What follows belongs to an exercise in optimizing a design on an open flow for small area and a short achievable clock period; a production flow would make more cautious choices. RTL that was checked went through simulation tests only; none was proved equivalent to the original. The series may have gaps, and a smaller design here may also do less where the tests do not look. No functional check of the RTL was part of runs 2 to 5. Power and IR drop assume default switching activity.

### flow/run.sh
#!/bin/bash
# synth_recipe.tcl (not shown) runs the flow's synth.tcl, then flattens the netlist and writes it again
# the make line also repeats each setting of config.mk as NAME=value (left out here)
make -C /OpenROAD-flow-scripts/flow DESIGN_CONFIG=/design/flow/config.mk WORK_HOME=/design/flow/orfs CLKGATE_MAP_FILE= SYNTH_SCRIPT=/design/flow/synth_recipe.tcl finish
### flow/config.mk
export PLATFORM = sky130hd
export DESIGN_NAME = main
export DESIGN_NICKNAME = main
export VERILOG_FILES = /design/flow/design.v
export SDC_FILE = /design/flow/constraint.sdc
export NUM_CORES = 4
export LEC_CHECK = 0
export CAP_MARGIN = 20
export CORE_MARGIN = 2
export CORE_UTILIZATION = 40
export SLEW_MARGIN = 20
### flow/constraint.sdc
create_clock -name core_clock -period 15.0 [get_ports {clk}]
set_input_delay 3.0000 -clock core_clock [delete_from_list [all_inputs] [get_ports {clk}]]
set_output_delay 3.0000 -clock core_clock [all_outputs]
set_load 0.01 [all_outputs]
### flow/design.v
`timescale 1ns / 1ps
module main(
	 input clk, 
	 input [19:0] data,
	 output reg [7:0] result_Ra,
	 output reg [7:0] result_Rb,
	 output reg [7:0] result_Rc,
	 output reg [7:0] result_Rd,
	 output reg [15:0] result_bFloat,
	 output reg SF,
	 output reg ZF
    );
	 reg [7:0] Ra;
	 reg [7:0] Rb;
	 reg [7:0] Rc;
	 reg [7:0] Rd;
	 reg [15:0]result_mul;
	 parameter Ra_flag = 8'b00000001;
	 parameter Rb_flag = 8'b00000010;
	 parameter Rc_flag = 8'b00000100;
	 parameter Rd_flag = 8'b00001000;
	 parameter save_op = 4'b0001;
	 parameter save_reg = 4'b0010;
	 parameter sum_op = 4'b0011;
	 parameter sum_reg = 4'b0100;
	 parameter sub_op = 4'b0101;
	 parameter sub_reg = 4'b0110;
	 parameter mul_op = 4'b0111;
	 parameter mul_reg = 4'b1000;
	 parameter shift_r = 4'b1011;
	 parameter shift_l = 4'b1100;
	 parameter bFloat = 4'b1101;
	 integer i;
	 reg [12:0]floating_point_3digit;
	 reg [15:0] binary_floating_point;
	 reg [7:0] exp_value; 
	 reg [7:0] decimal_point;
	 reg condition;
	 always @ (posedge clk) begin
	    case(data[19:16])
			  save_op: begin
				   case(data[15:8])
					    Ra_flag: begin
						     Ra = data[7:0];
							  if (Ra[7] == 1)
									SF = 1;
							  else
									SF = 0;
							  if (Ra == 0)
									ZF = 1;
							  else
									ZF = 0;
						 end
						 Rb_flag: begin
						     Rb = data[7:0];
							  if (Rb[7] == 1)
									SF = 1;
							  else
									SF = 0;
							  if (Rb == 0)
									ZF = 1;
							  else
									ZF = 0;
						 end
						 Rc_flag: begin
						     Rc = data[7:0];
							  if (Rc[7] == 1)
									SF = 1;
							  else
									SF = 0;
							  if (Rc == 0)
									ZF = 1;
							  else
									ZF = 0;
						 end
						 Rd_flag: begin
						     Rd = data[7:0];
							  if (Rd[7] == 1)
									SF = 1;
							  else
									SF = 0;
							  if (Rd == 0)
									ZF = 1;
							  else
									ZF = 0;
						 end
					endcase
			  end
			  save_reg: begin
				   case(data[15:8])
						 Ra_flag: begin
						     case(data[7:0])
							      Rb_flag: begin
									    Ra = Rb;
									end
									Rc_flag: begin
									    Ra = Rc;
									end
									Rd_flag: begin
									    Ra = Rd;
									end
							  endcase
							  if (Ra[7] == 1)
									SF = 1;
							  else
									SF = 0;
							  if (Ra == 0)
									ZF = 1;
							  else
									ZF = 0;
						 end
						 Rb_flag: begin
						     case(data[7:0])
							      Ra_flag: begin
									    Rb = Ra;
									end
									Rc_flag: begin
									    Rb = Rc;
									end
									Rd_flag: begin
									    Rb = Rd;
									end
							  endcase
							  if (Rb[7] == 1)
									SF = 1;
							  else
									SF = 0;
							  if (Rb == 0)
									ZF = 1;
							  else
									ZF = 0;
						 end
						 Rc_flag: begin
						     case(data[7:0])
							      Ra_flag: begin
									    Rc = Ra;
									end
									Rb_flag: begin
									    Rc = Rb;
									end
									Rd_flag: begin
									    Rc = Rd;
									end
							  endcase
							  if (Rc[7] == 1)
									SF = 1;
							  else
									SF = 0;
							  if (Rc == 0)
									ZF = 1;
							  else
									ZF = 0;
						 end
						 Rd_flag: begin
						     case(data[7:0])
							      Ra_flag: begin
									    Rd = Ra;
									end
									Rb_flag: begin
									    Rd = Rb;
									end
									Rc_flag: begin
									    Rd = Rc;
									end
							  endcase
							  if (Rd[7] == 1)
									SF = 1;
							  else
									SF = 0;
							  if (Rd == 0)
									ZF = 1;
							  else
									ZF = 0;
						 end
					endcase
			  end
			  sum_op: begin
			      case(data[15:8])
						 Ra_flag: begin
						     Ra = Ra + data[7:0];
							  if (Ra[7] == 1)
									SF = 1;
							  else
									SF = 0;
							  if (Ra == 0)
									ZF = 1;
							  else
									ZF = 0;
						 end
						 Rb_flag: begin
						     Rb = Rb + data[7:0];
							  if (Rb[7] == 1)
									SF = 1;
							  else
									SF = 0;
							  if (Rb == 0)
									ZF = 1;
							  else
									ZF = 0;
						 end
						 Rc_flag: begin
						     Rc = Rc + data[7:0];
							  if (Rc[7] == 1)
									SF = 1;
							  else
									SF = 0;
							  if (Rc == 0)
									ZF = 1;
							  else
									ZF = 0;
						 end
						 Rd_flag: begin
						     Rd = Rd + data[7:0];
							  if (Rd[7] == 1)
									SF = 1;
							  else
									SF = 0;
							  if (Rd == 0)
									ZF = 1;
							  else
									ZF = 0;
						 end
					endcase
			  end
			  sum_reg: begin
			      case(data[15:8])
						 Ra_flag: begin
						     case(data[7:0])
									Ra_flag: begin
										 Ra = Ra + Ra;
									end
							      Rb_flag: begin
									    Ra = Ra + Rb;
									end
									Rc_flag: begin
									    Ra = Ra + Rc;
									end
									Rd_flag: begin
									    Ra = Ra + Rd;
									end
							  endcase
							  if (Ra[7] == 1)
									SF = 1;
							  else
									SF = 0;
							  if (Ra == 0)
									ZF = 1;
							  else
									ZF = 0;
						 end
						 Rb_flag: begin
						     case(data[7:0])
							      Ra_flag: begin
									    Rb = Rb + Ra;
									end
									Rc_flag: begin
									    Rb = Rb + Rc;
									end
									Rd_flag: begin
									    Rb = Rb + Rd;
									end
							  endcase
							  if (Rb[7] == 1)
									SF = 1;
							  else
									SF = 0;
							  if (Rb == 0)
									ZF = 1;
							  else
									ZF = 0;
						 end
						 Rc_flag: begin
						     case(data[7:0])
							      Ra_flag: begin
									    Rc = Rc + Ra;
									end
									Rb_flag: begin
									    Rc = Rc + Rb;
									end
									Rd_flag: begin
									    Rc = Rc + Rd;
									end
							  endcase
							  if (Rc[7] == 1)
									SF = 1;
							  else
									SF = 0;
							  if (Rc == 0)
									ZF = 1;
							  else
									ZF = 0;
						 end
						 Rd_flag: begin
						     case(data[7:0])
							      Ra_flag: begin
									    Rd = Rd + Ra;
									end
									Rb_flag: begin
									    Rd = Rd + Rb;
									end
									Rc_flag: begin
									    Rd = Rd + Rc;
									end
							  endcase
							  if (Rd[7] == 1)
									SF = 1;
							  else
									SF = 0;
							  if (Rd == 0)
									ZF = 1;
							  else
									ZF = 0;
						 end
					endcase
			  end
			  sub_op: begin
			      case(data[15:8])
						 Ra_flag: begin
						     Ra = Ra - data[7:0];
							  if (Ra[7] == 1)
									SF = 1;
							  else
									SF = 0;
							  if (Ra == 0)
									ZF = 1;
							  else
									ZF = 0;
						 end
						 Rb_flag: begin
						     Rb = Rb - data[7:0];
							  if (Rb[7] == 1)
									SF = 1;
							  else
									SF = 0;
							  if (Rb == 0)
									ZF = 1;
							  else
									ZF = 0;
						 end
						 Rc_flag: begin
						     Rc = Rc - data[7:0];
							  if (Rc[7] == 1)
									SF = 1;
							  else
									SF = 0;
							  if (Rc == 0)
									ZF = 1;
							  else
									ZF = 0;
						 end
						 Rd_flag: begin
						     Rd = Rd - data[7:0];
							  if (Rd[7] == 1)
									SF = 1;
							  else
									SF = 0;
							  if (Rd == 0)
									ZF = 1;
							  else
									ZF = 0;
						 end
					endcase
			  end
			  sub_reg: begin
			      case(data[15:8])
						 Ra_flag: begin
						     case(data[7:0])
							      Rb_flag: begin
									    Ra = Ra - Rb;
									end
									Rc_flag: begin
									    Ra = Ra - Rc;
									end
									Rd_flag: begin
									    Ra = Ra - Rd;
									end
							  endcase
							  if (Ra[7] == 1)
									SF = 1;
							  else
									SF = 0;
							  if (Ra == 0)
									ZF = 1;
							  else
									ZF = 0;
						 end
						 Rb_flag: begin
						     case(data[7:0])
							      Ra_flag: begin
									    Rb = Rb - Ra;
									end
									Rc_flag: begin
									    Rb = Rb - Rc;
									end
									Rd_flag: begin
									    Rb = Rb - Rd;
									end
							  endcase
							  if (Rb[7] == 1)
									SF = 1;
							  else
									SF = 0;
							  if (Rb == 0)
									ZF = 1;
							  else
									ZF = 0;
						 end
						 Rc_flag: begin
						     case(data[7:0])
							      Ra_flag: begin
									    Rc = Rc - Ra;
									end
									Rb_flag: begin
									    Rc = Rc - Rb;
									end
									Rd_flag: begin
									    Rc = Rc - Rd;
									end
							  endcase
							  if (Rc[7] == 1)
									SF = 1;
							  else
									SF = 0;
							  if (Rc == 0)
									ZF = 1;
							  else
									ZF = 0;
						 end
						 Rd_flag: begin
						     case(data[7:0])
							      Ra_flag: begin
									    Rd = Rd - Ra;
									end
									Rb_flag: begin
									    Rd = Rd - Rb;
									end
									Rc_flag: begin
									    Rd = Rd - Rc;
									end
							  endcase
							  if (Rd[7] == 1)
									SF = 1;
							  else
									SF = 0;
							  if (Rd == 0)
									ZF = 1;
							  else
									ZF = 0;
						 end
					endcase
			  end
			  mul_op: begin
			      case(data[15:8])
						 Ra_flag: begin
						     result_mul = Ra * data[7:0];
						 end
						 Rb_flag: begin
						     result_mul = Rb * data[7:0];
						 end
						 Rc_flag: begin
						     result_mul = Rc * data[7:0];
						 end
						 Rd_flag: begin
						     result_mul = Rd * data[7:0];
						 end
					endcase
					Ra = result_mul[7:0];
					Rd = result_mul[15:8];
					if (Rd[7] == 1)
						 SF = 1;
					else
						 SF = 0;
					if (Rd == 0 && Ra == 0)
						 ZF = 1;
					else
						 ZF = 0;
			  end
			  mul_reg: begin
			      case(data[15:8])
						 Ra_flag: begin
						     case(data[7:0])
							      Rb_flag: begin
									    result_mul = Ra * Rb;
									end
									Rc_flag: begin
									    result_mul = Ra * Rc;
									end
									Rd_flag: begin
									    result_mul = Ra * Rd;
									end
							  endcase
						 end
						 Rb_flag: begin
						     case(data[7:0])
							      Ra_flag: begin
									    result_mul = Rb * Ra;
									end
									Rc_flag: begin
									    result_mul = Rb * Rc;
									end
									Rd_flag: begin
									    result_mul = Rb * Rd;
									end
							  endcase
						 end
						 Rc_flag: begin
						     case(data[7:0])
							      Ra_flag: begin
									    result_mul = Rc * Ra;
									end
									Rb_flag: begin
									    result_mul = Rc * Rb;
									end
									Rd_flag: begin
									    result_mul = Rc * Rd;
									end
							  endcase
						 end
						 Rd_flag: begin
						     case(data[7:0])
							      Ra_flag: begin
									    result_mul = Rd * Ra;
									end
									Rb_flag: begin
									    result_mul = Rd * Rb;
									end
									Rc_flag: begin
									    result_mul = Rd * Rc;
									end
							  endcase
						 end
					endcase
					Ra = result_mul[7:0];
					Rd = result_mul[15:8];
					if (Rd[7] == 1)
						 SF = 1;
					else
						 SF = 0;
					if (Rd == 0 && Ra == 0)
						 ZF = 1;
					else
						 ZF = 0;
			  end
			  shift_r: begin
			      case(data[15:8])
						 Ra_flag: begin
						     for (i=0;i<255;i = i+1)
							      if (i < data[7:0]) Ra = Ra/2;
							  if (Ra[7] == 1)
									SF = 1;
							  else
									SF = 0;
							  if (Ra == 0)
									ZF = 1;
							  else
									ZF = 0;
						 end
						 Rb_flag: begin
						     for (i=0;i<255;i = i+1)
							      if (i < data[7:0]) Rb = Rb/2;
							  if (Rb[7] == 1)
									SF = 1;
							  else
									SF = 0;
							  if (Rb == 0)
									ZF = 1;
							  else
									ZF = 0;
						 end
						 Rc_flag: begin
						     for (i=0;i<255;i = i+1)
							      if (i < data[7:0]) Rc = Rc/2;
							  if (Rc[7] == 1)
									SF = 1;
							  else
									SF = 0;
							  if (Rc == 0)
									ZF = 1;
							  else
									ZF = 0;
						 end
						 Rd_flag: begin
						     for (i=0;i<255;i = i+1)
							      if (i < data[7:0]) Rd = Rd/2;
							  if (Rd[7] == 1)
									SF = 1;
							  else
									SF = 0;
							  if (Rd == 0)
									ZF = 1;
							  else
									ZF = 0;
						 end
					endcase
			  end
			  shift_l: begin
			      case(data[15:8])
						 Ra_flag: begin
						     for (i=0;i<255;i = i+1)
							      if (i < data[7:0]) Ra = Ra*2;
							  if (Ra[7] == 1)
									SF = 1;
							  else
									SF = 0;
							  if (Ra == 0)
									ZF = 1;
							  else
									ZF = 0;
						 end
						 Rb_flag: begin
						     for (i=0;i<255;i = i+1)
							      if (i < data[7:0]) Rb = Rb*2;
							  if (Rb[7] == 1)
									SF = 1;
							  else
									SF = 0;
							  if (Rb == 0)
									ZF = 1;
							  else
									ZF = 0;
						 end
						 Rc_flag: begin
						     for (i=0;i<255;i = i+1)
							      if (i < data[7:0]) Rc = Rc*2;
							  if (Rc[7] == 1)
									SF = 1;
							  else
									SF = 0;
							  if (Rc == 0)
									ZF = 1;
							  else
									ZF = 0;
						 end
						 Rd_flag: begin
						     for (i=0;i<255;i = i+1)
							      if (i < data[7:0]) Rd = Rd*2;
							  if (Rd[7] == 1)
									SF = 1;
							  else
									SF = 0;
							  if (Rd == 0)
									ZF = 1;
							  else
									ZF = 0;
						 end
					endcase
			  end
			  bFloat: begin
			      Rb[6:0] = 0;
					binary_floating_point = 0;
					exp_value = 0;
					Rc = 0;
					decimal_point = data[15:8];
					if(data[7:0] < 10) 
						floating_point_3digit = data[7:0] * 100;
					else if(data[7:0] < 100)
						floating_point_3digit = data[7:0] * 10;
					else
						floating_point_3digit = data[7:0];
					for(i = 0; i < 16; i = i + 1) begin 
						floating_point_3digit = floating_point_3digit * 2;				
						if (floating_point_3digit >= 1000) begin
							binary_floating_point[15 - i] = 1;
							floating_point_3digit = floating_point_3digit - 1000;
						end
						else
							binary_floating_point[15 - i] = 0;
					end
					SF = 0;
					if(decimal_point[7]) begin
						SF = 1;
						decimal_point = ~decimal_point + 1;
					end
					exp_value = -1; 
					for(i = 0; i < 8; i = i + 1)  
						if(decimal_point[i]) 
							exp_value = i;
					condition = 1;
					if(exp_value[7])
						for(i = 0; i < 8; i = i + 1)
							if(binary_floating_point[15 - i] == 0 & condition)  
								exp_value = -1 * i - 2;
							else
								condition = 0;
					Rc = 127 + exp_value; 
					case(exp_value) 
						8'b11111001: Rb[6 : 0] = binary_floating_point[8:2];
						8'b11111010: Rb[6 : 0] = binary_floating_point[9:3];
						8'b11111011: Rb[6 : 0] = binary_floating_point[10:4];
						8'b11111100: Rb[6 : 0] = binary_floating_point[11:5];
						8'b11111101: Rb[6 : 0] = binary_floating_point[12:6];
						8'b11111110: Rb[6 : 0] = binary_floating_point[13:7];
						8'b11111111: Rb[6 : 0] = binary_floating_point[14:8];
						0: begin 
							Rb[6 : 0] = binary_floating_point[15 : 9];
						end
						1: begin 
							Rb[6 : 6] = decimal_point[0:0]; 
							Rb[5 : 0] = binary_floating_point[15 : 10];
						end
						2: begin 
							Rb[6 : 5] = decimal_point[1:0]; 
							Rb[4 : 0] = binary_floating_point[15 : 11];
						end
						3: begin 
							Rb[6 : 4] = decimal_point[2:0]; 
							Rb[3 : 0] = binary_floating_point[15 : 12];
						end
						4: begin 
							Rb[6 : 3] = decimal_point[3:0]; 
							Rb[2 : 0] = binary_floating_point[15 : 13];
						end
						5: begin 
							Rb[6 : 2] = decimal_point[4:0]; 
							Rb[1 : 0] = binary_floating_point[15 : 14];
						end
						6: begin 
							Rb[6 : 1] = decimal_point[5:0]; 
							Rb[0 : 0] = binary_floating_point[15 : 15];
						end
					endcase
					if(decimal_point == 0 && data[7:0] == 0)begin  
						Rb[6:0] = 0;
						Rc = 0;
						ZF = 1;
					end
					else
						ZF = 0;
					Rb[7] = SF;
					result_bFloat[15] = SF;
					result_bFloat[14:7] = Rc;
					result_bFloat[6:0] = Rb[6:0];
			  end
			  default: begin
			  end
		 endcase
		 result_Ra = Ra;
		 result_Rb = Rb;
		 result_Rc = Rc;
		 result_Rd = Rd;
	 end
endmodule
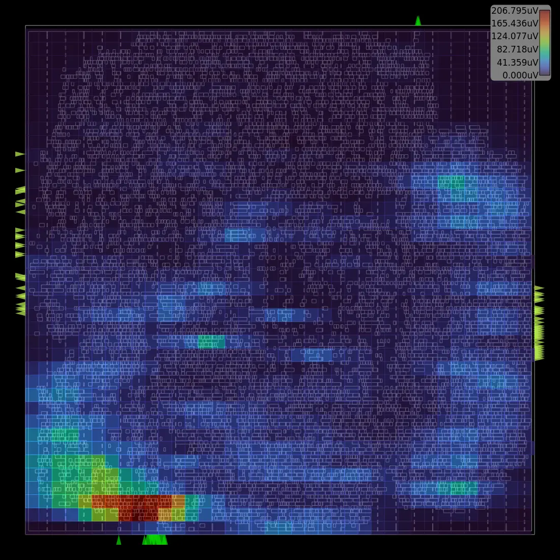
Figure 1: run 1, supply voltage drop heat map.
Net Switching: 3870 uW
total power: 6380 uW
pwr dens: 105 nW/um^2
Internal Power: 2510 uW

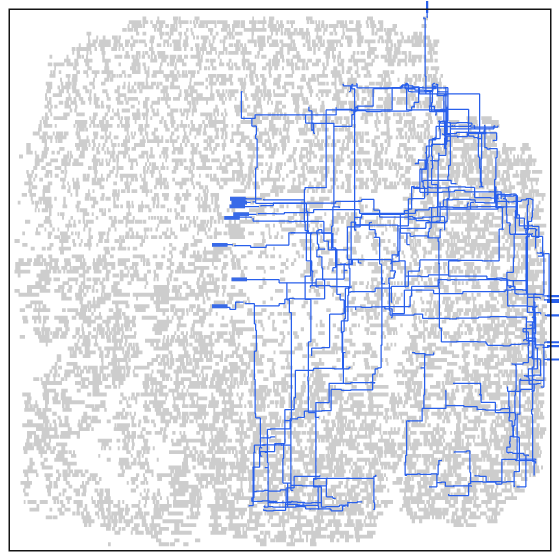
Figure 2: run 1, wires at chosen ports, followed through buffers.
| color | port | bits | direction | end cells | buffers | wire |
|---|---|---|---|---|---|---|
| blue | `result_Ra` | 8 | output | 8 | 20 | 8650 um |
# IOs: 71
port buffer count: 70

==> results.sh, run 1 <==
export IMPL_outcome="no timing/DRC/antenna violations"
export IMPL_die_area_sq_um=146000
export IMPL_crit_required_ns=15.12
export IMPL_cpLargestDelayFamily="compound AO/OA/AOI/OAI gates"
export IMPL_synthTopCellsByArea="fa_1 (13%), ha_1 (12%), a21oi_1 (6.7%), nand2_1 (5.8%), o21ai_0 (4.8%)"
export IMPL_worst_hold_path_endpoint="result_mul[5]$_DFFE_PP_"
export IMPL_drt_iter0_drc=9230
export IMPL_post_cts_buffers=0
export IMPL_multi_input_area_sq_um=50700
export IMPL_regArea_sq_um=1980
export IMPL_vias=67400
export IMPL_core_area_sq_um=142000
export IMPL_gp_congestion=1.08
export IMPL_ys_seq_area_frac=0.0346
export IMPL_hp_start="result_mul[5]$_DFFE_PP_"
export IMPL_whs_ns=0.868
export IMPL_initial_core_util=0.404
export IMPL_first_pass_iters=10
export IMPL_h_tree_depth=3
export IMPL_grt_overflow=0
export IMPL_fin_ws_ns=0.822
export IMPL_placed_area_sq_um=60500
export IMPL_leakage_uw=0.0249
export IMPL_dp_cells=9990
export IMPL_fin_area_sq_um=60900
export IMPL_drcViolationCount=0
export IMPL_crit_arrival_ns=14.30
export IMPL_synth_warnings=1
export IMPL_grt_pass1_vias=63000
export IMPL_antenna_found_initial=6
export IMPL_tightest_slew_ns=1.40
export IMPL_yosysUniqueCellTypes=131
export IMPL_ff2ff_path_depth=28
export IMPL_clock_fmax_ghz=0.0705
export IMPL_preCtsSetupSlack_ns=0.0936
export IMPL_r2r_start="result_Rc[3]$_DFFE_PP_"
export IMPL_critPathLaunchType="input port"
export IMPL_grt_pass1_wl_um=421000
export IMPL_ant_nets=0
export IMPL_synth_edf_count=66
export IMPL_syn_inst=8373
export IMPL_root_buffer="clkbuf_16"
export IMPL_grt_max_degree=67
export IMPL_grtUsageTotal=0.375
export IMPL_ys_ff_latch=66
export IMPL_min_path_cells=2
export IMPL_async_flop_share=0
export IMPL_fin_crit_sh=0.945
export IMPL_cp_max_fo=34
export IMPL_path_depth=48
export IMPL_clkTransAtPathRegs_ns=0.07
export IMPL_setup_viol=0
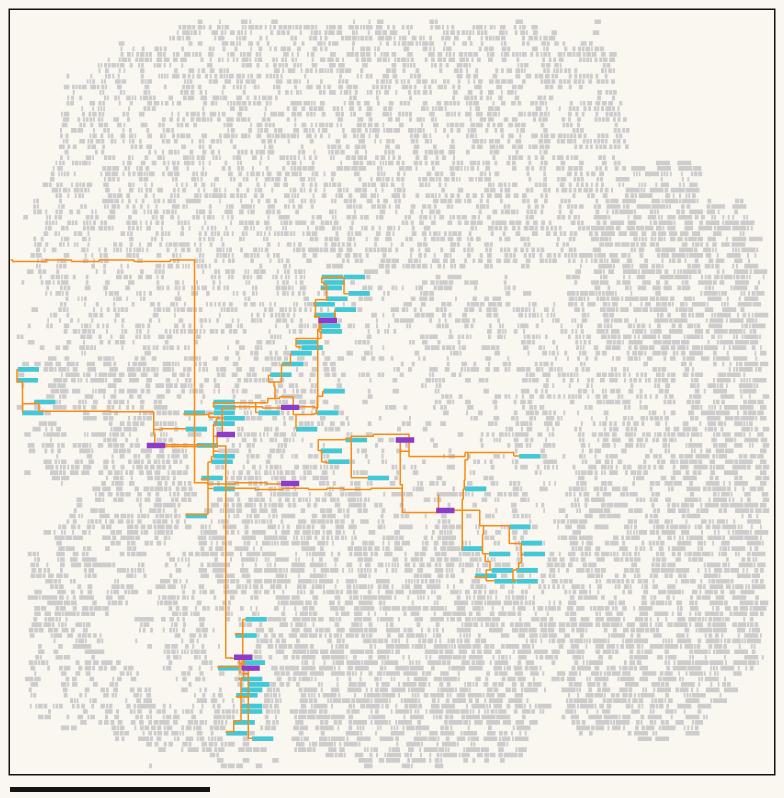
Figure 3: run 1, routed clock nets over the placement.
The bar under the picture is 100 um long.
[orange] clock wires | length: 1690 um
[purple] clock-net drivers | count: 9
[cyan] flip-flops | count: 66
routed clock nets: 10
Clock power frac: 0.043
Clk power: 274 uW
Skew-Pair Late Insertion Delay: 0.40 ns

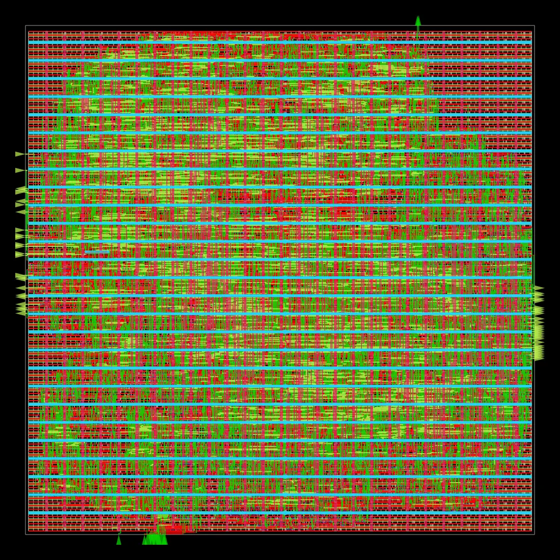
Figure 4: run 1, top view of the die.
floorplan row count: 138
Routed WL: 285000 um
Die W: 383 um
Util after Layout: 0.429

==> run 1: cell families after synthesis <==
| family | count (synthesis) | synth area share |
|---|---|---|
| adder cells (fa/ha/maj) | 937 | 0.254 |
| multiplexers | 104 | 0.0191 |
| AO/OA/AOI/OAI | 2942 | 0.339 |
| AND/OR/NAND/NOR | 2734 | 0.223 |
| flip-flops | 66 | 0.0346 |
| buffers and inverters | 1318 | 0.0878 |
| XOR/XNOR | 272 | 0.0418 |
==> run 1: layout by cell type, fill, tap and decap left out, types with 37 or more instances in the layout <==
cell type and n:
a221oi_1 55, o21ai_0 542, o22ai_1 130, a222oi_1 42, ha_1 551, a31oi_1 140
xnor2_1 225, mux2i_1 76, clkdlybuf4s50_1 62, buf_4 300, nand2b_1 51, nor3_1 175
o211ai_1 198, o31ai_1 82, a21o_1 103, a21oi_1 759, o21bai_1 114, a211oi_1 130
fa_1 382, o311ai_0 40, nor4_1 43, edfxtp_1 66, nand4_1 37, xor2_1 45
and2_1 374, inv_1 670, nor2_1 704, nand2_1 885, nand3_1 243, o221ai_1 49
a22oi_1 124
==> run 1: cell type report <==
type | count | share of cell area
clock buffers | 9 | 0.00370
repair buffers | 371 | 0.0486
inverters | 679 | 0.0420
clock inverters | 7 | 0.00205
multi-input cells | 6989 | 0.832
well taps | 1890 | 0.0388
flip-flops and latches | 66 | 0.0325
diodes | 3 | 0.000123
==> run 1: state kept, by name (all words and copies together) (netlist names) <==
| register | flops |
|---|---|
| result_Rb | 8 |
| result_Ra | 8 |
| result_bFloat | 16 |
| result_mul | 16 |
| result_Rc | 8 |
| result_Rd | 8 |
| ZF | 1 |
| SF | 1 |
==> run 1: metal layers <==
layer | track usage | up-vias | part of all wire | wire (um)
li1 | - | 29700 | - | -
met1 | 0.516 | 32600 | 0.41 | 117000
met2 | 0.572 | 4355 | 0.43 | 121000
met3 | 0.0575 | 786 | 0.10 | 29300
met4 | 0.178 | 2 | 0.058 | 16500
met5 | 0 | - | 0.000056 | 16
==> run 1: power by group <==
group	switching, uW	internal (uW)	leakage, uW	total (uW)
registers	12.4	220	0.000600	233
logic	3750	2120	0.0241	5870
clock network	110	164	0.000171	274
==> run 1: tightest hold or removal path: stages, from the launching register on <==
cell and delay (ns):
edfxtp_1 0.43, a211oi_1 0.17, mux2i_1 0.14
## Run 2: files that changed since run 1, shown whole
removed: flow/run.sh
==> flow/design.v <==
module main(
    input clk,
    input [19:0] data,
    output reg [7:0] result_Ra,
    output reg [7:0] result_Rb,
    output reg [7:0] result_Rc,
    output reg [7:0] result_Rd,
    output reg [15:0] result_bFloat,
    output reg SF,
    output reg ZF
    );
    reg [15:0] result_mul;
    wire [3:0] op = data[19:16];
    wire [7:0] f1 = data[15:8];
    wire [7:0] f2 = data[7:0];
    wire d_a = f1 == 8'h01, d_b = f1 == 8'h02, d_c = f1 == 8'h04, d_d = f1 == 8'h08;
    wire s_ok = f2 == 8'h01 || f2 == 8'h02 || f2 == 8'h04 || f2 == 8'h08;
    wire d_ok = d_a | d_b | d_c | d_d;
    wire same = f1 == f2;
    wire op_save = op == 4'b0001 || op == 4'b0010;
    wire op_sum  = op == 4'b0011 || op == 4'b0100;
    wire op_sub  = op == 4'b0101 || op == 4'b0110;
    wire op_reg  = op == 4'b0010 || op == 4'b0100 || op == 4'b0110;
    wire op_shr  = op == 4'b1011;
    wire op_shl  = op == 4'b1100;
    wire op_mul  = op == 4'b0111 || op == 4'b1000;
    wire op_bf   = op == 4'b1101;
    wire [7:0] opa = ({8{f1[0]}} & result_Ra) | ({8{f1[1]}} & result_Rb) |
                     ({8{f1[2]}} & result_Rc) | ({8{f1[3]}} & result_Rd);
    wire [7:0] srcv = ({8{f2[0]}} & result_Ra) | ({8{f2[1]}} & result_Rb) |
                      ({8{f2[2]}} & result_Rc) | ({8{f2[3]}} & result_Rd);
    wire [7:0] opb = op[0] ? f2 : srcv;
    wire keep = op_reg & (~s_ok | (same & ~(op == 4'b0100 & d_a)));
    wire [7:0] addsub = opa + (opb ^ {8{op_sub}}) + {7'd0, op_sub};
    wire big = f2[7:3] != 5'd0;
    wire [7:0] shr = big ? 8'd0 : (opa >> f2[2:0]);
    wire [7:0] shl = big ? 8'd0 : (opa << f2[2:0]);
    reg [7:0] alu;
    always @* begin
        if (keep) alu = opa;
        else if (op_save) alu = opb;
        else if (op_shr) alu = shr;
        else if (op_shl) alu = shl;
        else alu = addsub;
    end
    wire alu_wr = (op_save | op_sum | op_sub | op_shr | op_shl) & d_ok;
    wire mul_ld = op_mul & d_ok & (~op[3] | (s_ok & ~same));
    wire [15:0] prod = opa * opb;
    wire pzero = mul_ld ? (opa == 8'd0 || opb == 8'd0) : (result_mul == 16'd0);
    wire ltA = f2 < 8'd10;
    wire ltB = f2 < 8'd100;
    reg [10:0] uA;                   
    always @* begin
        case (f2[3:0])
        4'd1: uA = 11'd204;
        4'd2: uA = 11'd409;
        4'd3: uA = 11'd614;
        4'd4: uA = 11'd819;
        4'd5: uA = 11'd1024;
        4'd6: uA = 11'd1228;
        4'd7: uA = 11'd1433;
        4'd8: uA = 11'd1638;
        4'd9: uA = 11'd1843;
        default: uA = 11'd0;
        endcase
    end
    wire [1:0] cB = f2[0] ? ((f2 > 8'd75) ? 2'd2 : (f2 > 8'd25) ? 2'd1 : 2'd0)
                          : ((f2 > 8'd50) ? 2'd2 : 2'd1);
    wire [10:0] uB = {f2[6:0], 4'd0} + {2'd0, f2[6:0], 2'd0} + {5'd0, f2[6:1]} - {9'd0, cB};
    wire t1 = f2 >= 8'd105, t2 = f2 >= 8'd125, t3 = f2 >= 8'd146, t4 = f2 >= 8'd167;
    wire t5 = f2 >= 8'd188, t6 = f2 >= 8'd209, t7 = f2 >= 8'd230, t8 = f2 >= 8'd250;
    wire [3:0] nC = {t8, t4 & ~t8, (t2 & ~t4) | (t6 & ~t8),
                     (t1 & ~t2) | (t3 & ~t4) | (t5 & ~t6) | (t7 & ~t8)};
    wire [10:0] uC = {2'd0, f2, 1'b0} + {7'd0, nC} + 11'd4;
    wire [10:0] u = ltA ? uA : ltB ? uB : uC;
    wire [6:0] bf_hi = u[10:4];      
    wire [1:0] zk = u[10] ? 2'd0 : u[9] ? 2'd1 : u[8] ? 2'd2 : 2'd3;
    wire [6:0] zm = u[10] ? u[9:3] : u[9] ? u[8:2] : u[8] ? u[7:1] : u[6:0];
    wire bs = f1[7];
    wire [7:0] mag = bs ? -f1 : f1;
    reg [2:0] e;
    always @* begin
        casez (mag)
        8'b1???????: e = 3'd7;
        8'b01??????: e = 3'd6;
        8'b001?????: e = 3'd5;
        8'b0001????: e = 3'd4;
        8'b00001???: e = 3'd3;
        8'b000001??: e = 3'd2;
        8'b0000001?: e = 3'd1;
        default:     e = 3'd0;
        endcase
    end
    wire [13:0] y = {mag[6:0], bf_hi};
    wire [13:0] ysh = y >> e;
    wire izero = f1 == 8'd0;
    wire bzero = izero & (f2 == 8'd0);
    wire [6:0] bman = bzero ? 7'd0 : izero ? zm : ysh[6:0];
    wire [7:0] bexp = bzero ? 8'd0 : izero ? (8'd126 - {6'd0, zk}) : (8'd127 + {5'd0, e});
    wire wa = op_mul | (alu_wr & d_a);
    wire wb = op_bf  | (alu_wr & d_b);
    wire wc = op_bf  | (alu_wr & d_c);
    wire wd = op_mul | (alu_wr & d_d);
    wire wf = op_mul | op_bf | alu_wr;
    wire [7:0] na0 = op_mul ? result_mul[7:0]  : alu;
    wire [7:0] nd0 = op_mul ? result_mul[15:8] : alu;
    wire sf0 = op_mul ? result_mul[15] : op_bf ? bs : alu[7];
    wire zf0 = op_mul ? pzero : op_bf ? bzero : (alu == 8'd0);
    always @(posedge clk) begin
        if (mul_ld) result_mul <= prod;
        if (wa) result_Ra <= mul_ld ? prod[7:0] : na0;
        if (wd) result_Rd <= mul_ld ? prod[15:8] : nd0;
        if (wb) result_Rb <= op_bf ? {bs, bman} : alu;
        if (wc) result_Rc <= op_bf ? bexp : alu;
        if (wf) begin
            SF <= mul_ld ? prod[15] : sf0;
            ZF <= zf0;
        end
        if (op_bf) result_bFloat <= {bs, bexp, bman};
    end
endmodule
==> flow/flow/run.sh <==
#!/bin/bash
set -euo pipefail
bash standard.sh ADDER_MAP_FILE= finish > standard_flow.log 2>&1
==> flow/standard.sh <==
#!/bin/bash
# synth_recipe.tcl (not shown) runs the flow's synth.tcl, then flattens the netlist and writes it again
# the make line also repeats each setting of config.mk as NAME=value (left out here)
make -C /OpenROAD-flow-scripts/flow DESIGN_CONFIG=/design/flow/config.mk WORK_HOME=/design/flow/orfs CLKGATE_MAP_FILE= SYNTH_SCRIPT=/design/flow/synth_recipe.tcl "${@:-finish}"
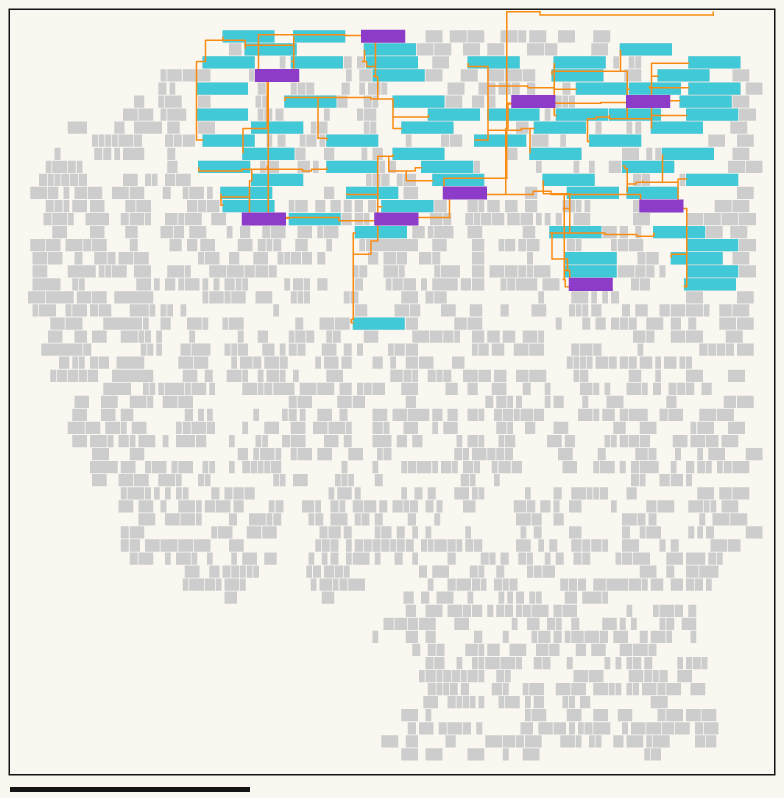
Figure 5: run 2, routed clock nets over the placement.
The bar under the picture is 50 um long.
[cyan] flip-flops | count: 64
[purple] clock-net drivers | count: 9
[orange] clock wires | length: 883 um
routed clock nets: 10
flops lie: a band across the top

==> results.sh, run 2 <==
export IMPL_outcome="no timing/DRC/antenna violations"
export IMPL_leakage_uw=0.00389
export IMPL_grt_busiest_layer="met2"
export IMPL_antenna_found_initial=1
export IMPL_root_buffer="clkbuf_16"
export IMPL_ys_seq_area_frac=0.200
export IMPL_drt_iter0_drc=1329
export IMPL_grt_use_met1=0.341
export IMPL_clkTransAtPathRegs_ns=0.06
export IMPL_core_area_sq_um=23500
export IMPL_placed_area_sq_um=10400
export IMPL_final_cell_mix="nand2_1 (200), nor2_1 (169), xnor2_1 (98), a21oi_1 (95), o21ai_0 (94)"
export IMPL_gp_congestion=0.936
export IMPL_crit_arrival_ns=8.34
export IMPL_async_flop_share=0
export IMPL_grt_max_degree=70
export IMPL_critPathLaunchType="input port"
export IMPL_die_area_sq_um=25300
export IMPL_ant_nets=0
export IMPL_dp_cells=1657
export IMPL_tightest_slew_ns=1.04
export IMPL_top_register="result_mul"
export IMPL_die_width_um=159
export IMPL_cpLargestDelayFamily="XOR/XNOR gates"
export IMPL_initial_core_util=0.409
export IMPL_synthDominantCellAreaShare=0.200
export IMPL_yosysUniqueCellTypes=89
export IMPL_pin_count=71
export IMPL_largest_reg_flops=16
export IMPL_crit_chain="clkdlybuf4s50_1, a21oi_1, a21oi_2, nand2_1, xor3_1, xor2_2, xnor2_2, xnor3_2, xnor2_2, xnor2_2, nor3b_1, or4_4, a31o_2, a21oi_4, a211oi_1, o21ba_1"
export IMPL_syn_inst=1353
export IMPL_first_pass_iters=6
export IMPL_final_common_cell="nand2_1"
export IMPL_grt_pass1_vias=9143
export IMPL_synth_warnings=1
export IMPL_clk_insertion_delay_late_ns=0.33
export IMPL_grtUsageTotal=0.257
export IMPL_setup_viol=0
export IMPL_port_buffers=70
export IMPL_grt_overflow=0
export IMPL_cp_max_fo=29
export IMPL_synth_edf_count=64
export IMPL_met3_usage=0.0495
export IMPL_clock_fmax_ghz=0.121
export IMPL_fin_crit_sh=0.550
export IMPL_ir_worst_vdd_mv=0.195
export IMPL_syn_cell_area_sq_um=9630
export IMPL_rows=56
export IMPL_cts_buffers=9
export IMPL_ys_ff_latch=64
export IMPL_h_tree_depth=3
export IMPL_clockBufferDepth=2
export IMPL_drcViolationCount=0
export IMPL_synthTopCellsByArea="edfxtp_1 (20%), xnor2_1 (8.9%), nand2_1 (7.8%), nor2_1 (6.6%), a21oi_1 (4.9%)"
export IMPL_grt_pass1_wl_um=52100
export IMPL_power_density_nw_per_um2=134
export IMPL_post_cts_buffers=0
export IMPL_crit_required_ns=15.09
export IMPL_fin_util=0.455
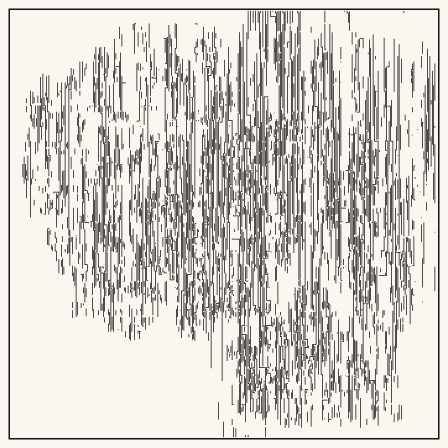
Figure 6: run 2, M2 wires.
main direction: vertical
share of all routed wire: 46%
Routed WL: 33600 um
via count: 10200
GRT met2 Usage: 0.411

==> run 2: cell count changes after synthesis, moves of 153 or more <==
cell and change:
o211ai_1 -183, ha_1 -555, nor2_1 -549, nand3_1 -221
nor3_1 -153, clkbuf_1 -467, a21oi_1 -678, fa_1 -382
inv_1 -641, nand2_1 -687, and2_1 -355, o21ai_0 -452
==> run 2: logic make-up (layout without fill, tap and decap cells) <==
family | count (synthesis) | in the layout | share of synthesized area
DFF | 64 | 64 | 0.200
buffers and inverters | 139 | 140 | 0.0608
AOI/OAI and AO/OA | 414 | 414 | 0.284
muxes | 37 | 37 | 0.0391
and+or+nand+nor | 526 | 526 | 0.243
xor gates and xnor gates | 142 | 142 | 0.141
adders and majority gates | 31 | 31 | 0.0330
other | 0 | 1 | 0
==> run 2: final cells by class <==
type                    instances  area (sq um)  share of cell area
diodes                          1          2.50            0.000234
flip-flops and latches         64          1920               0.179
repair buffers                 90           836              0.0781
well taps                     319           399              0.0373
inverters                      34           128              0.0119
clock inverters                 6          60.1             0.00561
clock buffers                  10           229              0.0214
multi-input cells            1150          7130               0.666
==> run 2: metal layers <==
layer,vias up,routed length [um]
li1,4882,-
met1,4718,14000
met2,498,15300
met3,68,3050
met4,0,1240
met5,-,0
==> run 2: power by group <==
part / switching (uW) / total [uW] / internal [uW] / leakage, uW
clock: 75.8 / 203 / 128 / 0.000138
sequential: 7.00 / 249 / 242 / 0.000582
combinational: 598 / 984 / 386 / 0.00317
==> run 2: metrics by stage <==
stage	worst slack [ns]	hold slack, ns	power [uW]
5_1_grt	6.39	0.687	1540
2_1_floorplan	8.13	0.575	1000
6_report	6.75	0.646	1440
3_3_place_gp	6.58	0.622	1210
4_1_cts	6.78	0.643	1430
3_5_place_dp	6.44	0.628	1220
==> run 2: tightest hold or removal path: cells and delay by family, from the launching register on <==
family / cells / cell delay, ns
and+or+nand+nor: 1 / 0.09
DFF: 1 / 0.35
AOI/OAI and AO/OA: 1 / 0.10
==> run 2: final timing paths <==
check                           from                      to  slack (ns)  cells after the start
min reg2reg  result_mul[6]$_DFFE_PP_  result_Ra[6]$_DFFE_PP_        0.65                      2
min          result_mul[6]$_DFFE_PP_  result_Ra[6]$_DFFE_PP_        0.65                      2
max                         data[16]  result_Rd[5]$_DFFE_PP_        6.75                     16
max reg2reg   result_Rd[4]$_DFFE_PP_  result_Rd[5]$_DFFE_PP_       10.08                     15
==> run 3, diff against run 2 <==
==> flow/flow/run.sh (replaced) <==
#!/bin/bash
set -euo pipefail
bash standard.sh ADDER_MAP_FILE= "BUFFER_PORTS_ARGS=-buffer_cell sky130_fd_sc_hd__buf_1" finish > standard_flow.log 2>&1
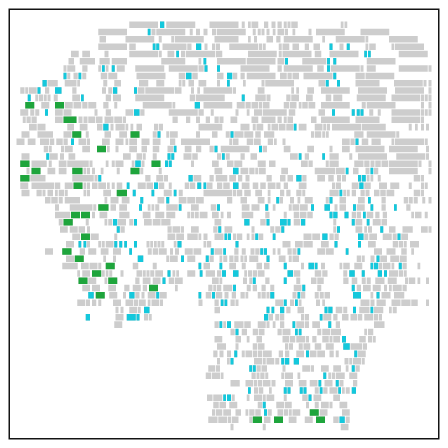
Figure 7: run 3, gate-type map.
| color | family | cells |
|---|---|---|
| cyan | nor cells | 224 |
| green | fa/ha/maj cells | 31 |
commonest non-fill, non-tap cell in the layout: nand2_1
multi-input combinational area share: 0.689

==> results.sh, run 3 <==
export IMPL_grt_overflow=0
export IMPL_drcViolationCount=0
export IMPL_grtUsageTotal=0.257
export IMPL_gp_congestion=0.954
export IMPL_clk_insertion_delay_late_ns=0.33
export IMPL_first_pass_iters=9
export IMPL_setup_viol=0
export IMPL_largest_reg_flops=16
export IMPL_grt_pass1_wl_um=52500
export IMPL_seq_power_share=0.172
export IMPL_cts_buffers=9
export IMPL_vias=10400
export IMPL_grt_busiest_layer="met2"
export IMPL_h_tree_depth=3
export IMPL_met3_usage=0.0529
export IMPL_critPathLaunchType="input port"
export IMPL_syn_inst=1353
export IMPL_grt_max_degree=69
export IMPL_synth_warnings=1
export IMPL_top_register="result_mul"
export IMPL_port_buffers=70
export IMPL_ir_worst_vdd_mv=0.186
export IMPL_fin_crit_sh=0.527
export IMPL_outcome="no timing/DRC/antenna violations"
export IMPL_p_sw_uw=680
export IMPL_grt_use_met2=0.408
export IMPL_ant_nets=0
export IMPL_rows=56
export IMPL_core_area_sq_um=23500
export IMPL_switching_share=0.471
export IMPL_synth_edf_count=64
export IMPL_dp_cells=1661
export IMPL_synthTopCellsByArea="edfxtp_1 (20%), xnor2_1 (8.9%), nand2_1 (7.8%), nor2_1 (6.6%), a21oi_1 (4.9%)"
export IMPL_crit_arrival_ns=7.99
export IMPL_root_buffer="clkbuf_16"
export IMPL_grt_pass1_vias=9343
export IMPL_crit_required_ns=15.08
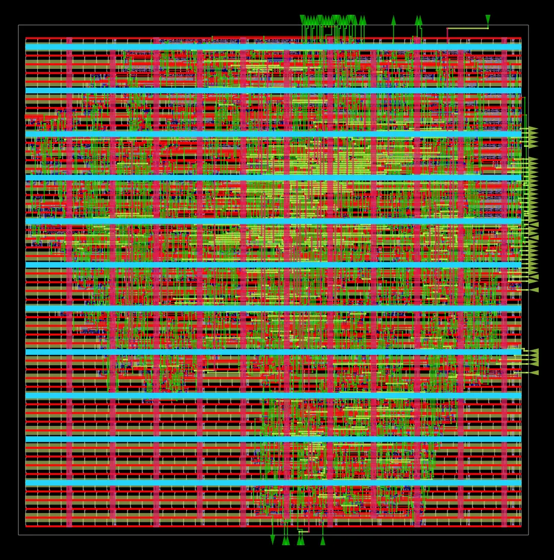
Figure 8: run 3, top view of the die.
Routed WL: 33600 um
Die Footprint: 25300 sq um
Die W: 159 um

[run 3: per-stage QoR]
stage	util	total power, uW	setup WS (ns)	hold WS [ns]	instance area, sq um
floorplan	-	1000	8.13	0.575	9630
global placement	0.426	1200	6.65	0.632	10000
detailed placement	0.426	1210	6.57	0.637	10000
CTS	0.440	1440	6.90	0.649	10300
global route	0.441	1560	6.74	0.690	10400
finish	0.441	1440	7.10	0.656	10400
[run 3: worst max-delay path: cells and delay by family]
family	cells	cell delay, ns
and+or+nand+nor	3	0.89
AOI/OAI and AO/OA	6	1.66
adders and majority gates	1	0.41
buffers and inverters	2	0.61
xor gates and xnor gates	5	1.38
[run 3: power by group through the flow]
stage               Combinational, uW  Clock (uW)  Sequential [uW]
floorplan                         748           0              252
global placement                  946           0              252
detailed placement                960           0              252
CTS                               965         223              249
global route                     1070         231              249
finish                            974         222              249
[run 3: cells by family (layout without fill, tap and decap cells)]
logic type	count (synthesis)	in the layout	synth area share
compound gates	414	414	0.284
xor+xnor	142	142	0.141
fa+ha+maj	31	31	0.0330
buf+inv	139	144	0.0608
flops	64	64	0.200
mux	37	37	0.0391
other cells	0	3	0
simple gates	526	526	0.243
[run 3: area by class of cell]
| type | count | area [sq um] | share of cell area |
|---|---|---|---|
| antenna | 3 | 7.51 | 0.000724 |
| clock buffer | 9 | 225 | 0.0217 |
| clock inverter | 7 | 96.3 | 0.00929 |
| inverter | 34 | 128 | 0.0123 |
| multi-input combinational | 1150 | 7150 | 0.689 |
| sequential | 64 | 1920 | 0.185 |
| tap | 319 | 399 | 0.0385 |
| timing repair buffer | 94 | 448 | 0.0432 |
[run 3: path summary, 6_finish.rpt]
kind                                         startpoint                      to  slack [ns]  cells after the start
worst min-delay path            result_mul[0]$_DFFE_PP_  result_Ra[0]$_DFFE_PP_        0.66                      2
worst min register to register  result_mul[0]$_DFFE_PP_  result_Ra[0]$_DFFE_PP_        0.66                      2
worst max register to register   result_Rd[7]$_DFFE_PP_  result_Rd[5]$_DFFE_PP_       10.01                     15
worst max-delay path                            data[2]  result_Rd[5]$_DFFE_PP_        7.10                     17
[run 3: metal layers]
layer  part of all wire  wire length [um]
met3              0.083              2780
met4              0.046              1540
met2               0.45             15100
met1               0.42             14200
met5                  0                 0
==> run 4, diff against run 3 <==
==> flow/flow/run.sh (replaced) <==
#!/bin/bash
set -euo pipefail
bash standard.sh ADDER_MAP_FILE= "BUFFER_PORTS_ARGS=-buffer_cell sky130_fd_sc_hd__buf_1" SETUP_SLACK_MARGIN=7.5 finish > standard_flow.log 2>&1
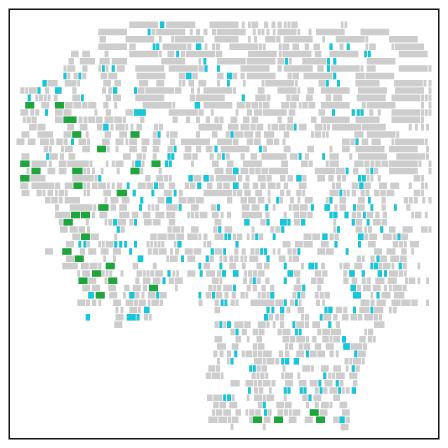
Figure 9: run 4, gate-type map.
| color | family | cells |
|---|---|---|
| green | fa/ha/maj cells | 31 |
| cyan | nor cells | 224 |
multi-input combinational area share: 0.682
non-filler cells, final: 1690

==> results.sh, run 4 <==
export IMPL_power_density_nw_per_um2=138
export IMPL_power_frac_comb=0.678
export IMPL_routed_wl_um=34100
export IMPL_synth_adder_area_share=0.0330
export IMPL_fin_ws_ns=7.69
export IMPL_die_area_sq_um=25300
export IMPL_synth_compound_area_frac=0.284
export IMPL_fin_area_sq_um=10600
export IMPL_placed_area_sq_um=10000
export IMPL_grt_max_degree=69
export IMPL_p_sw_uw=688
export IMPL_setup_viol=0
export IMPL_synth_top_family_by_area="compound AO/OA/AOI/OAI gates"
export IMPL_clockBufferDepth=2
export IMPL_p_int_uw=773
export IMPL_grtUsageTotal=0.257
export IMPL_grt_pass1_wl_um=52500
export IMPL_clock_fmax_ghz=0.137
export IMPL_cts_buffers=9
export IMPL_regArea_sq_um=1920
export IMPL_path_buf_inv=2
export IMPL_h_tree_depth=3
export IMPL_gp_congestion=0.954
export IMPL_pin_count=71
export IMPL_outcome="no timing/DRC/antenna violations"
export IMPL_synth_xor_area_share=0.141
export IMPL_final_cell_mix="nand2_1 (194), nor2_1 (166), xnor2_1 (98), a21oi_1 (94), o21ai_0 (94)"
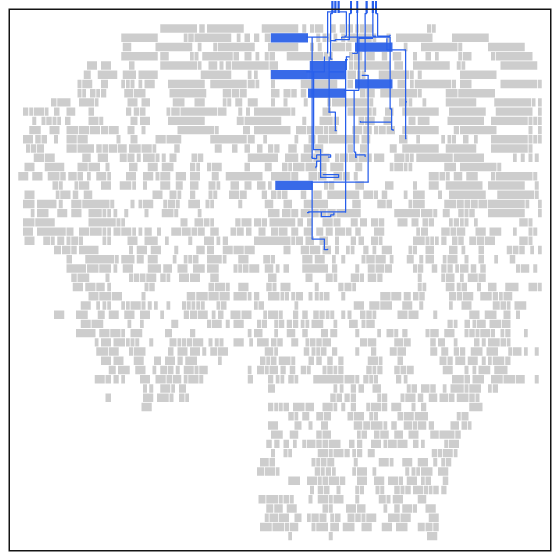
Figure 10: run 4, wires at chosen ports, followed through buffers.
| color | port | bits | direction | end cells | buffers | wire |
|---|---|---|---|---|---|---|
| blue | `result_Ra` | 8 | output | 8 | 8 | 517 um |

==> run 4: cell count changes in the layout (fill, tap and decap cells not counted), sizes merged <==
cell      before  now
inv           34   33
clkinvlp       2    4
clkbuf        13   14
buf           90   98
==> run 4: layout make-up <==
| class | count | share of cell area |
|---|---|---|
| Timing Repair inverter | 1 | 0.000472 |
| Sequential cell | 64 | 0.181 |
| Clock buffer | 9 | 0.0212 |
| Clock inverter | 7 | 0.00909 |
| Tap cell | 319 | 0.0377 |
| Timing Repair Buffer | 103 | 0.0554 |
| Antenna cell | 3 | 0.000708 |
| Inverter | 34 | 0.0124 |
| Multi-Input combinational cell | 1150 | 0.682 |
==> run 4: final timing paths <==
path / startpoint / slack [ns] / cells past startpoint / endpoint
setup / recovery: data[10] / 7.69 / 17 / result_Rd[5]$_DFFE_PP_
hold reg to reg: result_mul[0]$_DFFE_PP_ / 0.66 / 2 / result_Ra[0]$_DFFE_PP_
hold / removal: result_mul[0]$_DFFE_PP_ / 0.66 / 2 / result_Ra[0]$_DFFE_PP_
setup reg to reg: result_Rc[5]$_DFFE_PP_ / 10.18 / 15 / result_Rd[5]$_DFFE_PP_
==> run 4: logic make-up after synthesis <==
group / count (synthesis)
AND/OR/NAND/NOR: 526
AO/OA/AOI/OAI: 414
buffers and inverters: 139
flip-flops: 64
XOR/XNOR: 142
multiplexers: 37
adder cells (fa/ha/maj): 31
==> run 4: per-layer routing <==
layer | part of all wire | global-route usage | up-vias
met5 | 0 | 0 | -
met4 | 0.050 | 0.122 | 0
met3 | 0.092 | 0.0547 | 117
met2 | 0.45 | 0.406 | 556
met1 | 0.41 | 0.334 | 4853
li1 | - | - | 4922
==> run 4: repair_timing <==
item | CTS | global route
gates resized for setup | 8 | 28
cloned | 0 | 2
endpoints found under the setup margin | 23 | 29
buffers inserted | 0 | 8
pin swaps | 0 | 5
==> run 4: per-stage QoR <==
stage          cells  hold WS (ns)  power [uW]
6_report        1690         0.662        1460
5_1_grt         1690         0.690        1570
4_1_cts         1677         0.649        1440
3_5_place_dp    1661         0.637        1210
3_3_place_gp    1661         0.632        1200
2_1_floorplan   1353         0.575        1000
==> run 4: worst min-delay path, cell delays in order, from the launching register on <==
cell	delay, ns
edfxtp_1	0.38
o211ai_1	0.10
o21ai_0	0.07
==> run 5, diff against run 4 <==
==> flow/flow/run.sh (replaced) <==
#!/bin/bash
set -euo pipefail
bash standard.sh ADDER_MAP_FILE= "BUFFER_PORTS_ARGS=-buffer_cell sky130_fd_sc_hd__buf_1" CORE_UTILIZATION=65 PLACE_DENSITY=0.8 finish > standard_flow.log 2>&1
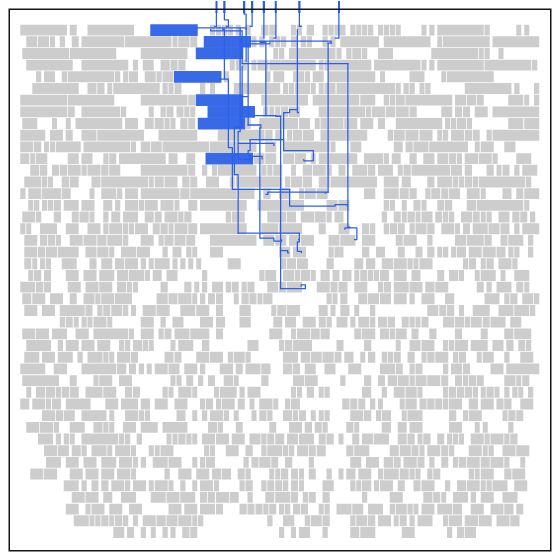
Figure 11: run 5, wires at chosen ports, followed through buffers.
| color | port | bits | direction | end cells | buffers | wire |
|---|---|---|---|---|---|---|
| blue | `result_Ra` | 8 | output | 8 | 8 | 593 um |

==> results.sh, run 5 <==
export IMPL_whs_ns=0.626
export IMPL_pin_count=71
export IMPL_h_tree_depth=3
export IMPL_cts_buffers=9
export IMPL_die_width_um=126
export IMPL_layout_cells_non_filler=1536
export IMPL_fin_area_sq_um=10200
export IMPL_ff2ff_path_depth=15
export IMPL_outcome="no timing/DRC/antenna violations"
export IMPL_cpLargestDelayFamily="compound AO/OA/AOI/OAI gates"
export IMPL_crit_start="data[3]"
export IMPL_syn_cell_area_sq_um=9630
export IMPL_regArea_sq_um=1920
export IMPL_grt_pass1_vias=9486
export IMPL_cp_endpoint="result_Rd[6]$_DFFE_PP_"
export IMPL_synthDominantCellAreaShare=0.200
export IMPL_clkTransAtPathRegs_ns=0.06
export IMPL_crit_required_ns=15.12
export IMPL_die_area_sq_um=15800
export IMPL_final_cell_mix="nand2_1 (200), nor2_1 (169), xnor2_1 (98), a21oi_1 (95), o21ai_0 (95)"
export IMPL_leakage_uw=0.00372
export IMPL_core_area_sq_um=14500
export IMPL_syn_inst=1353
export IMPL_cts_resized=0
export IMPL_critPathLaunchType="input port"
export IMPL_vias=10500
export IMPL_multi_input_area_sq_um=7140
export IMPL_crit_chain="clkbuf_2, nand2b_1, o221ai_1, nand2_1, xor2_1, xnor2_1, xnor2_2, xor2_1, xor2_1, maj3_4, a21oi_1, or4_4, o211ai_2, a21oi_1, o31a_1, o31ai_1"
export IMPL_grtUsageTotal=0.389
export IMPL_grt_max_degree=70
export IMPL_post_cts_buffers=0
export IMPL_clockBufferDepth=2
export IMPL_synth_warnings=1
export IMPL_num_antenna_cells=0
export IMPL_r2r_start="result_Ra[5]$_DFFE_PP_"
export IMPL_placed_area_sq_um=9810
export IMPL_drcViolationCount=0
export IMPL_gp_congestion=1.03
export IMPL_antenna_found_initial=1
export IMPL_largest_reg_flops=16
export IMPL_ys_ff_latch=64
export IMPL_r2r_end="result_Rd[6]$_DFFE_PP_"
export IMPL_drt_iter0_drc=1613
export IMPL_yosysUniqueCellTypes=89
export IMPL_routed_wl_um=32000
export IMPL_async_flop_share=0
export IMPL_ys_seq_area_frac=0.200
export IMPL_path_depth=16
export IMPL_port_buffers=70
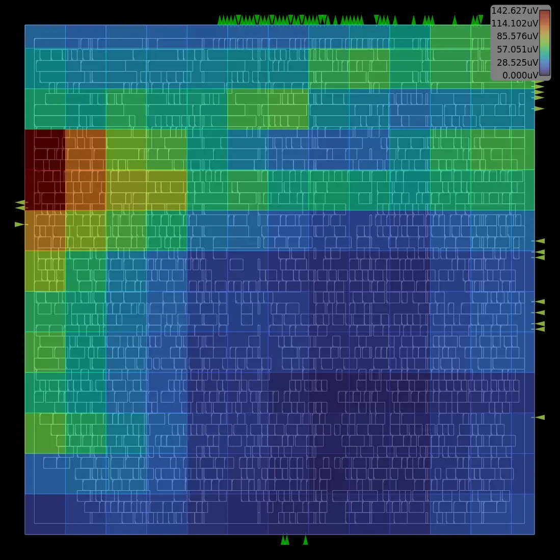
Figure 12: run 5, supply voltage drop heat map.
pwr dens: 142 nW/um^2
total power: 1450 uW
Net Switching: 680 uW
Internal Power: 766 uW

## run 5: cell counts after synthesis
Identical to the previous run, type by type.
## run 5: worst min path at each step
stage                            start                      to  slack, ns  cells after the start
2_1_floorplan  result_mul[6]$_DFFE_PP_  result_Ra[6]$_DFFE_PP_       0.57                      2
3_3_place_gp   result_mul[6]$_DFFE_PP_  result_Ra[6]$_DFFE_PP_       0.59                      2
3_5_place_dp   result_mul[6]$_DFFE_PP_  result_Ra[6]$_DFFE_PP_       0.62                      2
4_1_cts        result_mul[0]$_DFFE_PP_  result_Ra[0]$_DFFE_PP_       0.62                      2
5_1_grt        result_mul[0]$_DFFE_PP_  result_Ra[0]$_DFFE_PP_       0.66                      2
6_report       result_mul[0]$_DFFE_PP_  result_Ra[0]$_DFFE_PP_       0.63                      2
## run 5: layer usage
layer,GRT usage,share of wire,vias up
met5,0,0.00038,-
met4,0.204,0.063,2
met3,0.0624,0.088,148
met2,0.620,0.45,644
met1,0.510,0.39,4781
li1,-,-,4888
## run 5: area by class of cell
| class | instances | area share |
|---|---|---|
| clock buffers | 9 | 0.0221 |
| clock inverters | 7 | 0.0101 |
| inverters | 34 | 0.0125 |
| multi-input cells | 1150 | 0.702 |
| flip-flops and latches | 64 | 0.189 |
| well taps | 184 | 0.0226 |
| repair buffers | 88 | 0.0416 |
## run 5: cell families after synthesis
kind of cell             count (synthesis)  share of synthesized area
XOR/XNOR                               142                      0.141
AND/OR/NAND/NOR                        526                      0.243
buffers and inverters                  139                     0.0608
flip-flops                              64                      0.200
AO/OA/AOI/OAI                          414                      0.284
multiplexers                            37                     0.0391
adder cells (fa/ha/maj)                 31                     0.0330
## run 5: metrics by stage
step	util	total power (uW)	setup WS, ns
floorplan	-	1000	8.13
global placement	0.677	1170	6.93
detailed placement	0.677	1190	6.86
CTS	0.700	1430	7.14
global route	0.702	1530	6.65
finish	0.702	1450	7.03
## run 5: power breakdown
part / internal (uW) / leakage (uW) / switching [uW]
logic: 376 / 0.00298 / 587
clock network: 147 / 0.000157 / 86.3
registers: 242 / 0.000582 / 6.72
## run 5: tightest hold or removal path, stage by stage, from the launching register on
cell,delay (ns)
edfxtp_1,0.35
o211ai_1,0.09
o21ai_0,0.07
==> run 6, diff against run 5 <==
--- a/flow/design.v
+++ b/flow/design.v
@@ -47,3 +47,98 @@
     wire mul_ld = op_mul & d_ok & (~op[3] | (s_ok & ~same));
-    wire [15:0] prod = opa * opb;
+    wire [15:0] mul_s, mul_c;
+    wire [7:0] pp0 = opa & {8{opb[0]}};
+    wire [7:0] pp1 = opa & {8{opb[1]}};
+    wire [7:0] pp2 = opa & {8{opb[2]}};
+    wire [7:0] pp3 = opa & {8{opb[3]}};
+    wire [7:0] pp4 = opa & {8{opb[4]}};
+    wire [7:0] pp5 = opa & {8{opb[5]}};
+    wire [7:0] pp6 = opa & {8{opb[6]}};
+    wire [7:0] pp7 = opa & {8{opb[7]}};
+    wire mt1 = pp0[6] ^ pp1[5];
+    wire mt2 = pp0[6] & pp1[5];
+    wire mt3 = pp0[7] ^ pp1[6] ^ pp2[5];
+    wire mt4 = (pp0[7] & pp1[6]) | (pp2[5] & (pp0[7] ^ pp1[6]));
+    wire mt5 = pp3[4] ^ pp4[3];
+    wire mt6 = pp3[4] & pp4[3];
+    wire mt7 = pp1[7] ^ pp2[6] ^ pp3[5];
+    wire mt8 = (pp1[7] & pp2[6]) | (pp3[5] & (pp1[7] ^ pp2[6]));
+    wire mt9 = pp4[4] ^ pp5[3];
+    wire mt10 = pp4[4] & pp5[3];
+    wire mt11 = pp2[7] ^ pp3[6] ^ pp4[5];
+    wire mt12 = (pp2[7] & pp3[6]) | (pp4[5] & (pp2[7] ^ pp3[6]));
+    wire mt13 = pp0[4] ^ pp1[3];
+    wire mt14 = pp0[4] & pp1[3];
+    wire mt15 = pp0[5] ^ pp1[4] ^ pp2[3];
+    wire mt16 = (pp0[5] & pp1[4]) | (pp2[3] & (pp0[5] ^ pp1[4]));
+    wire mt17 = pp3[2] ^ pp4[1];
+    wire mt18 = pp3[2] & pp4[1];
+    wire mt19 = pp2[4] ^ pp3[3] ^ pp4[2];
+    wire mt20 = (pp2[4] & pp3[3]) | (pp4[2] & (pp2[4] ^ pp3[3]));
+    wire mt21 = pp5[1] ^ pp6[0] ^ mt1;
+    wire mt22 = (pp5[1] & pp6[0]) | (mt1 & (pp5[1] ^ pp6[0]));
+    wire mt23 = pp5[2] ^ pp6[1] ^ pp7[0];
+    wire mt24 = (pp5[2] & pp6[1]) | (pp7[0] & (pp5[2] ^ pp6[1]));
+    wire mt25 = mt3 ^ mt5 ^ mt2;
+    wire mt26 = (mt3 & mt5) | (mt2 & (mt3 ^ mt5));
+    wire mt27 = pp6[2] ^ pp7[1] ^ mt7;
+    wire mt28 = (pp6[2] & pp7[1]) | (mt7 & (pp6[2] ^ pp7[1]));
+    wire mt29 = mt9 ^ mt4 ^ mt6;
+    wire mt30 = (mt9 & mt4) | (mt6 & (mt9 ^ mt4));
+    wire mt31 = pp5[4] ^ pp6[3] ^ pp7[2];
+    wire mt32 = (pp5[4] & pp6[3]) | (pp7[2] & (pp5[4] ^ pp6[3]));
+    wire mt33 = mt11 ^ mt8 ^ mt10;
+    wire mt34 = (mt11 & mt8) | (mt10 & (mt11 ^ mt8));
+    wire mt35 = pp3[7] ^ pp4[6] ^ pp5[5];
+    wire mt36 = (pp3[7] & pp4[6]) | (pp5[5] & (pp3[7] ^ pp4[6]));
+    wire mt37 = pp6[4] ^ pp7[3] ^ mt12;
+    wire mt38 = (pp6[4] & pp7[3]) | (mt12 & (pp6[4] ^ pp7[3]));
+    wire mt39 = pp4[7] ^ pp5[6] ^ pp6[5];
+    wire mt40 = (pp4[7] & pp5[6]) | (pp6[5] & (pp4[7] ^ pp5[6]));
+    wire mt41 = pp0[3] ^ pp1[2];
+    wire mt42 = pp0[3] & pp1[2];
+    wire mt43 = pp2[2] ^ pp3[1] ^ pp4[0];
+    wire mt44 = (pp2[2] & pp3[1]) | (pp4[0] & (pp2[2] ^ pp3[1]));
+    wire mt45 = pp5[0] ^ mt15 ^ mt17;
+    wire mt46 = (pp5[0] & mt15) | (mt17 & (pp5[0] ^ mt15));
+    wire mt47 = mt19 ^ mt21 ^ mt16;
+    wire mt48 = (mt19 & mt21) | (mt16 & (mt19 ^ mt21));
+    wire mt49 = mt23 ^ mt25 ^ mt20;
+    wire mt50 = (mt23 & mt25) | (mt20 & (mt23 ^ mt25));
+    wire mt51 = mt27 ^ mt29 ^ mt24;
+    wire mt52 = (mt27 & mt29) | (mt24 & (mt27 ^ mt29));
+    wire mt53 = mt31 ^ mt33 ^ mt28;
+    wire mt54 = (mt31 & mt33) | (mt28 & (mt31 ^ mt33));
+    wire mt55 = mt35 ^ mt37 ^ mt32;
+    wire mt56 = (mt35 & mt37) | (mt32 & (mt35 ^ mt37));
+    wire mt57 = pp7[4] ^ mt39 ^ mt36;
+    wire mt58 = (pp7[4] & mt39) | (mt36 & (pp7[4] ^ mt39));
+    wire mt59 = pp5[7] ^ pp6[6] ^ pp7[5];
+    wire mt60 = (pp5[7] & pp6[6]) | (pp7[5] & (pp5[7] ^ pp6[6]));
+    wire mt61 = pp0[2] ^ pp1[1];
+    wire mt62 = pp0[2] & pp1[1];
+    wire mt63 = pp2[1] ^ pp3[0] ^ mt41;
+    wire mt64 = (pp2[1] & pp3[0]) | (mt41 & (pp2[1] ^ pp3[0]));
+    wire mt65 = mt13 ^ mt43 ^ mt42;
+    wire mt66 = (mt13 & mt43) | (mt42 & (mt13 ^ mt43));
+    wire mt67 = mt14 ^ mt45 ^ mt44;
+    wire mt68 = (mt14 & mt45) | (mt44 & (mt14 ^ mt45));
+    wire mt69 = mt18 ^ mt47 ^ mt46;
+    wire mt70 = (mt18 & mt47) | (mt46 & (mt18 ^ mt47));
+    wire mt71 = mt22 ^ mt49 ^ mt48;
+    wire mt72 = (mt22 & mt49) | (mt48 & (mt22 ^ mt49));
+    wire mt73 = mt26 ^ mt51 ^ mt50;
+    wire mt74 = (mt26 & mt51) | (mt50 & (mt26 ^ mt51));
+    wire mt75 = mt30 ^ mt53 ^ mt52;
+    wire mt76 = (mt30 & mt53) | (mt52 & (mt30 ^ mt53));
+    wire mt77 = mt34 ^ mt55 ^ mt54;
+    wire mt78 = (mt34 & mt55) | (mt54 & (mt34 ^ mt55));
+    wire mt79 = mt38 ^ mt57 ^ mt56;
+    wire mt80 = (mt38 & mt57) | (mt56 & (mt38 ^ mt57));
+    wire mt81 = mt40 ^ mt59 ^ mt58;
+    wire mt82 = (mt40 & mt59) | (mt58 & (mt40 ^ mt59));
+    wire mt83 = pp6[7] ^ pp7[6] ^ mt60;
+    wire mt84 = (pp6[7] & pp7[6]) | (mt60 & (pp6[7] ^ pp7[6]));
+    assign mul_s = {1'b0, pp7[7], mt83, mt81, mt79, mt77, mt75, mt73, mt71, mt69, mt67, mt65, mt63, pp2[0], pp0[1], pp0[0]};
+    assign mul_c = {1'b0, mt84, mt82, mt80, mt78, mt76, mt74, mt72, mt70, mt68, mt66, mt64, mt62, mt61, pp1[0], 1'b0};
+    wire [15:0] prod = mul_s + mul_c;
     wire pzero = mul_ld ? (opa == 8'd0 || opb == 8'd0) : (result_mul == 16'd0);
==> flow/flow/run.sh (replaced) <==
#!/bin/bash
# Own layout flow: the standard ORFS flow (standard.sh) with these changes:
#  - synthesis leaves the adders to ABC instead of extracting full/half adder cells,
#    and ABC runs its area script (ABC_AREA=1), which here also gives the shorter paths;
#  - the port buffers are buf_1 cells instead of the slow clkdlybuf4s50_1 (the resizer
#    then sizes them as it does any cell).
set -euo pipefail
bash standard.sh ADDER_MAP_FILE= ABC_AREA=1 SETUP_SLACK_MARGIN=8.7 \
  "BUFFER_PORTS_ARGS=-buffer_cell sky130_fd_sc_hd__buf_1" finish > standard_flow.log 2>&1
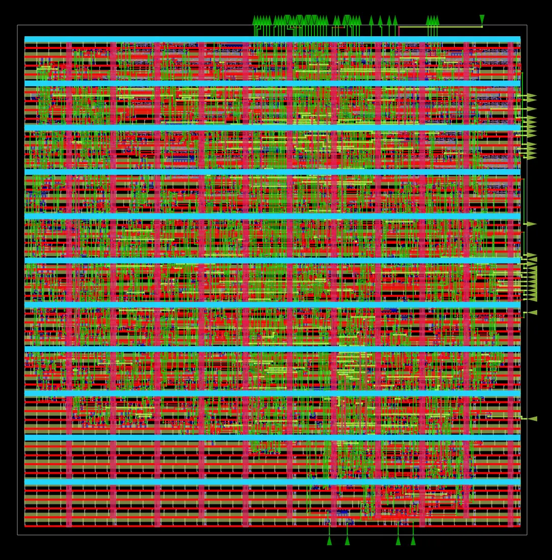
Figure 13: run 6, top view of the die.
Die Footprint: 24500 sq um
floorplan row count: 55
Die W: 157 um
Routed WL: 32400 um
non-filler cells, final: 1980

==> results.sh, run 6 <==
export IMPL_port_buffers=70
export IMPL_clkTransAtPathRegs_ns=0.05
export IMPL_num_antenna_cells=0
export IMPL_grtUsageTotal=0.263
export IMPL_grt_busiest_layer="met2"
export IMPL_first_pass_iters=6
export IMPL_outcome="no timing/DRC/antenna violations"
export IMPL_tightest_slew_ns=0.805
export IMPL_dr_wl_met2_um=15400
export IMPL_grt_pass1_vias=9717
export IMPL_ir_worst_vdd_mv=0.133
export IMPL_setup_viol=0
export IMPL_cp_max_fo=21
export IMPL_critPathLaunchType="input port"
export IMPL_synthDominantCellAreaShare=0.229
export IMPL_clock_fmax_ghz=0.166
export IMPL_fin_crit_sh=0.401
export IMPL_grt_max_degree=30
export IMPL_synthTopCellsByArea="nand2_1 (23%), edfxtp_1 (21%), nand3_1 (8.4%), inv_1 (6.6%), nor2_1 (5.2%)"
export IMPL_root_buffer="clkbuf_16"
export IMPL_core_area_sq_um=22800
export IMPL_critPathCaptureType="register"
export IMPL_final_cell_mix="nand2_1 (558), inv_1 (160), nand3_1 (155), nor2_1 (127), o21ai_0 (74)"
export IMPL_h_tree_depth=3
export IMPL_path_buf_inv=7
export IMPL_crit_required_ns=15.09
export IMPL_antenna_found_initial=0
export IMPL_cts_buffers=9
export IMPL_placed_area_sq_um=9770
export IMPL_crit_arrival_ns=6.10
export IMPL_highest_layer="met4"
export IMPL_synth_warnings=1
export IMPL_async_flop_share=0
export IMPL_syn_inst=1600
export IMPL_whs_ns=0.657
export IMPL_ant_nets=0
export IMPL_clockBufferDepth=2
export IMPL_largest_reg_flops=16
export IMPL_ys_seq_area_frac=0.206
export IMPL_vias=10600
export IMPL_cpLargestDelayFamily="simple AND/OR/NAND/NOR gates"
export IMPL_final_common_cell="nand2_1"
export IMPL_grt_use_met1=0.355
export IMPL_synth_edf_count=64
export IMPL_fin_ws_ns=8.99
export IMPL_met3_usage=0.0244
export IMPL_fin_area_sq_um=10400
export IMPL_fin_util=0.455
export IMPL_top_register="result_mul"
export IMPL_initial_core_util=0.409
export IMPL_leakage_uw=0.00510
export IMPL_power_uw=1120
export IMPL_pin_count=71
export IMPL_drt_iter0_drc=961
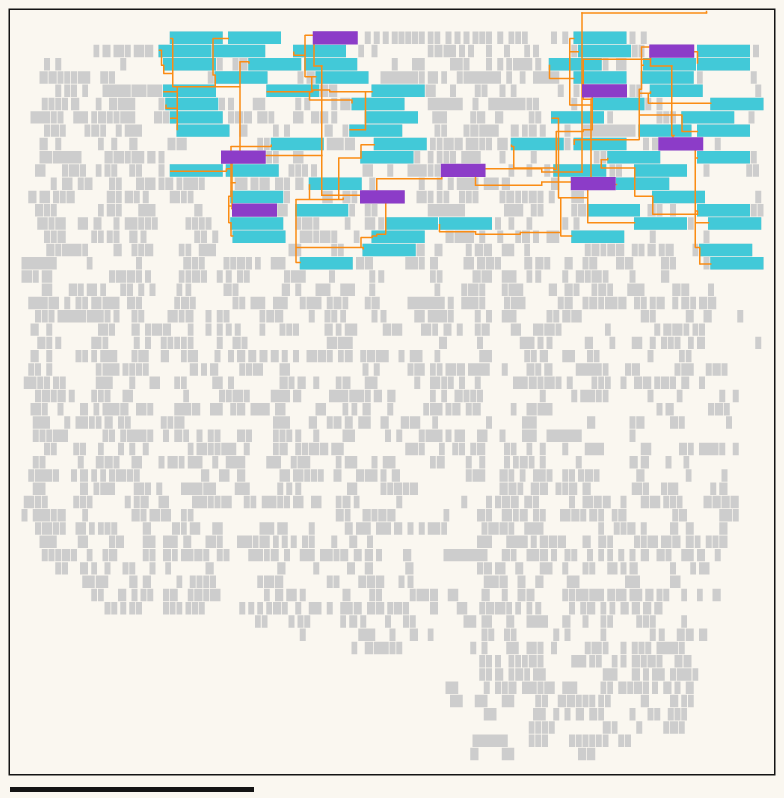
Figure 14: run 6, routed clock nets over the placement.
The bar under the picture is 50 um long.
[cyan] flip-flops | count: 64
[purple] clock-net drivers | count: 9
[orange] clock wires | length: 868 um
flops lie: a band across the top
Clock power frac: 0.181
Skew-Pair Late Insertion Delay: 0.33 ns
clock skew: 0.00507 ns

## run 6: changes by cell type in the layout (fill, tap and decap cells not counted), sizes merged, moves of 27 or more
cell	before	now
a21oi	97	66
inv	35	203
maj3	31	0
mux2i	32	3
nand2	202	608
nand3	24	171
nand4	6	33
xnor2	103	17
## run 6: timing repair
item | 4_1_cts | 5_1_grt
setup buffers | 4 | 8
pin swaps | 0 | 4
gates cloned | 0 | 1
endpoints found under the setup margin | 31 | 48
gates resized for setup | 11 | 50
## run 6: worst paths after layout
check                                 from                     end  slack [ns]  cells after the start
setup reg to reg    result_Rd[3]$_DFFE_PP_  result_Rd[5]$_DFFE_PP_       11.46                     24
hold / removal    result_mul[10]$_DFFE_PP_  result_Rd[2]$_DFFE_PP_        0.66                      2
hold reg to reg   result_mul[10]$_DFFE_PP_  result_Rd[2]$_DFFE_PP_        0.66                      2
setup / recovery                   data[1]  result_Rb[4]$_DFFE_PP_        8.99                     26
## run 6: area by class of cell
class,instances,share of cell area
flip-flops and latches,64,0.186
multi-input cells,1287,0.622
inverters,208,0.0776
clock inverters,6,0.00580
clock buffers,10,0.0221
well taps,313,0.0378
repair buffers,92,0.0489
## run 6: worst register-to-register path, cell delays in order, from the launching register on
cell and delay (ns):
edfxtp_1 0.47, o21ai_0 0.35, nand2_4 0.20, inv_1 0.22, nor2_4 0.07, a21oi_2 0.16, nand3_1 0.12, nand3_1 0.16
nand2_1 0.08, nand2_2 0.08, nand2_1 0.05, nand2_1 0.08, nand3_2 0.15, nand2_1 0.12, nand2_2 0.08, nand2_2 0.08
nand2_1 0.06, nand2_2 0.11, nand2_1 0.13, nor2_2 0.12, nand3_1 0.08, nand3b_1 0.08, nand2_1 0.07, nand3_1 0.09
nand2_1 0.08
## run 6: kinds of logic after synthesis
logic type             share of synthesized area
AND/OR/NAND/NOR                            0.492
flip-flops                                 0.206
multiplexers                             0.00322
AO/OA/AOI/OAI                              0.145
buffers and inverters                      0.114
XOR/XNOR                                  0.0403
## run 6: where the power goes
| group | leakage, uW | switching [uW] | internal, uW | total, uW |
|---|---|---|---|---|
| sequential | 0.000584 | 5.45 | 225 | 230 |
| combinational | 0.00438 | 472 | 215 | 688 |
| clock | 0.000138 | 76.0 | 128 | 204 |
| total | 0.00510 | 554 | 568 | 1120 |
==> run 7, diff against run 6 <==
--- a/flow/flow/run.sh
+++ b/flow/flow/run.sh
@@ -7,3 +7,3 @@
 set -euo pipefail
-bash standard.sh ADDER_MAP_FILE= ABC_AREA=1 SETUP_SLACK_MARGIN=8.7 \
+bash standard.sh ADDER_MAP_FILE= ABC_AREA=1 SETUP_SLACK_MARGIN=9.3 \
   "BUFFER_PORTS_ARGS=-buffer_cell sky130_fd_sc_hd__buf_1" finish > standard_flow.log 2>&1
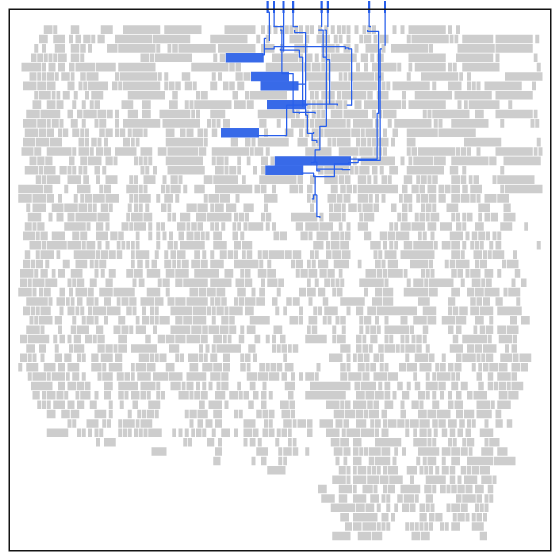
Figure 15: run 7, wires at chosen ports, followed through buffers.
| color | port | bits | direction | end cells | buffers | wire |
|---|---|---|---|---|---|---|
| blue | `result_Ra` | 8 | output | 8 | 8 | 452 um |

==> results.sh, run 7 <==
export IMPL_outcome="no timing/DRC/antenna violations"
export IMPL_synth_warnings=1
export IMPL_root_buffer="clkbuf_16"
export IMPL_critPathLaunchType="input port"
export IMPL_path_buf_inv=4
export IMPL_die_width_um=157
export IMPL_synthTopCellsByArea="nand2_1 (23%), edfxtp_1 (21%), nand3_1 (8.4%), inv_1 (6.6%), nor2_1 (5.2%)"
export IMPL_cts_resized=236
export IMPL_fin_crit_sh=0.391
export IMPL_num_antenna_cells=0
export IMPL_synthDominantCellAreaShare=0.229
export IMPL_critPathCaptureType="register"
export IMPL_top_register="result_mul"
export IMPL_cts_buffers=9
export IMPL_setup_viol=0
export IMPL_fin_worst_skew_ns=0.00552
export IMPL_clockBufferDepth=2
export IMPL_h_tree_depth=3
export IMPL_clock_fmax_ghz=0.170
export IMPL_power_frac_comb=0.693
export IMPL_syn_cell_area_sq_um=9320
export IMPL_clkPwrFrac=0.144
export IMPL_port_buffers=70
export IMPL_first_pass_iters=8
export IMPL_gp_congestion=0.965
export IMPL_async_flop_share=0
export IMPL_power_top_group="combinational cells"
export IMPL_p_sw_uw=705
export IMPL_crit_arrival_ns=5.97
export IMPL_grt_overflow=0
export IMPL_rows=55
export IMPL_syn_inst=1600
export IMPL_grtUsageTotal=0.289
export IMPL_p_comb_uw=983
export IMPL_clk_insertion_delay_late_ns=0.34
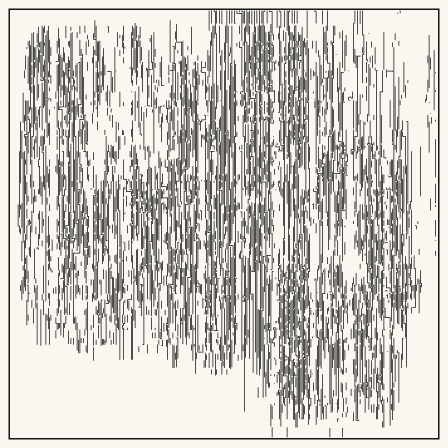
Figure 16: run 7, M2 wires.
longest straight run: 68.7 um
main direction: vertical
share of all routed wire: 49%
nets with wire on the layer: 1548
wire length on this layer: 18600 um
via count: 11800
Routed WL: 37800 um
GRT met2 Usage: 0.505

## run 7: cell count changes in the layout (fill, tap and decap cells not counted), moves of 17 or more
cell / before / now
nor2_4: 5 / 22
nor2_1: 127 / 103
inv_1: 160 / 143
buf_6: 1 / 19
buf_4: 17 / 124
o21ai_2: 1 / 18
nand2_1: 558 / 413
nand2_4: 10 / 52
o21ai_0: 74 / 56
nand3_2: 16 / 65
nand3_1: 155 / 91
nand2_2: 40 / 141
## run 7: worst paths after layout
check	start	to	slack, ns	cells past startpoint
setup / recovery	data[2]	result_mul[14]$_DFFE_PP_	9.13	22
setup reg to reg	result_Rc[5]$_DFFE_PP_	result_mul[14]$_DFFE_PP_	11.48	23
hold reg to reg	result_mul[7]$_DFFE_PP_	result_Ra[7]$_DFFE_PP_	0.65	2
hold / removal	result_mul[7]$_DFFE_PP_	result_Ra[7]$_DFFE_PP_	0.65	2
## run 7: layout make-up
| cell class | count | area (sq um) |
|---|---|---|
| clock inverters | 6 | 60.1 |
| inverters | 208 | 892 |
| multi-input cells | 1294 | 8160 |
| flip-flops and latches | 64 | 1920 |
| fillers | 2150 | 9270 |
| repair buffers | 223 | 1840 |
| well taps | 313 | 392 |
| repair inverters | 2 | 11.3 |
| clock buffers | 10 | 229 |
## run 7: per-stage QoR
| stage | hold WS, ns | instance area, sq um | std cells | util | setup slack [ns] |
|---|---|---|---|---|---|
| final | 0.651 | 13500 | 2120 | 0.593 | 9.13 |
| after global routing | 0.705 | 13500 | 2120 | 0.593 | 8.92 |
| after CTS | 0.662 | 11500 | 2027 | 0.507 | 9.23 |
| after detailed placement | 0.651 | 9770 | 1951 | 0.429 | 8.05 |
| after global placement | 0.658 | 9770 | 1951 | 0.429 | 8.05 |
| after floorplan | 0.586 | 9320 | 1600 | - | 9.47 |
## run 7: logic make-up (layout without fill, tap and decap cells)
group	Yosys count	after routing	synth area share
AND/OR/NAND/NOR	1011	1018	0.492
flip-flops	64	64	0.206
XOR/XNOR	42	42	0.0403
multiplexers	3	3	0.00322
AO/OA/AOI/OAI	231	231	0.145
buffers and inverters	249	449	0.114
## run 7: metal layers
metal | routed length [um] | vias up | track usage
met5 | 0 | - | 0
met4 | 1480 | 0 | 0.0935
met3 | 2320 | 106 | 0.0410
met2 | 18600 | 485 | 0.505
met1 | 15400 | 5564 | 0.366
li1 | - | 5662 | -
==> run 8, diff against run 7 <==
--- a/flow/flow/run.sh
+++ b/flow/flow/run.sh
@@ -7,3 +7,3 @@
 set -euo pipefail
-bash standard.sh ADDER_MAP_FILE= ABC_AREA=1 SETUP_SLACK_MARGIN=9.3 \
+bash standard.sh ADDER_MAP_FILE= ABC_AREA=1 SETUP_SLACK_MARGIN=8.5 \
   "BUFFER_PORTS_ARGS=-buffer_cell sky130_fd_sc_hd__buf_1" finish > standard_flow.log 2>&1
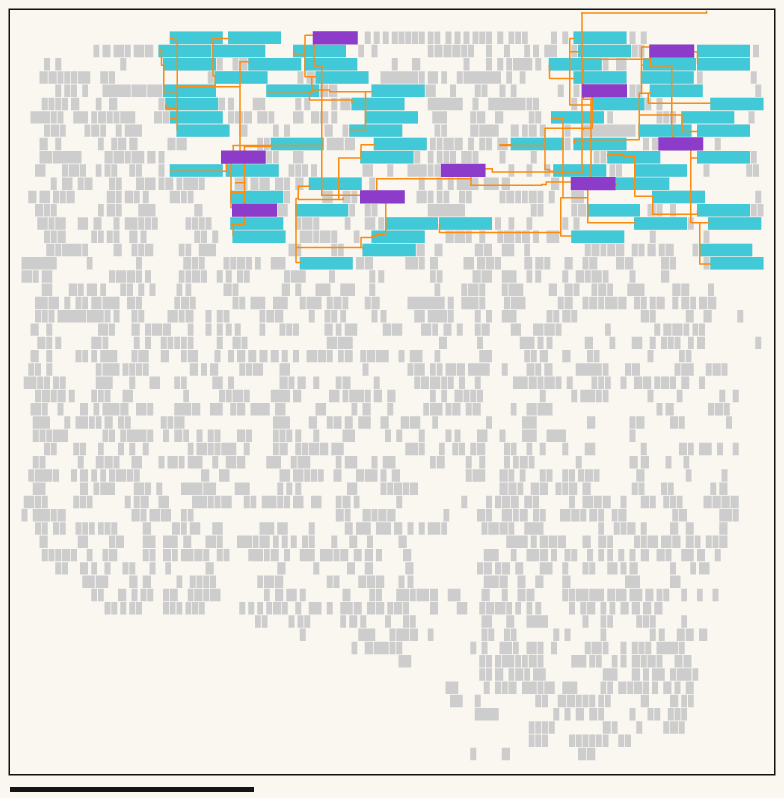
Figure 17: run 8, routed clock nets over the placement.
The bar under the picture is 50 um long.
[orange] clock wires | length: 877 um
[purple] clock-net drivers | count: 9
[cyan] flip-flops | count: 64
routed clock nets: 10

==> results.sh, run 8 <==
export IMPL_outcome="no timing/DRC/antenna violations"
export IMPL_critPathLaunchType="input port"
export IMPL_grt_pass1_wl_um=51300
export IMPL_fillers=2535
export IMPL_ys_ff_latch=64
export IMPL_synth_top_family_by_area="simple AND/OR/NAND/NOR gates"
export IMPL_critPathCaptureType="register"
export IMPL_fin_util=0.447
export IMPL_grt_pass1_vias=9701
export IMPL_pin_count=71
export IMPL_antenna_found_initial=0
export IMPL_ir_worst_vdd_mv=0.132
export IMPL_top_register="result_mul"
export IMPL_preCtsSetupSlack_ns=8.05
export IMPL_placed_area_sq_um=9770
export IMPL_yosys_area_share_simple=0.492
export IMPL_fin_ws_ns=8.85
export IMPL_die_width_um=157
export IMPL_h_tree_depth=3
export IMPL_syn_cell_area_sq_um=9320
export IMPL_power_uw=1110
export IMPL_rows=55
export IMPL_fin_worst_skew_ns=0.00486
export IMPL_initial_core_util=0.409
export IMPL_yosysUniqueCellTypes=55
export IMPL_cts_buffers=9
export IMPL_crit_required_ns=15.09
export IMPL_leakage_uw=0.00503
export IMPL_setup_viol=0
export IMPL_syn_inst=1600
export IMPL_synth_edf_count=64
export IMPL_gp_congestion=0.965
export IMPL_clkTransAtPathRegs_ns=0.05
export IMPL_fin_crit_sh=0.410
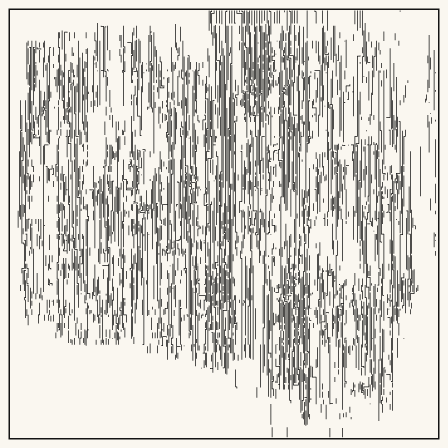
Figure 18: run 8, M2 wires.
longest straight run: 56.8 um
wire length on this layer: 15300 um
share of all routed wire: 47%
main direction: vertical
nets with wire on the layer: 1330

-- run 8: cell types whose count changed in the layout (fill, tap and decap cells not counted), sizes merged --
cell,before,now
inv,200,203
clkinvlp,10,7
nand2,615,608
buf,215,79
clkbuf,14,18
bufbuf,4,0
clkinv,5,4
-- run 8: path summary, 6_finish.rpt --
kind / startpoint / endpoint / slack, ns / cells past startpoint
worst max-delay path: data[0] / result_Rb[4]$_DFFE_PP_ / 8.85 / 25
worst min-delay path: result_mul[10]$_DFFE_PP_ / result_Rd[2]$_DFFE_PP_ / 0.66 / 2
worst max register to register: result_Rb[6]$_DFFE_PP_ / result_Rd[6]$_DFFE_PP_ / 11.40 / 20
worst min register to register: result_mul[10]$_DFFE_PP_ / result_Rd[2]$_DFFE_PP_ / 0.66 / 2
-- run 8: where the power goes --
| group | total, uW | switching [uW] | internal [uW] |
|---|---|---|---|
| combinational | 677 | 467 | 210 |
| sequential | 230 | 5.44 | 225 |
| clock | 204 | 76.5 | 128 |
| total | 1110 | 549 | 563 |
-- run 8: timing repair --
item | 4_1_cts | 5_1_grt
endpoints found under the setup margin | 5 | 45
buffers inserted | 1 | 7
cloned | 0 | 1
hold buffers | 0 | 0
pin swaps | 0 | 2
resized for setup | 3 | 20
-- run 8: layout make-up --
type                       count  area [sq um]  share of cell area
tap                          313           392              0.0384
timing repair buffer          87           410              0.0403
clock buffer                  10           229              0.0225
inverter                     208           798              0.0783
multi-input combinational   1287          6370               0.625
sequential                    64          1920               0.189
clock inverter                 6          60.1             0.00589
timing repair inverter         1          5.00            0.000491
-- run 8: critical path, stage by stage --
cell and delay, ns:
buf_1 0.07, buf_4 0.29, clkinvlp_4 0.32, nand2_1 0.23
nor2_1 0.10, o31ai_2 0.23, nand2_1 0.08, o21ai_1 0.17
nand2_1 0.15, nor2_1 0.13, nand2_1 0.09, nand2_1 0.06
nand2_1 0.09, nand2_2 0.10, a21oi_1 0.07, a21oi_1 0.18
nand2_1 0.06, nand2_1 0.20, nand2_1 0.08, nand3_1 0.09
nand2_1 0.06, nand2_1 0.09, nand3_1 0.12, nand2_1 0.09
nand2_1 0.05
-- run 8: layer usage --
layer,up-vias,wire [um],GRT usage
met1,4823,14500,0.354
met2,341,15300,0.446
met5,-,0,0
met4,0,914,0.0782
li1,5354,-,-
met3,63,1580,0.0241
==> run 9, diff against run 8 <==
--- a/flow/flow/run.sh
+++ b/flow/flow/run.sh
@@ -7,3 +7,3 @@
 set -euo pipefail
-bash standard.sh ADDER_MAP_FILE= ABC_AREA=1 SETUP_SLACK_MARGIN=8.5 \
+bash standard.sh ADDER_MAP_FILE= ABC_AREA=1 SETUP_SLACK_MARGIN=8.9 \
   "BUFFER_PORTS_ARGS=-buffer_cell sky130_fd_sc_hd__buf_1" finish > standard_flow.log 2>&1
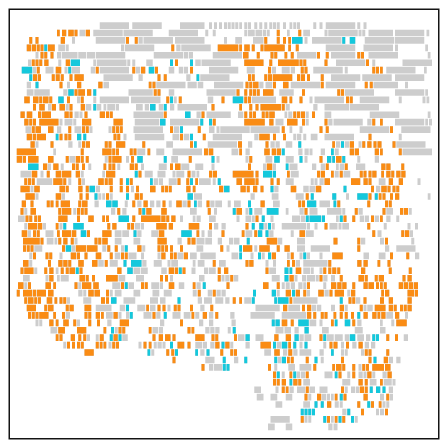
Figure 19: run 9, gate-type map.
| color | family | cells |
|---|---|---|
| cyan | nor cells | 174 |
| orange | nand cells | 822 |
multi-input combinational area share: 0.617
non-filler cells, final: 2004

==> results.sh, run 9 <==
export IMPL_cts_buffers=9
export IMPL_ys_seq_area_frac=0.206
export IMPL_outcome="no timing/DRC/antenna violations"
export IMPL_fillers=2444
export IMPL_fin_worst_skew_ns=0.00508
export IMPL_ys_ff_latch=64
export IMPL_synth_top_family_by_area="simple AND/OR/NAND/NOR gates"
export IMPL_synth_edf_count=64
export IMPL_vias=10900
export IMPL_critPathLaunchType="input port"
export IMPL_largest_reg_flops=16
export IMPL_min_path_cells=2
export IMPL_clock_fmax_ghz=0.169
export IMPL_die_area_sq_um=24500
export IMPL_syn_inst=1600
export IMPL_syn_cell_area_sq_um=9320
export IMPL_first_pass_iters=7
export IMPL_ir_worst_vdd_mv=0.134
export IMPL_seq_power_share=0.195
export IMPL_power_density_nw_per_um2=107
export IMPL_critPathSlowestCell="o31ai_2"
export IMPL_async_flop_share=0
export IMPL_antenna_found_initial=0
export IMPL_clkTransAtPathRegs_ns=0.05
export IMPL_p_sw_uw=586
export IMPL_fin_crit_sh=0.394
export IMPL_synth_adder_area_share=0
export IMPL_path_buf_inv=4
export IMPL_top_register="result_mul"
export IMPL_core_area_sq_um=22800
export IMPL_yosysUniqueCellTypes=55
export IMPL_synth_compound_area_frac=0.145
export IMPL_grtUsageTotal=0.263
export IMPL_root_buffer="clkbuf_16"
export IMPL_cp_max_fo=8
export IMPL_crit_top_cell="nand2_1"
export IMPL_final_cell_mix="nand2_1 (534), inv_1 (157), nand3_1 (137), nor2_1 (123), o21ai_0 (68)"
export IMPL_p_int_uw=596
export IMPL_drt_iter0_drc=993
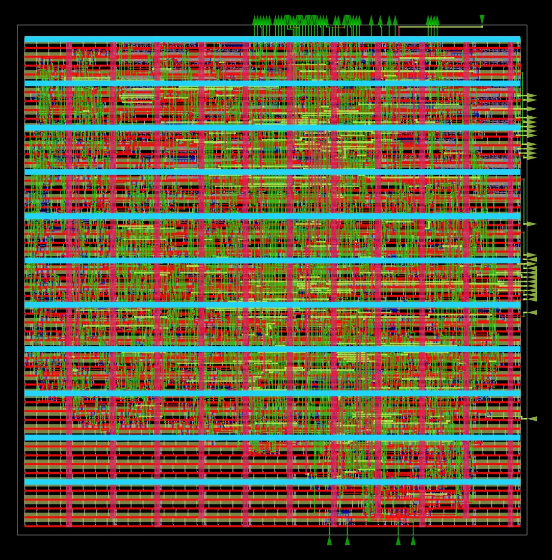
Figure 20: run 9, top view of the die.
Routed WL: 33800 um
Util after Layout: 0.484

run 9: cell counts after synthesis:
Identical to the previous run, type by type.
run 9: logic make-up (layout without fill, tap and decap cells):
| group | count (synthesis) | after routing |
|---|---|---|
| xor+xnor | 42 | 42 |
| mux | 3 | 3 |
| compound gates | 231 | 231 |
| flops | 64 | 64 |
| simple gates | 1011 | 1012 |
| buf+inv | 249 | 339 |
run 9: worst max path at each step:
stage	startpoint	endpoint	slack [ns]
5_1_grt	data[1]	result_Rb[6]$_DFFE_PP_	8.87
4_1_cts	data[7]	result_Rb[1]$_DFFE_PP_	8.90
2_1_floorplan	data[0]	result_mul[12]$_DFFE_PP_	9.47
6_report	data[1]	result_Rb[4]$_DFFE_PP_	9.09
3_5_place_dp	data[4]	result_Rb[1]$_DFFE_PP_	8.05
3_3_place_gp	data[2]	result_Rb[1]$_DFFE_PP_	8.05
run 9: layout make-up:
type,instances,area (sq um),area share
Multi-Input combinational cell,1288,6800,0.617
Sequential cell,64,1920,0.174
Inverter,208,815,0.0739
Timing Repair Buffer,115,807,0.0732
Tap cell,313,392,0.0355
Clock buffer,10,229,0.0208
Clock inverter,6,60.1,0.00545
run 9: timing repair:
| action | in CTS | in global routing |
|---|---|---|
| hold buffers | 0 | 0 |
| cloned | 0 | 7 |
| gates resized for setup | 20 | 154 |
| pin swaps | 0 | 23 |
| buffers inserted | 4 | 26 |
| setup endpoints to repair | 59 | 47 |
run 9: through the flow:
| step | total power (uW) | cell area (sq um) | hold slack (ns) | cells |
|---|---|---|---|---|
| after floorplan | 745 | 9320 | 0.586 | 1600 |
| after CTS | 1110 | 10100 | 0.662 | 1971 |
| after global placement | 893 | 9770 | 0.658 | 1951 |
| after global routing | 1270 | 11000 | 0.722 | 2004 |
| final | 1180 | 11000 | 0.663 | 2004 |
| after detailed placement | 900 | 9770 | 0.651 | 1951 |
run 9: routing by layer:
| layer | wire, um | vias to the layer above | track usage |
|---|---|---|---|
| met1 | 14500 | 4980 | 0.354 |
| met4 | 1250 | 0 | 0.0769 |
| met5 | 0 | - | 0 |
| li1 | - | 5425 | - |
| met2 | 16000 | 394 | 0.449 |
| met3 | 2110 | 88 | 0.0238 |
run 9: power by group through the flow:
stage	Combinational, uW	Sequential (uW)	Clock [uW]
after floorplan	511	234	0
after global placement	659	234	0
after detailed placement	666	234	0
after CTS	671	230	204
after global routing	832	231	212
final	747	230	205
==> run 10, diff against run 9 <==
--- a/flow/flow/run.sh
+++ b/flow/flow/run.sh
@@ -7,3 +7,3 @@
 set -euo pipefail
-bash standard.sh ADDER_MAP_FILE= ABC_AREA=1 SETUP_SLACK_MARGIN=8.9 \
+bash standard.sh ADDER_MAP_FILE= ABC_AREA=1 \
   "BUFFER_PORTS_ARGS=-buffer_cell sky130_fd_sc_hd__buf_1" finish > standard_flow.log 2>&1
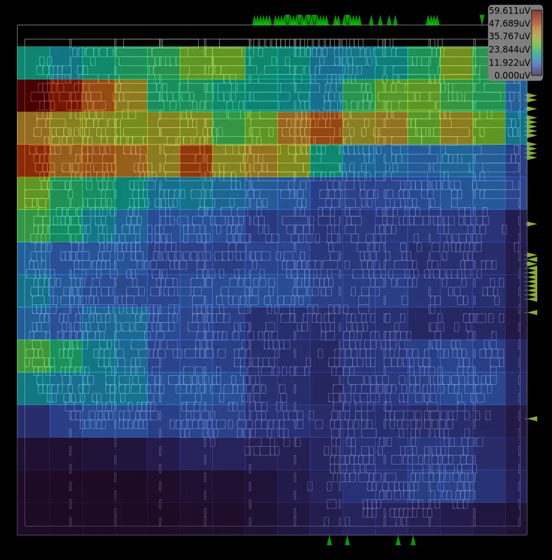
Figure 21: run 10, supply voltage drop heat map.
Net Switching: 547 uW
total power: 1110 uW

==> results.sh, run 10 <==
export IMPL_outcome="no timing/DRC/antenna violations"
export IMPL_rows=55
export IMPL_synthTopCellsByArea="nand2_1 (23%), edfxtp_1 (21%), nand3_1 (8.4%), inv_1 (6.6%), nor2_1 (5.2%)"
export IMPL_ff2ff_path_depth=23
export IMPL_synthMuxAreaShare=0.00322
export IMPL_die_area_sq_um=24500
export IMPL_postCtsHoldBufs=0
export IMPL_synth_compound_area_frac=0.145
export IMPL_tightest_slew_ns=0.829
export IMPL_root_buffer="clkbuf_16"
export IMPL_vias=10500
export IMPL_whs_ns=0.659
export IMPL_grt_use_met2=0.446
export IMPL_grt_pass1_wl_um=51200
export IMPL_critPathCaptureType="register"
export IMPL_ir_worst_vdd_mv=0.131
export IMPL_pin_count=71
export IMPL_ys_ff_latch=64
export IMPL_clkTransAtPathRegs_ns=0.05
export IMPL_ant_nets=0
export IMPL_crit_required_ns=15.09
export IMPL_grt_pass1_vias=9688
export IMPL_initial_core_util=0.409
export IMPL_port_buffers=70
export IMPL_largest_reg_flops=16
export IMPL_core_area_sq_um=22800
export IMPL_num_antenna_cells=0
export IMPL_syn_cell_area_sq_um=9320
export IMPL_routed_wl_um=32100
export IMPL_cts_buffers=9
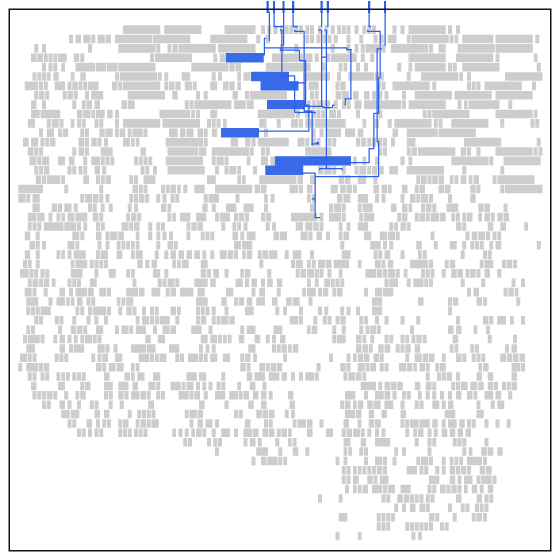
Figure 22: run 10, wires at chosen ports, followed through buffers.
| color | port | bits | direction | end cells | buffers | wire |
|---|---|---|---|---|---|---|
| blue | `result_Ra` | 8 | output | 8 | 8 | 445 um |

run 10: worst paths after layout:
kind / startpoint / endpoint
max: data[4] / result_Rb[1]$_DFFE_PP_
min reg2reg: result_mul[10]$_DFFE_PP_ / result_Rd[2]$_DFFE_PP_
max reg2reg: result_Rb[6]$_DFFE_PP_ / result_Rd[7]$_DFFE_PP_
min: result_mul[10]$_DFFE_PP_ / result_Rd[2]$_DFFE_PP_
run 10: metrics by stage:
| step | util | cells | power (uW) |
|---|---|---|---|
| 6_report | 0.442 | 1967 | 1110 |
| 3_5_place_dp | 0.429 | 1951 | 900 |
| 5_1_grt | 0.442 | 1967 | 1200 |
| 3_3_place_gp | 0.429 | 1951 | 893 |
| 2_1_floorplan | - | 1600 | 745 |
| 4_1_cts | 0.442 | 1967 | 1100 |
run 10: cell families after synthesis:
family | Yosys count
xor+xnor | 42
buf+inv | 249
flops | 64
simple gates | 1011
compound gates | 231
mux | 3
run 10: worst max-delay path, stage by stage:
cell and delay [ns]:
buf_1 0.48, inv_1 0.36, nand2_1 0.21, inv_1 0.09, nand4_1 0.09, nand3_1 0.08
nand2_1 0.14, nor2_1 0.08, inv_1 0.10, nand3_1 0.11, nor2_1 0.24, nand4_2 0.16
nand2_1 0.13, nand3_1 0.14, nand2_1 0.09, o21ai_1 0.06, nand3_1 0.12, nand2_1 0.27
inv_2 0.22, nand2_1 0.11, nand2_1 0.09, nand2_1 0.06, nand3_1 0.08, nand3_1 0.12
nand2_1 0.08, nand2_1 0.05
run 10: final cells by class:
| type | instances | area (sq um) |
|---|---|---|
| fillers | 2542 | 12700 |
| multi-input cells | 1287 | 6340 |
| flip-flops and latches | 64 | 1920 |
| inverters | 208 | 783 |
| well taps | 313 | 392 |
| repair buffers | 79 | 330 |
| clock buffers | 10 | 229 |
| clock inverters | 6 | 60.1 |
run 10: power by group:
group	internal, uW	switching [uW]	total (uW)
logic	208	465	673
registers	225	5.46	230
clock network	128	75.9	203
run 10: per-layer routing:
| metal | routed length, um | up-vias |
|---|---|---|
| met1 | 14300 | 4766 |
| li1 | - | 5338 |
| met2 | 15000 | 361 |
| met4 | 1010 | 0 |
| met5 | 0 | - |
| met3 | 1770 | 75 |
==> run 11, diff against run 10 <==
--- a/flow/flow/run.sh
+++ b/flow/flow/run.sh
@@ -7,3 +7,3 @@
 set -euo pipefail
-bash standard.sh ADDER_MAP_FILE= ABC_AREA=1 \
+bash standard.sh ADDER_MAP_FILE= ABC_AREA=1 SETUP_SLACK_MARGIN=8.7 CORE_UTILIZATION=60 PLACE_DENSITY=0.75 \
   "BUFFER_PORTS_ARGS=-buffer_cell sky130_fd_sc_hd__buf_1" finish > standard_flow.log 2>&1
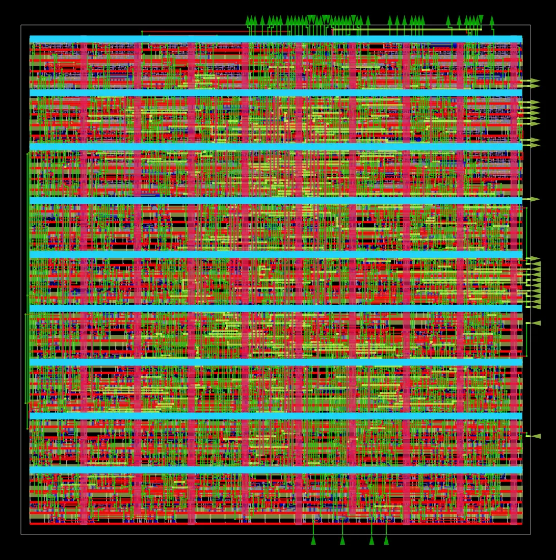
Figure 23: run 11, top view of the die.
post-route cell area: 10200 sq um
Die W: 129 um
floorplan row count: 45
die height: 129 um

==> results.sh, run 11 <==
export IMPL_outcome="no timing/DRC/antenna violations"
export IMPL_die_area_sq_um=16500
export IMPL_ff2ff_path_depth=20
export IMPL_synth_adder_area_share=0
export IMPL_setup_viol=0
export IMPL_pin_count=71
export IMPL_drcViolationCount=0
export IMPL_critPathLaunchType="input port"
export IMPL_critPathSlowestCell="buf_8"
export IMPL_power_density_nw_per_um2=113
export IMPL_clk_insertion_delay_late_ns=0.33
export IMPL_grtUsageTotal=0.357
export IMPL_yosys_area_share_simple=0.492
export IMPL_drt_iter0_drc=1199
export IMPL_antenna_found_initial=0
export IMPL_power_uw=1150
export IMPL_top_register="result_mul"
export IMPL_syn_cell_area_sq_um=9320
export IMPL_crit_top_cell="nand2_1"
export IMPL_final_cell_mix="nand2_1 (564), inv_1 (160), nand3_1 (155), nor2_1 (126), o21ai_0 (73)"
export IMPL_r2r_start="result_Rb[1]$_DFFE_PP_"
export IMPL_routed_wl_um=30100
export IMPL_synthTopCellsByArea="nand2_1 (23%), edfxtp_1 (21%), nand3_1 (8.4%), inv_1 (6.6%), nor2_1 (5.2%)"
export IMPL_postCtsHoldBufs=0
export IMPL_cpLargestDelayFamily="simple AND/OR/NAND/NOR gates"
export IMPL_r2r_slack_ns=11.42
export IMPL_dp_cells=1826
export IMPL_cp_max_fo=21
export IMPL_hp_start="result_mul[2]$_DFFE_PP_"
export IMPL_tightest_slew_ns=0.792
export IMPL_critPathCaptureType="register"
export IMPL_grt_overflow=0
export IMPL_core_area_sq_um=15200
export IMPL_h_tree_depth=3
export IMPL_synthMuxAreaShare=0.00322
export IMPL_vias=10700
export IMPL_async_flop_share=0
export IMPL_met3_usage=0.0482
export IMPL_fin_worst_skew_ns=0.00468
export IMPL_r2r_end="SF$_DFFE_PP_"
export IMPL_gp_congestion=1.01
export IMPL_fin_crit_sh=0.405
export IMPL_initial_core_util=0.613
export IMPL_crit_required_ns=15.09
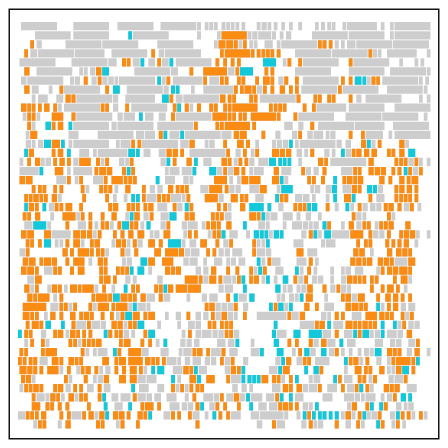
Figure 24: run 11, gate-type map.
| color | family | cells | where |
|---|---|---|---|
| orange | nand cells | 821 | all over the die |
| cyan | nor cells | 174 | all over the die |

run 11: through the flow:
stage               hold WS [ns]  utilization  worst slack [ns]  area [sq um]
floorplan                  0.586            -              9.47          9320
global placement           0.647        0.632              8.21          9610
detailed placement         0.637        0.632              8.20          9610
CTS                        0.653        0.658              8.72         10000
global route               0.687        0.672              8.67         10200
finish                     0.657        0.672              8.92         10200
run 11: worst reg2reg max path: cells and delay by family (launching register included):
| kind | cells | cell delay (ns) |
|---|---|---|
| and+or+nand+nor | 13 | 1.36 |
| buffers and inverters | 1 | 0.13 |
| AOI/OAI and AO/OA | 5 | 1.28 |
| DFF | 1 | 0.50 |
| muxes | 1 | 0.14 |
run 11: worst max-delay path by stage:
| stage | slack [ns] | cells past startpoint | end | from |
|---|---|---|---|---|
| 6_report | 8.92 | 31 | result_Rb[5]$_DFFE_PP_ | data[1] |
| 5_1_grt | 8.67 | 24 | result_Rb[2]$_DFFE_PP_ | data[8] |
| 4_1_cts | 8.72 | 28 | ZF$_DFFE_PP_ | data[11] |
| 3_5_place_dp | 8.20 | 14 | ZF$_DFFE_PP_ | data[0] |
| 3_3_place_gp | 8.21 | 26 | result_Rb[5]$_DFFE_PP_ | data[4] |
| 2_1_floorplan | 9.47 | 29 | result_mul[12]$_DFFE_PP_ | data[0] |
run 11: power by group:
| part | switching (uW) | internal (uW) |
|---|---|---|
| logic | 467 | 214 |
| registers | 5.71 | 225 |
| clock network | 77.1 | 162 |
run 11: what timing repair did:
action,4_1_cts,5_1_grt
pin swaps,0,2
setup endpoints to repair,13,45
setup buffers,4,10
resized for setup,7,37
cloned,0,1
endpoints found under the hold margin,0,0
run 11: logic make-up (layout without fill, tap and decap cells):
family                 count (synthesis)  count (layout)
multiplexers                           3               3
buffers and inverters                249             318
XOR/XNOR                              42              42
AO/OA/AOI/OAI                        231             231
AND/OR/NAND/NOR                     1011            1011
flip-flops                            64              64
run 11: per-layer routing:
metal  share of wire  vias to the layer above
li1                -                     5354
met1            0.41                     4785
met2            0.47                      500
met3           0.073                      107
met4           0.049                        0
met5               0                        -
run 11: area by class of cell:
class / count / area, sq um / share of cell area
Inverter: 208 / 801 / 0.0783
Sequential cell: 64 / 1920 / 0.188
Clock buffer: 9 / 225 / 0.0220
Tap cell: 188 / 235 / 0.0230
Timing Repair Buffer: 94 / 504 / 0.0493
Clock inverter: 7 / 120 / 0.0118
Multi-Input combinational cell: 1287 / 6410 / 0.627
==> run 12, diff against run 11 <==
--- a/flow/flow/run.sh
+++ b/flow/flow/run.sh
@@ -7,3 +7,3 @@
 set -euo pipefail
-bash standard.sh ADDER_MAP_FILE= ABC_AREA=1 SETUP_SLACK_MARGIN=8.7 CORE_UTILIZATION=60 PLACE_DENSITY=0.75 \
+bash standard.sh ADDER_MAP_FILE= ABC_AREA=1 SETUP_SLACK_MARGIN=8.7 CAP_MARGIN=0 SLEW_MARGIN=0 \
   "BUFFER_PORTS_ARGS=-buffer_cell sky130_fd_sc_hd__buf_1" finish > standard_flow.log 2>&1
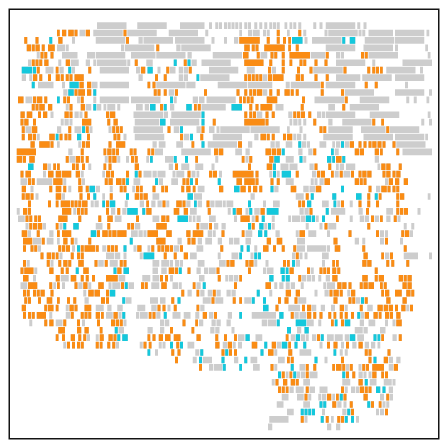
Figure 25: run 12, gate-type map.
| color | family | cells |
|---|---|---|
| orange | nand cells | 821 |
| cyan | nor cells | 174 |

==> results.sh, run 12 <==
export IMPL_top_register="result_mul"
export IMPL_fin_worst_skew_ns=0.00451
export IMPL_h_tree_depth=3
export IMPL_grt_overflow=0
export IMPL_routed_wl_um=32400
export IMPL_cpLargestDelayFamily="simple AND/OR/NAND/NOR gates"
export IMPL_cp_endpoint="result_Rd[7]$_DFFE_PP_"
export IMPL_synthTopCellsByArea="nand2_1 (23%), edfxtp_1 (21%), nand3_1 (8.4%), inv_1 (6.6%), nor2_1 (5.2%)"
export IMPL_largest_reg_flops=16
export IMPL_antenna_found_initial=0
export IMPL_final_common_cell="nand2_1"
export IMPL_r2r_slack_ns=11.42
export IMPL_drcViolationCount=0
export IMPL_p_int_uw=569
export IMPL_tightest_slew_ns=1.24
export IMPL_vias=10600
export IMPL_first_pass_iters=6
export IMPL_setup_viol=0
export IMPL_cp_max_fo=21
export IMPL_fin_crit_sh=0.401
export IMPL_layout_cells_non_filler=1986
export IMPL_drt_iter0_drc=954
export IMPL_leakage_uw=0.00512
export IMPL_critPathSlowestCell="a21boi_0"
export IMPL_synthDominantCellAreaShare=0.229
export IMPL_outcome="no timing/DRC/antenna violations"
export IMPL_fin_ws_ns=8.99
export IMPL_yosysUniqueCellTypes=55
export IMPL_r2r_end="result_Rd[7]$_DFFE_PP_"
export IMPL_final_cell_mix="nand2_1 (558), inv_1 (160), nand3_1 (155), nor2_1 (126), o21ai_0 (75)"
export IMPL_ant_nets=0
export IMPL_crit_top_cell="nand3_1"
export IMPL_seq_power_share=0.206
export IMPL_clockBufferDepth=2
export IMPL_ff2ff_path_depth=19
export IMPL_whs_ns=0.674
export IMPL_syn_cell_area_sq_um=9320
export IMPL_async_flop_share=0
export IMPL_die_width_um=157
export IMPL_grt_pass1_wl_um=51500
export IMPL_ys_ff_latch=64
export IMPL_preCtsSetupSlack_ns=8.07
export IMPL_path_depth=21
export IMPL_crit_chain="buf_1, buf_12, a21oi_1, nand4_1, nand3_1, inv_2, nand3_1, a21boi_0, inv_1, nand3_1, nand3_1, nand3_1, nand2_2, nor2_2, nor2_4, nand2_1, nor2_1, nand3_1, nand3_2, nand2_1, o21ai_1"
export IMPL_die_y_um=157
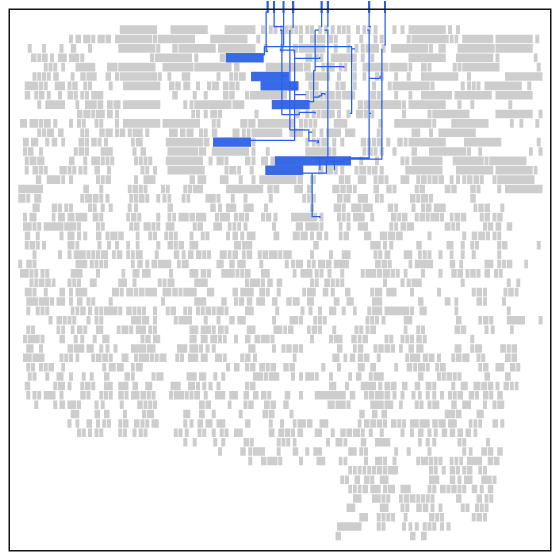
Figure 26: run 12, wires at chosen ports, followed through buffers.
| color | port | bits | direction | end cells | buffers | wire |
|---|---|---|---|---|---|---|
| blue | `result_Ra` | 8 | output | 8 | 8 | 455 um |

## run 12: logic make-up (layout without fill, tap and decap cells)
logic type	count (synthesis)	after routing	synth area share
and+or+nand+nor	1011	1011	0.492
buffers and inverters	249	322	0.114
AOI/OAI and AO/OA	231	231	0.145
DFF	64	64	0.206
xor gates and xnor gates	42	42	0.0403
muxes	3	3	0.00322
## run 12: cell type report
type / instances / area, sq um
Clock inverter: 6 / 60.1
Multi-Input combinational cell: 1287 / 6440
Tap cell: 313 / 392
Timing Repair Buffer: 98 / 553
Fill cell: 2516 / 12400
Clock buffer: 10 / 229
Inverter: 208 / 803
Sequential cell: 64 / 1920
## run 12: worst min path at each step
stage                             end                     start  slack [ns]  cells after the start
3_3_place_gp   result_Ra[4]$_DFFE_PP_   result_mul[4]$_DFFE_PP_        0.66                      4
2_1_floorplan  result_Rd[4]$_DFFE_PP_  result_mul[12]$_DFFE_PP_        0.59                      2
5_1_grt        result_Ra[4]$_DFFE_PP_   result_mul[4]$_DFFE_PP_        0.71                      4
3_5_place_dp   result_Ra[7]$_DFFE_PP_   result_mul[7]$_DFFE_PP_        0.66                      2
4_1_cts        result_Ra[4]$_DFFE_PP_   result_mul[4]$_DFFE_PP_        0.67                      4
6_report       result_Ra[7]$_DFFE_PP_   result_mul[7]$_DFFE_PP_        0.67                      2
## run 12: what timing repair did
| item | in CTS | in global routing |
|---|---|---|
| gates cloned | 0 | 1 |
| hold endpoints to repair | 0 | 0 |
| hold buffers | 0 | 0 |
| pin swaps | 0 | 4 |
| setup endpoints to repair | 30 | 44 |
| buffers inserted | 4 | 14 |
| gates resized for setup | 12 | 47 |
## run 12: power groups by stage
stage	logic [uW]	registers [uW]	clock network [uW]
after CTS	670	230	204
final	687	231	202
after global routing	777	231	213
after floorplan	511	234	0
after global placement	659	234	0
after detailed placement	667	234	0
## run 12: per-layer routing
layer	wire, um	GRT usage
met4	803	0.0778
met1	14300	0.352
met5	0	0
met3	1720	0.0294
met2	15600	0.451
## run 12: worst register-to-register path, delay by kind of cell, from the launching register on
kind,cells,cell delay (ns)
flops,1,0.50
compound gates,3,0.73
simple gates,14,1.88
buf+inv,2,0.20
==> run 13, diff against run 12 <==
--- a/flow/flow/run.sh
+++ b/flow/flow/run.sh
@@ -5,5 +5,6 @@
 #  - the port buffers are buf_1 cells instead of the slow clkdlybuf4s50_1 (the resizer
-#    then sizes them as it does any cell).
+#    then sizes them as it does any cell);
+#  - repair_timing aims for 8.7 ns of setup slack, so it sizes up the critical paths.
 set -euo pipefail
-bash standard.sh ADDER_MAP_FILE= ABC_AREA=1 SETUP_SLACK_MARGIN=8.7 CAP_MARGIN=0 SLEW_MARGIN=0 \
+bash standard.sh ADDER_MAP_FILE= ABC_AREA=1 SETUP_SLACK_MARGIN=8.7 \
   "BUFFER_PORTS_ARGS=-buffer_cell sky130_fd_sc_hd__buf_1" finish > standard_flow.log 2>&1
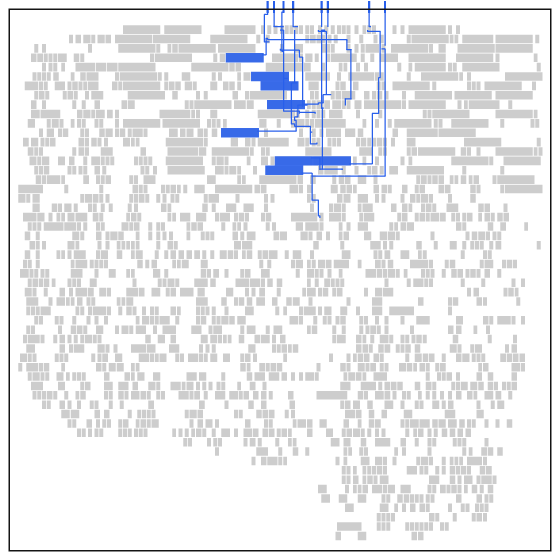
Figure 27: run 13, wires at chosen ports, followed through buffers.
| color | port | bits | direction | end cells | buffers | wire |
|---|---|---|---|---|---|---|
| blue | `result_Ra` | 8 | output | 8 | 8 | 452 um |

==> results.sh, run 13 <==
export IMPL_fin_area_sq_um=10400
export IMPL_syn_inst=1600
export IMPL_initial_core_util=0.409
export IMPL_yosysUniqueCellTypes=55
export IMPL_cts_buffers=9
export IMPL_port_buffers=70
export IMPL_crit_arrival_ns=6.10
export IMPL_multi_input_area_sq_um=6440
export IMPL_synth_warnings=1
export IMPL_clock_fmax_ghz=0.166
export IMPL_fillers=2525
export IMPL_pin_count=71
export IMPL_outcome="no timing/DRC/antenna violations"
export IMPL_ys_seq_area_frac=0.206
export IMPL_grt_pass1_vias=9717
export IMPL_antenna_found_initial=0
export IMPL_leakage_uw=0.00510
export IMPL_placed_area_sq_um=9770
export IMPL_synthMuxAreaShare=0.00322
export IMPL_postCtsHoldBufs=0
export IMPL_path_buf_inv=7
export IMPL_cp_max_fo=21
export IMPL_whs_ns=0.657
export IMPL_top_register="result_mul"
export IMPL_fin_worst_skew_ns=0.00507
export IMPL_final_cell_mix="nand2_1 (558), inv_1 (160), nand3_1 (155), nor2_1 (127), o21ai_0 (74)"
export IMPL_clockBufferDepth=2
export IMPL_critPathLaunchType="input port"
export IMPL_die_width_um=157
export IMPL_synth_edf_count=64
export IMPL_tightest_slew_ns=0.805
export IMPL_fin_ws_ns=8.99
export IMPL_crit_required_ns=15.09
export IMPL_grtUsageTotal=0.263
export IMPL_crit_top_cell="nand2_1"
export IMPL_grt_pass1_wl_um=51500
export IMPL_ys_ff_latch=64
export IMPL_root_buffer="clkbuf_16"
export IMPL_clkTransAtPathRegs_ns=0.05
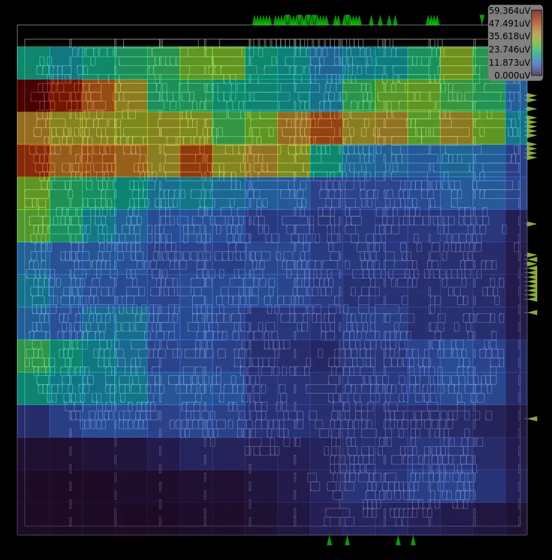
Figure 28: run 13, supply voltage drop heat map.
Net Switching: 554 uW
Internal Power: 568 uW
pwr dens: 108 nW/um^2
total power: 1120 uW

## run 13: path summary, 6_finish.rpt
kind	startpoint	end	cells after the start
worst max-delay path	data[1]	result_Rb[4]$_DFFE_PP_	26
worst min register to register	result_mul[10]$_DFFE_PP_	result_Rd[2]$_DFFE_PP_	2
worst max register to register	result_Rd[3]$_DFFE_PP_	result_Rd[5]$_DFFE_PP_	24
worst min-delay path	result_mul[10]$_DFFE_PP_	result_Rd[2]$_DFFE_PP_	2
## run 13: layout make-up
| class | count | share of cell area |
|---|---|---|
| inverters | 208 | 0.0776 |
| clock buffers | 10 | 0.0221 |
| flip-flops and latches | 64 | 0.186 |
| repair buffers | 92 | 0.0489 |
| well taps | 313 | 0.0378 |
| multi-input cells | 1287 | 0.622 |
| clock inverters | 6 | 0.00580 |
## run 13: where the power goes
group	total, uW	internal (uW)	leakage [uW]	switching [uW]
sequential	230	225	0.000584	5.45
clock	204	128	0.000138	76.0
combinational	688	215	0.00438	472
## run 13: kinds of logic after synthesis
logic type,after synthesis
simple gates,1011
buf+inv,249
compound gates,231
flops,64
xor+xnor,42
mux,3
## run 13: what timing repair did
item | in CTS | in global routing
setup endpoints to repair | 31 | 48
resized for setup | 11 | 50
gates cloned | 0 | 1
buffers inserted | 4 | 8
pin swaps | 0 | 4
## run 13: per-stage QoR
stage	util	std cells
2_1_floorplan	-	1600
3_3_place_gp	0.429	1951
3_5_place_dp	0.429	1951
4_1_cts	0.444	1971
5_1_grt	0.455	1980
6_report	0.455	1980
## run 13: worst register-to-register path: cells and delay by family (launching register included)
family / cells / cell delay (ns)
AO/OA/AOI/OAI: 2 / 0.51
buffers and inverters: 1 / 0.22
flip-flops: 1 / 0.47
AND/OR/NAND/NOR: 21 / 2.09
## run 13: per-layer routing
layer / global-route usage / wire length (um) / vias to the layer above
met5: 0 / 0 / -
met4: 0.0743 / 924 / 0
met3: 0.0244 / 1550 / 67
met2: 0.450 / 15400 / 316
met1: 0.355 / 14600 / 4867
li1: - / - / 5371

==> layout pictures side by side <==
Routed clock nets over the placement.
The bar under the picture is 50 um long.
shot_01.png
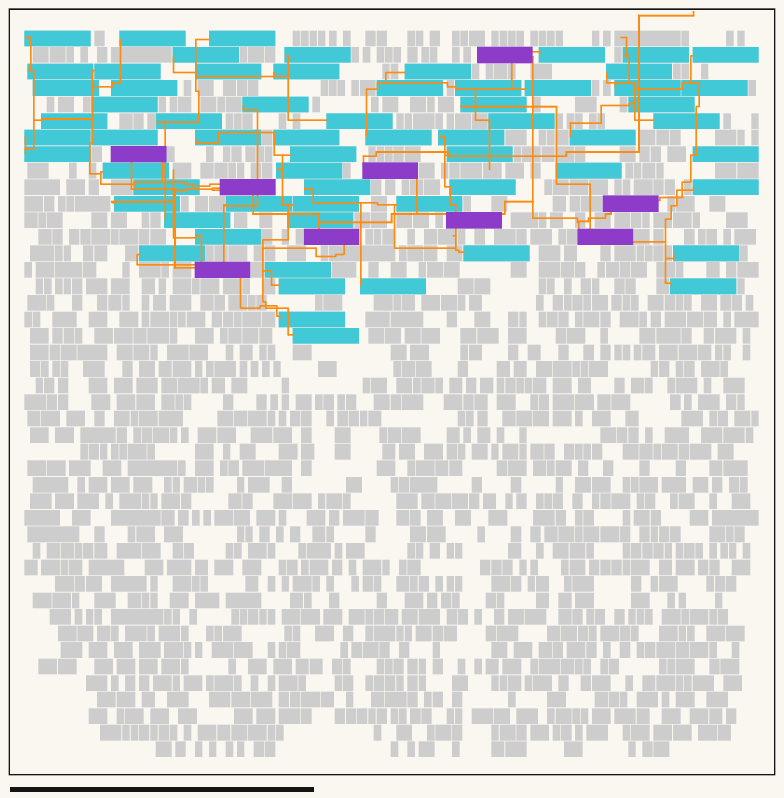
shot_02.png
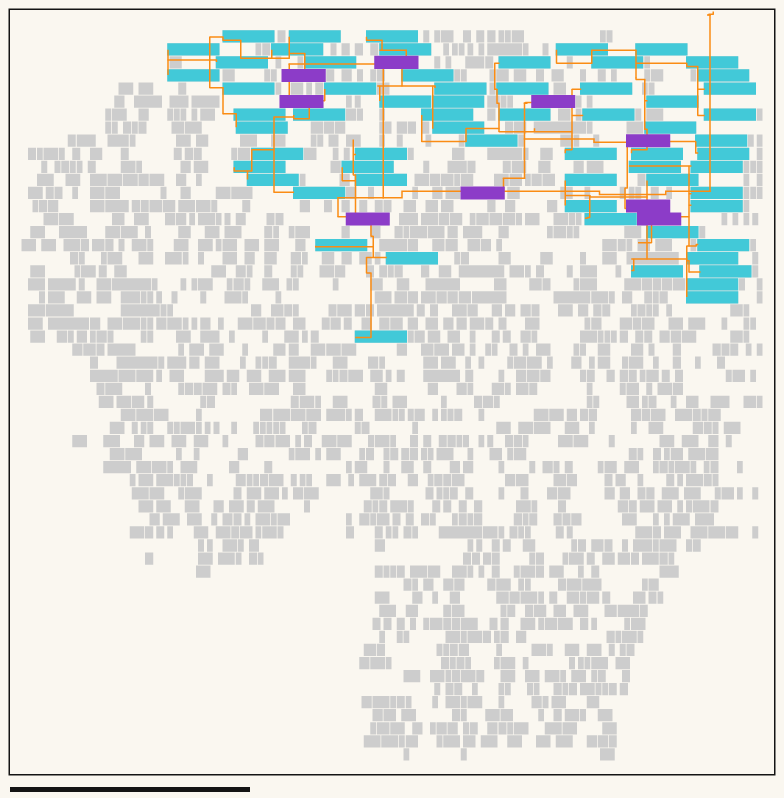
shot_03.png
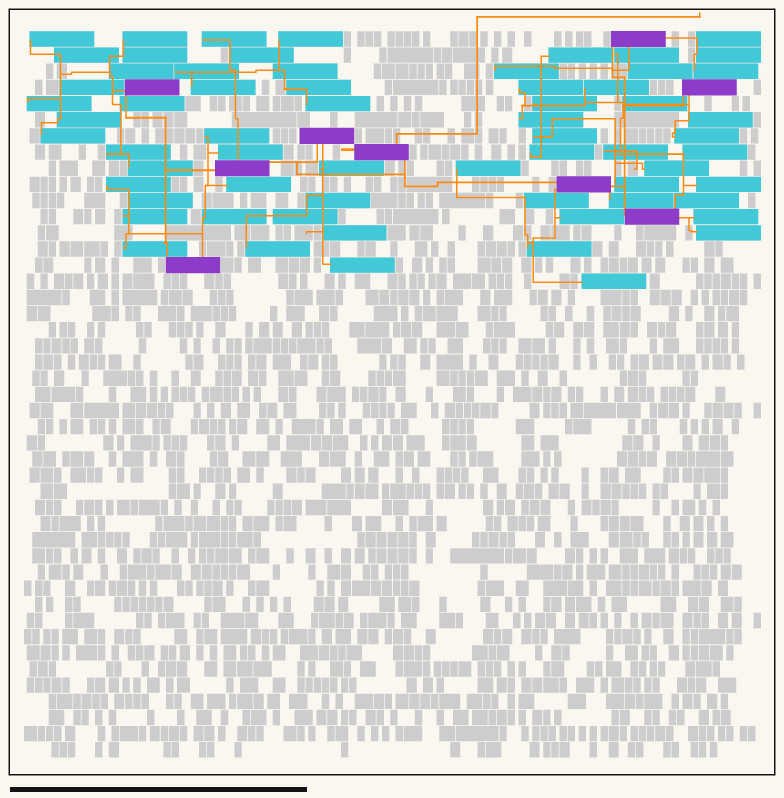
shot_04.png
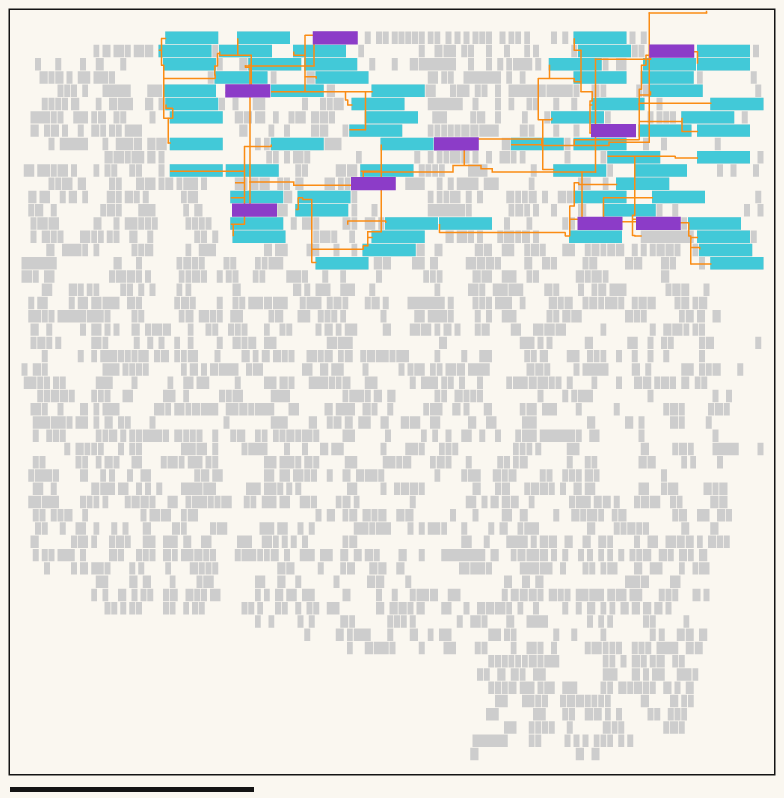
shot_01.png comes from run 5.
shot_02.png comes from run 4.
shot_03.png comes from run 11.
shot_04.png comes from run 12.


==> notes/layouts.md <==
Pictures saved along the way, in no particular order.

Wires at chosen ports, followed through buffers.
panel A
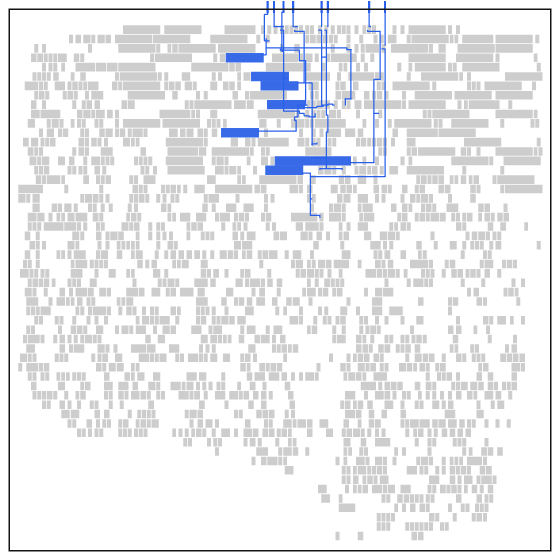
panel B
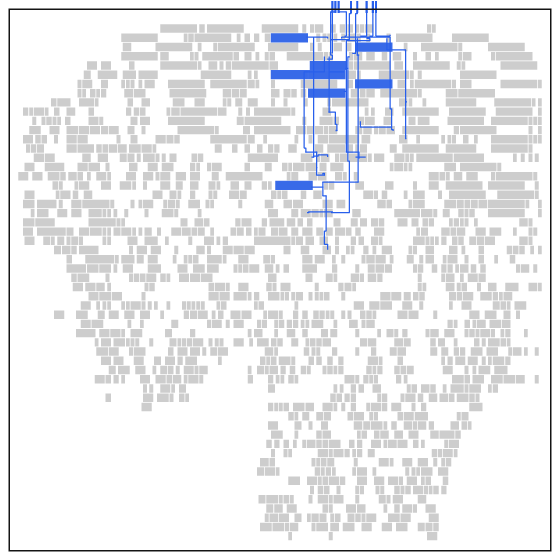
panel C
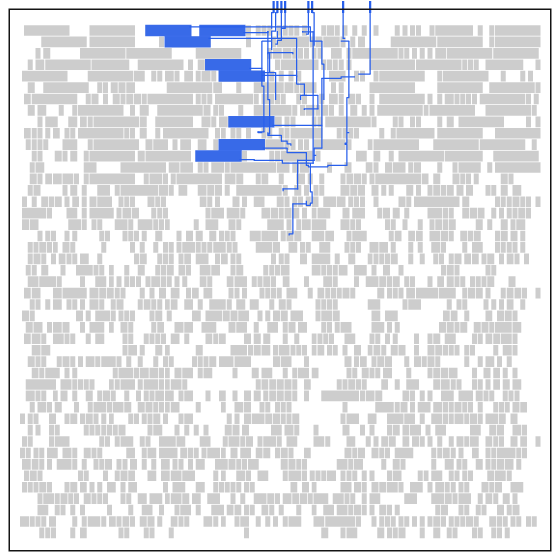
run 8: panel A
run 11: panel C
run 3: panel B

==> separate check: timing with driven ports <==
The flow's constraints put no driver on any port. The routed layouts listed below were extracted and timed again, unchanged, in two steps.
Step 1 sets driving cells, clkbuf_16 on the clock port and buf_2 on the other inputs (assumed; they add their load-dependent delay and slew).
Step 2 also shifts input and output timing later by t, the mid clock arrival at the registers, as if the neighbouring blocks saw the same clock.
Three values: ideal ports, drivers, drivers and shift; two values: the first two.
run	shift t [ns]	setup slack, ns	clock arrival spread, ns	worst slew at a driven data input, ns	pins driven straight from the clock port
run 1	0.458	0.822 / 0.834 / 0.376	0.026 / 0.027	0.14	1
run 2	0.368	6.747 / 6.729 / 6.360	0.005 / 0.005	0.06	1
run 3	0.362	7.097 / 7.110 / 6.747	0.007 / 0.007	0.09	1
run 4	0.362	7.694 / 7.712 / 7.350	0.006 / 0.006	0.09	1
run 5	0.370	7.028 / 7.013 / 6.643	0.008 / 0.008	0.07	1
run 6	0.367	8.989 / 8.963 / 8.596	0.005 / 0.005	0.08	1
run 7	0.375	9.130 / 9.131 / 8.756	0.006 / 0.006	0.11	1
run 8	0.367	8.845 / 8.848 / 8.481	0.005 / 0.004	0.06	1
run 9	0.367	9.087 / 9.056 / 8.688	0.005 / 0.005	0.07	1
run 10	0.367	8.332 / 8.346 / 7.979	0.006 / 0.006	0.06	1
run 11	0.368	8.919 / 8.904 / 8.536	0.005 / 0.005	0.07	1
run 12	0.367	8.989 / 8.979 / 8.611	0.005 / 0.005	0.06	1
run 13	0.367	8.989 / 8.963 / 8.596	0.005 / 0.005	0.08	1
After both steps every run listed still meets setup and hold. For run 1, which loses most, drivers alone change the setup slack by +0.012 ns; drivers and shift together by -0.446 ns.
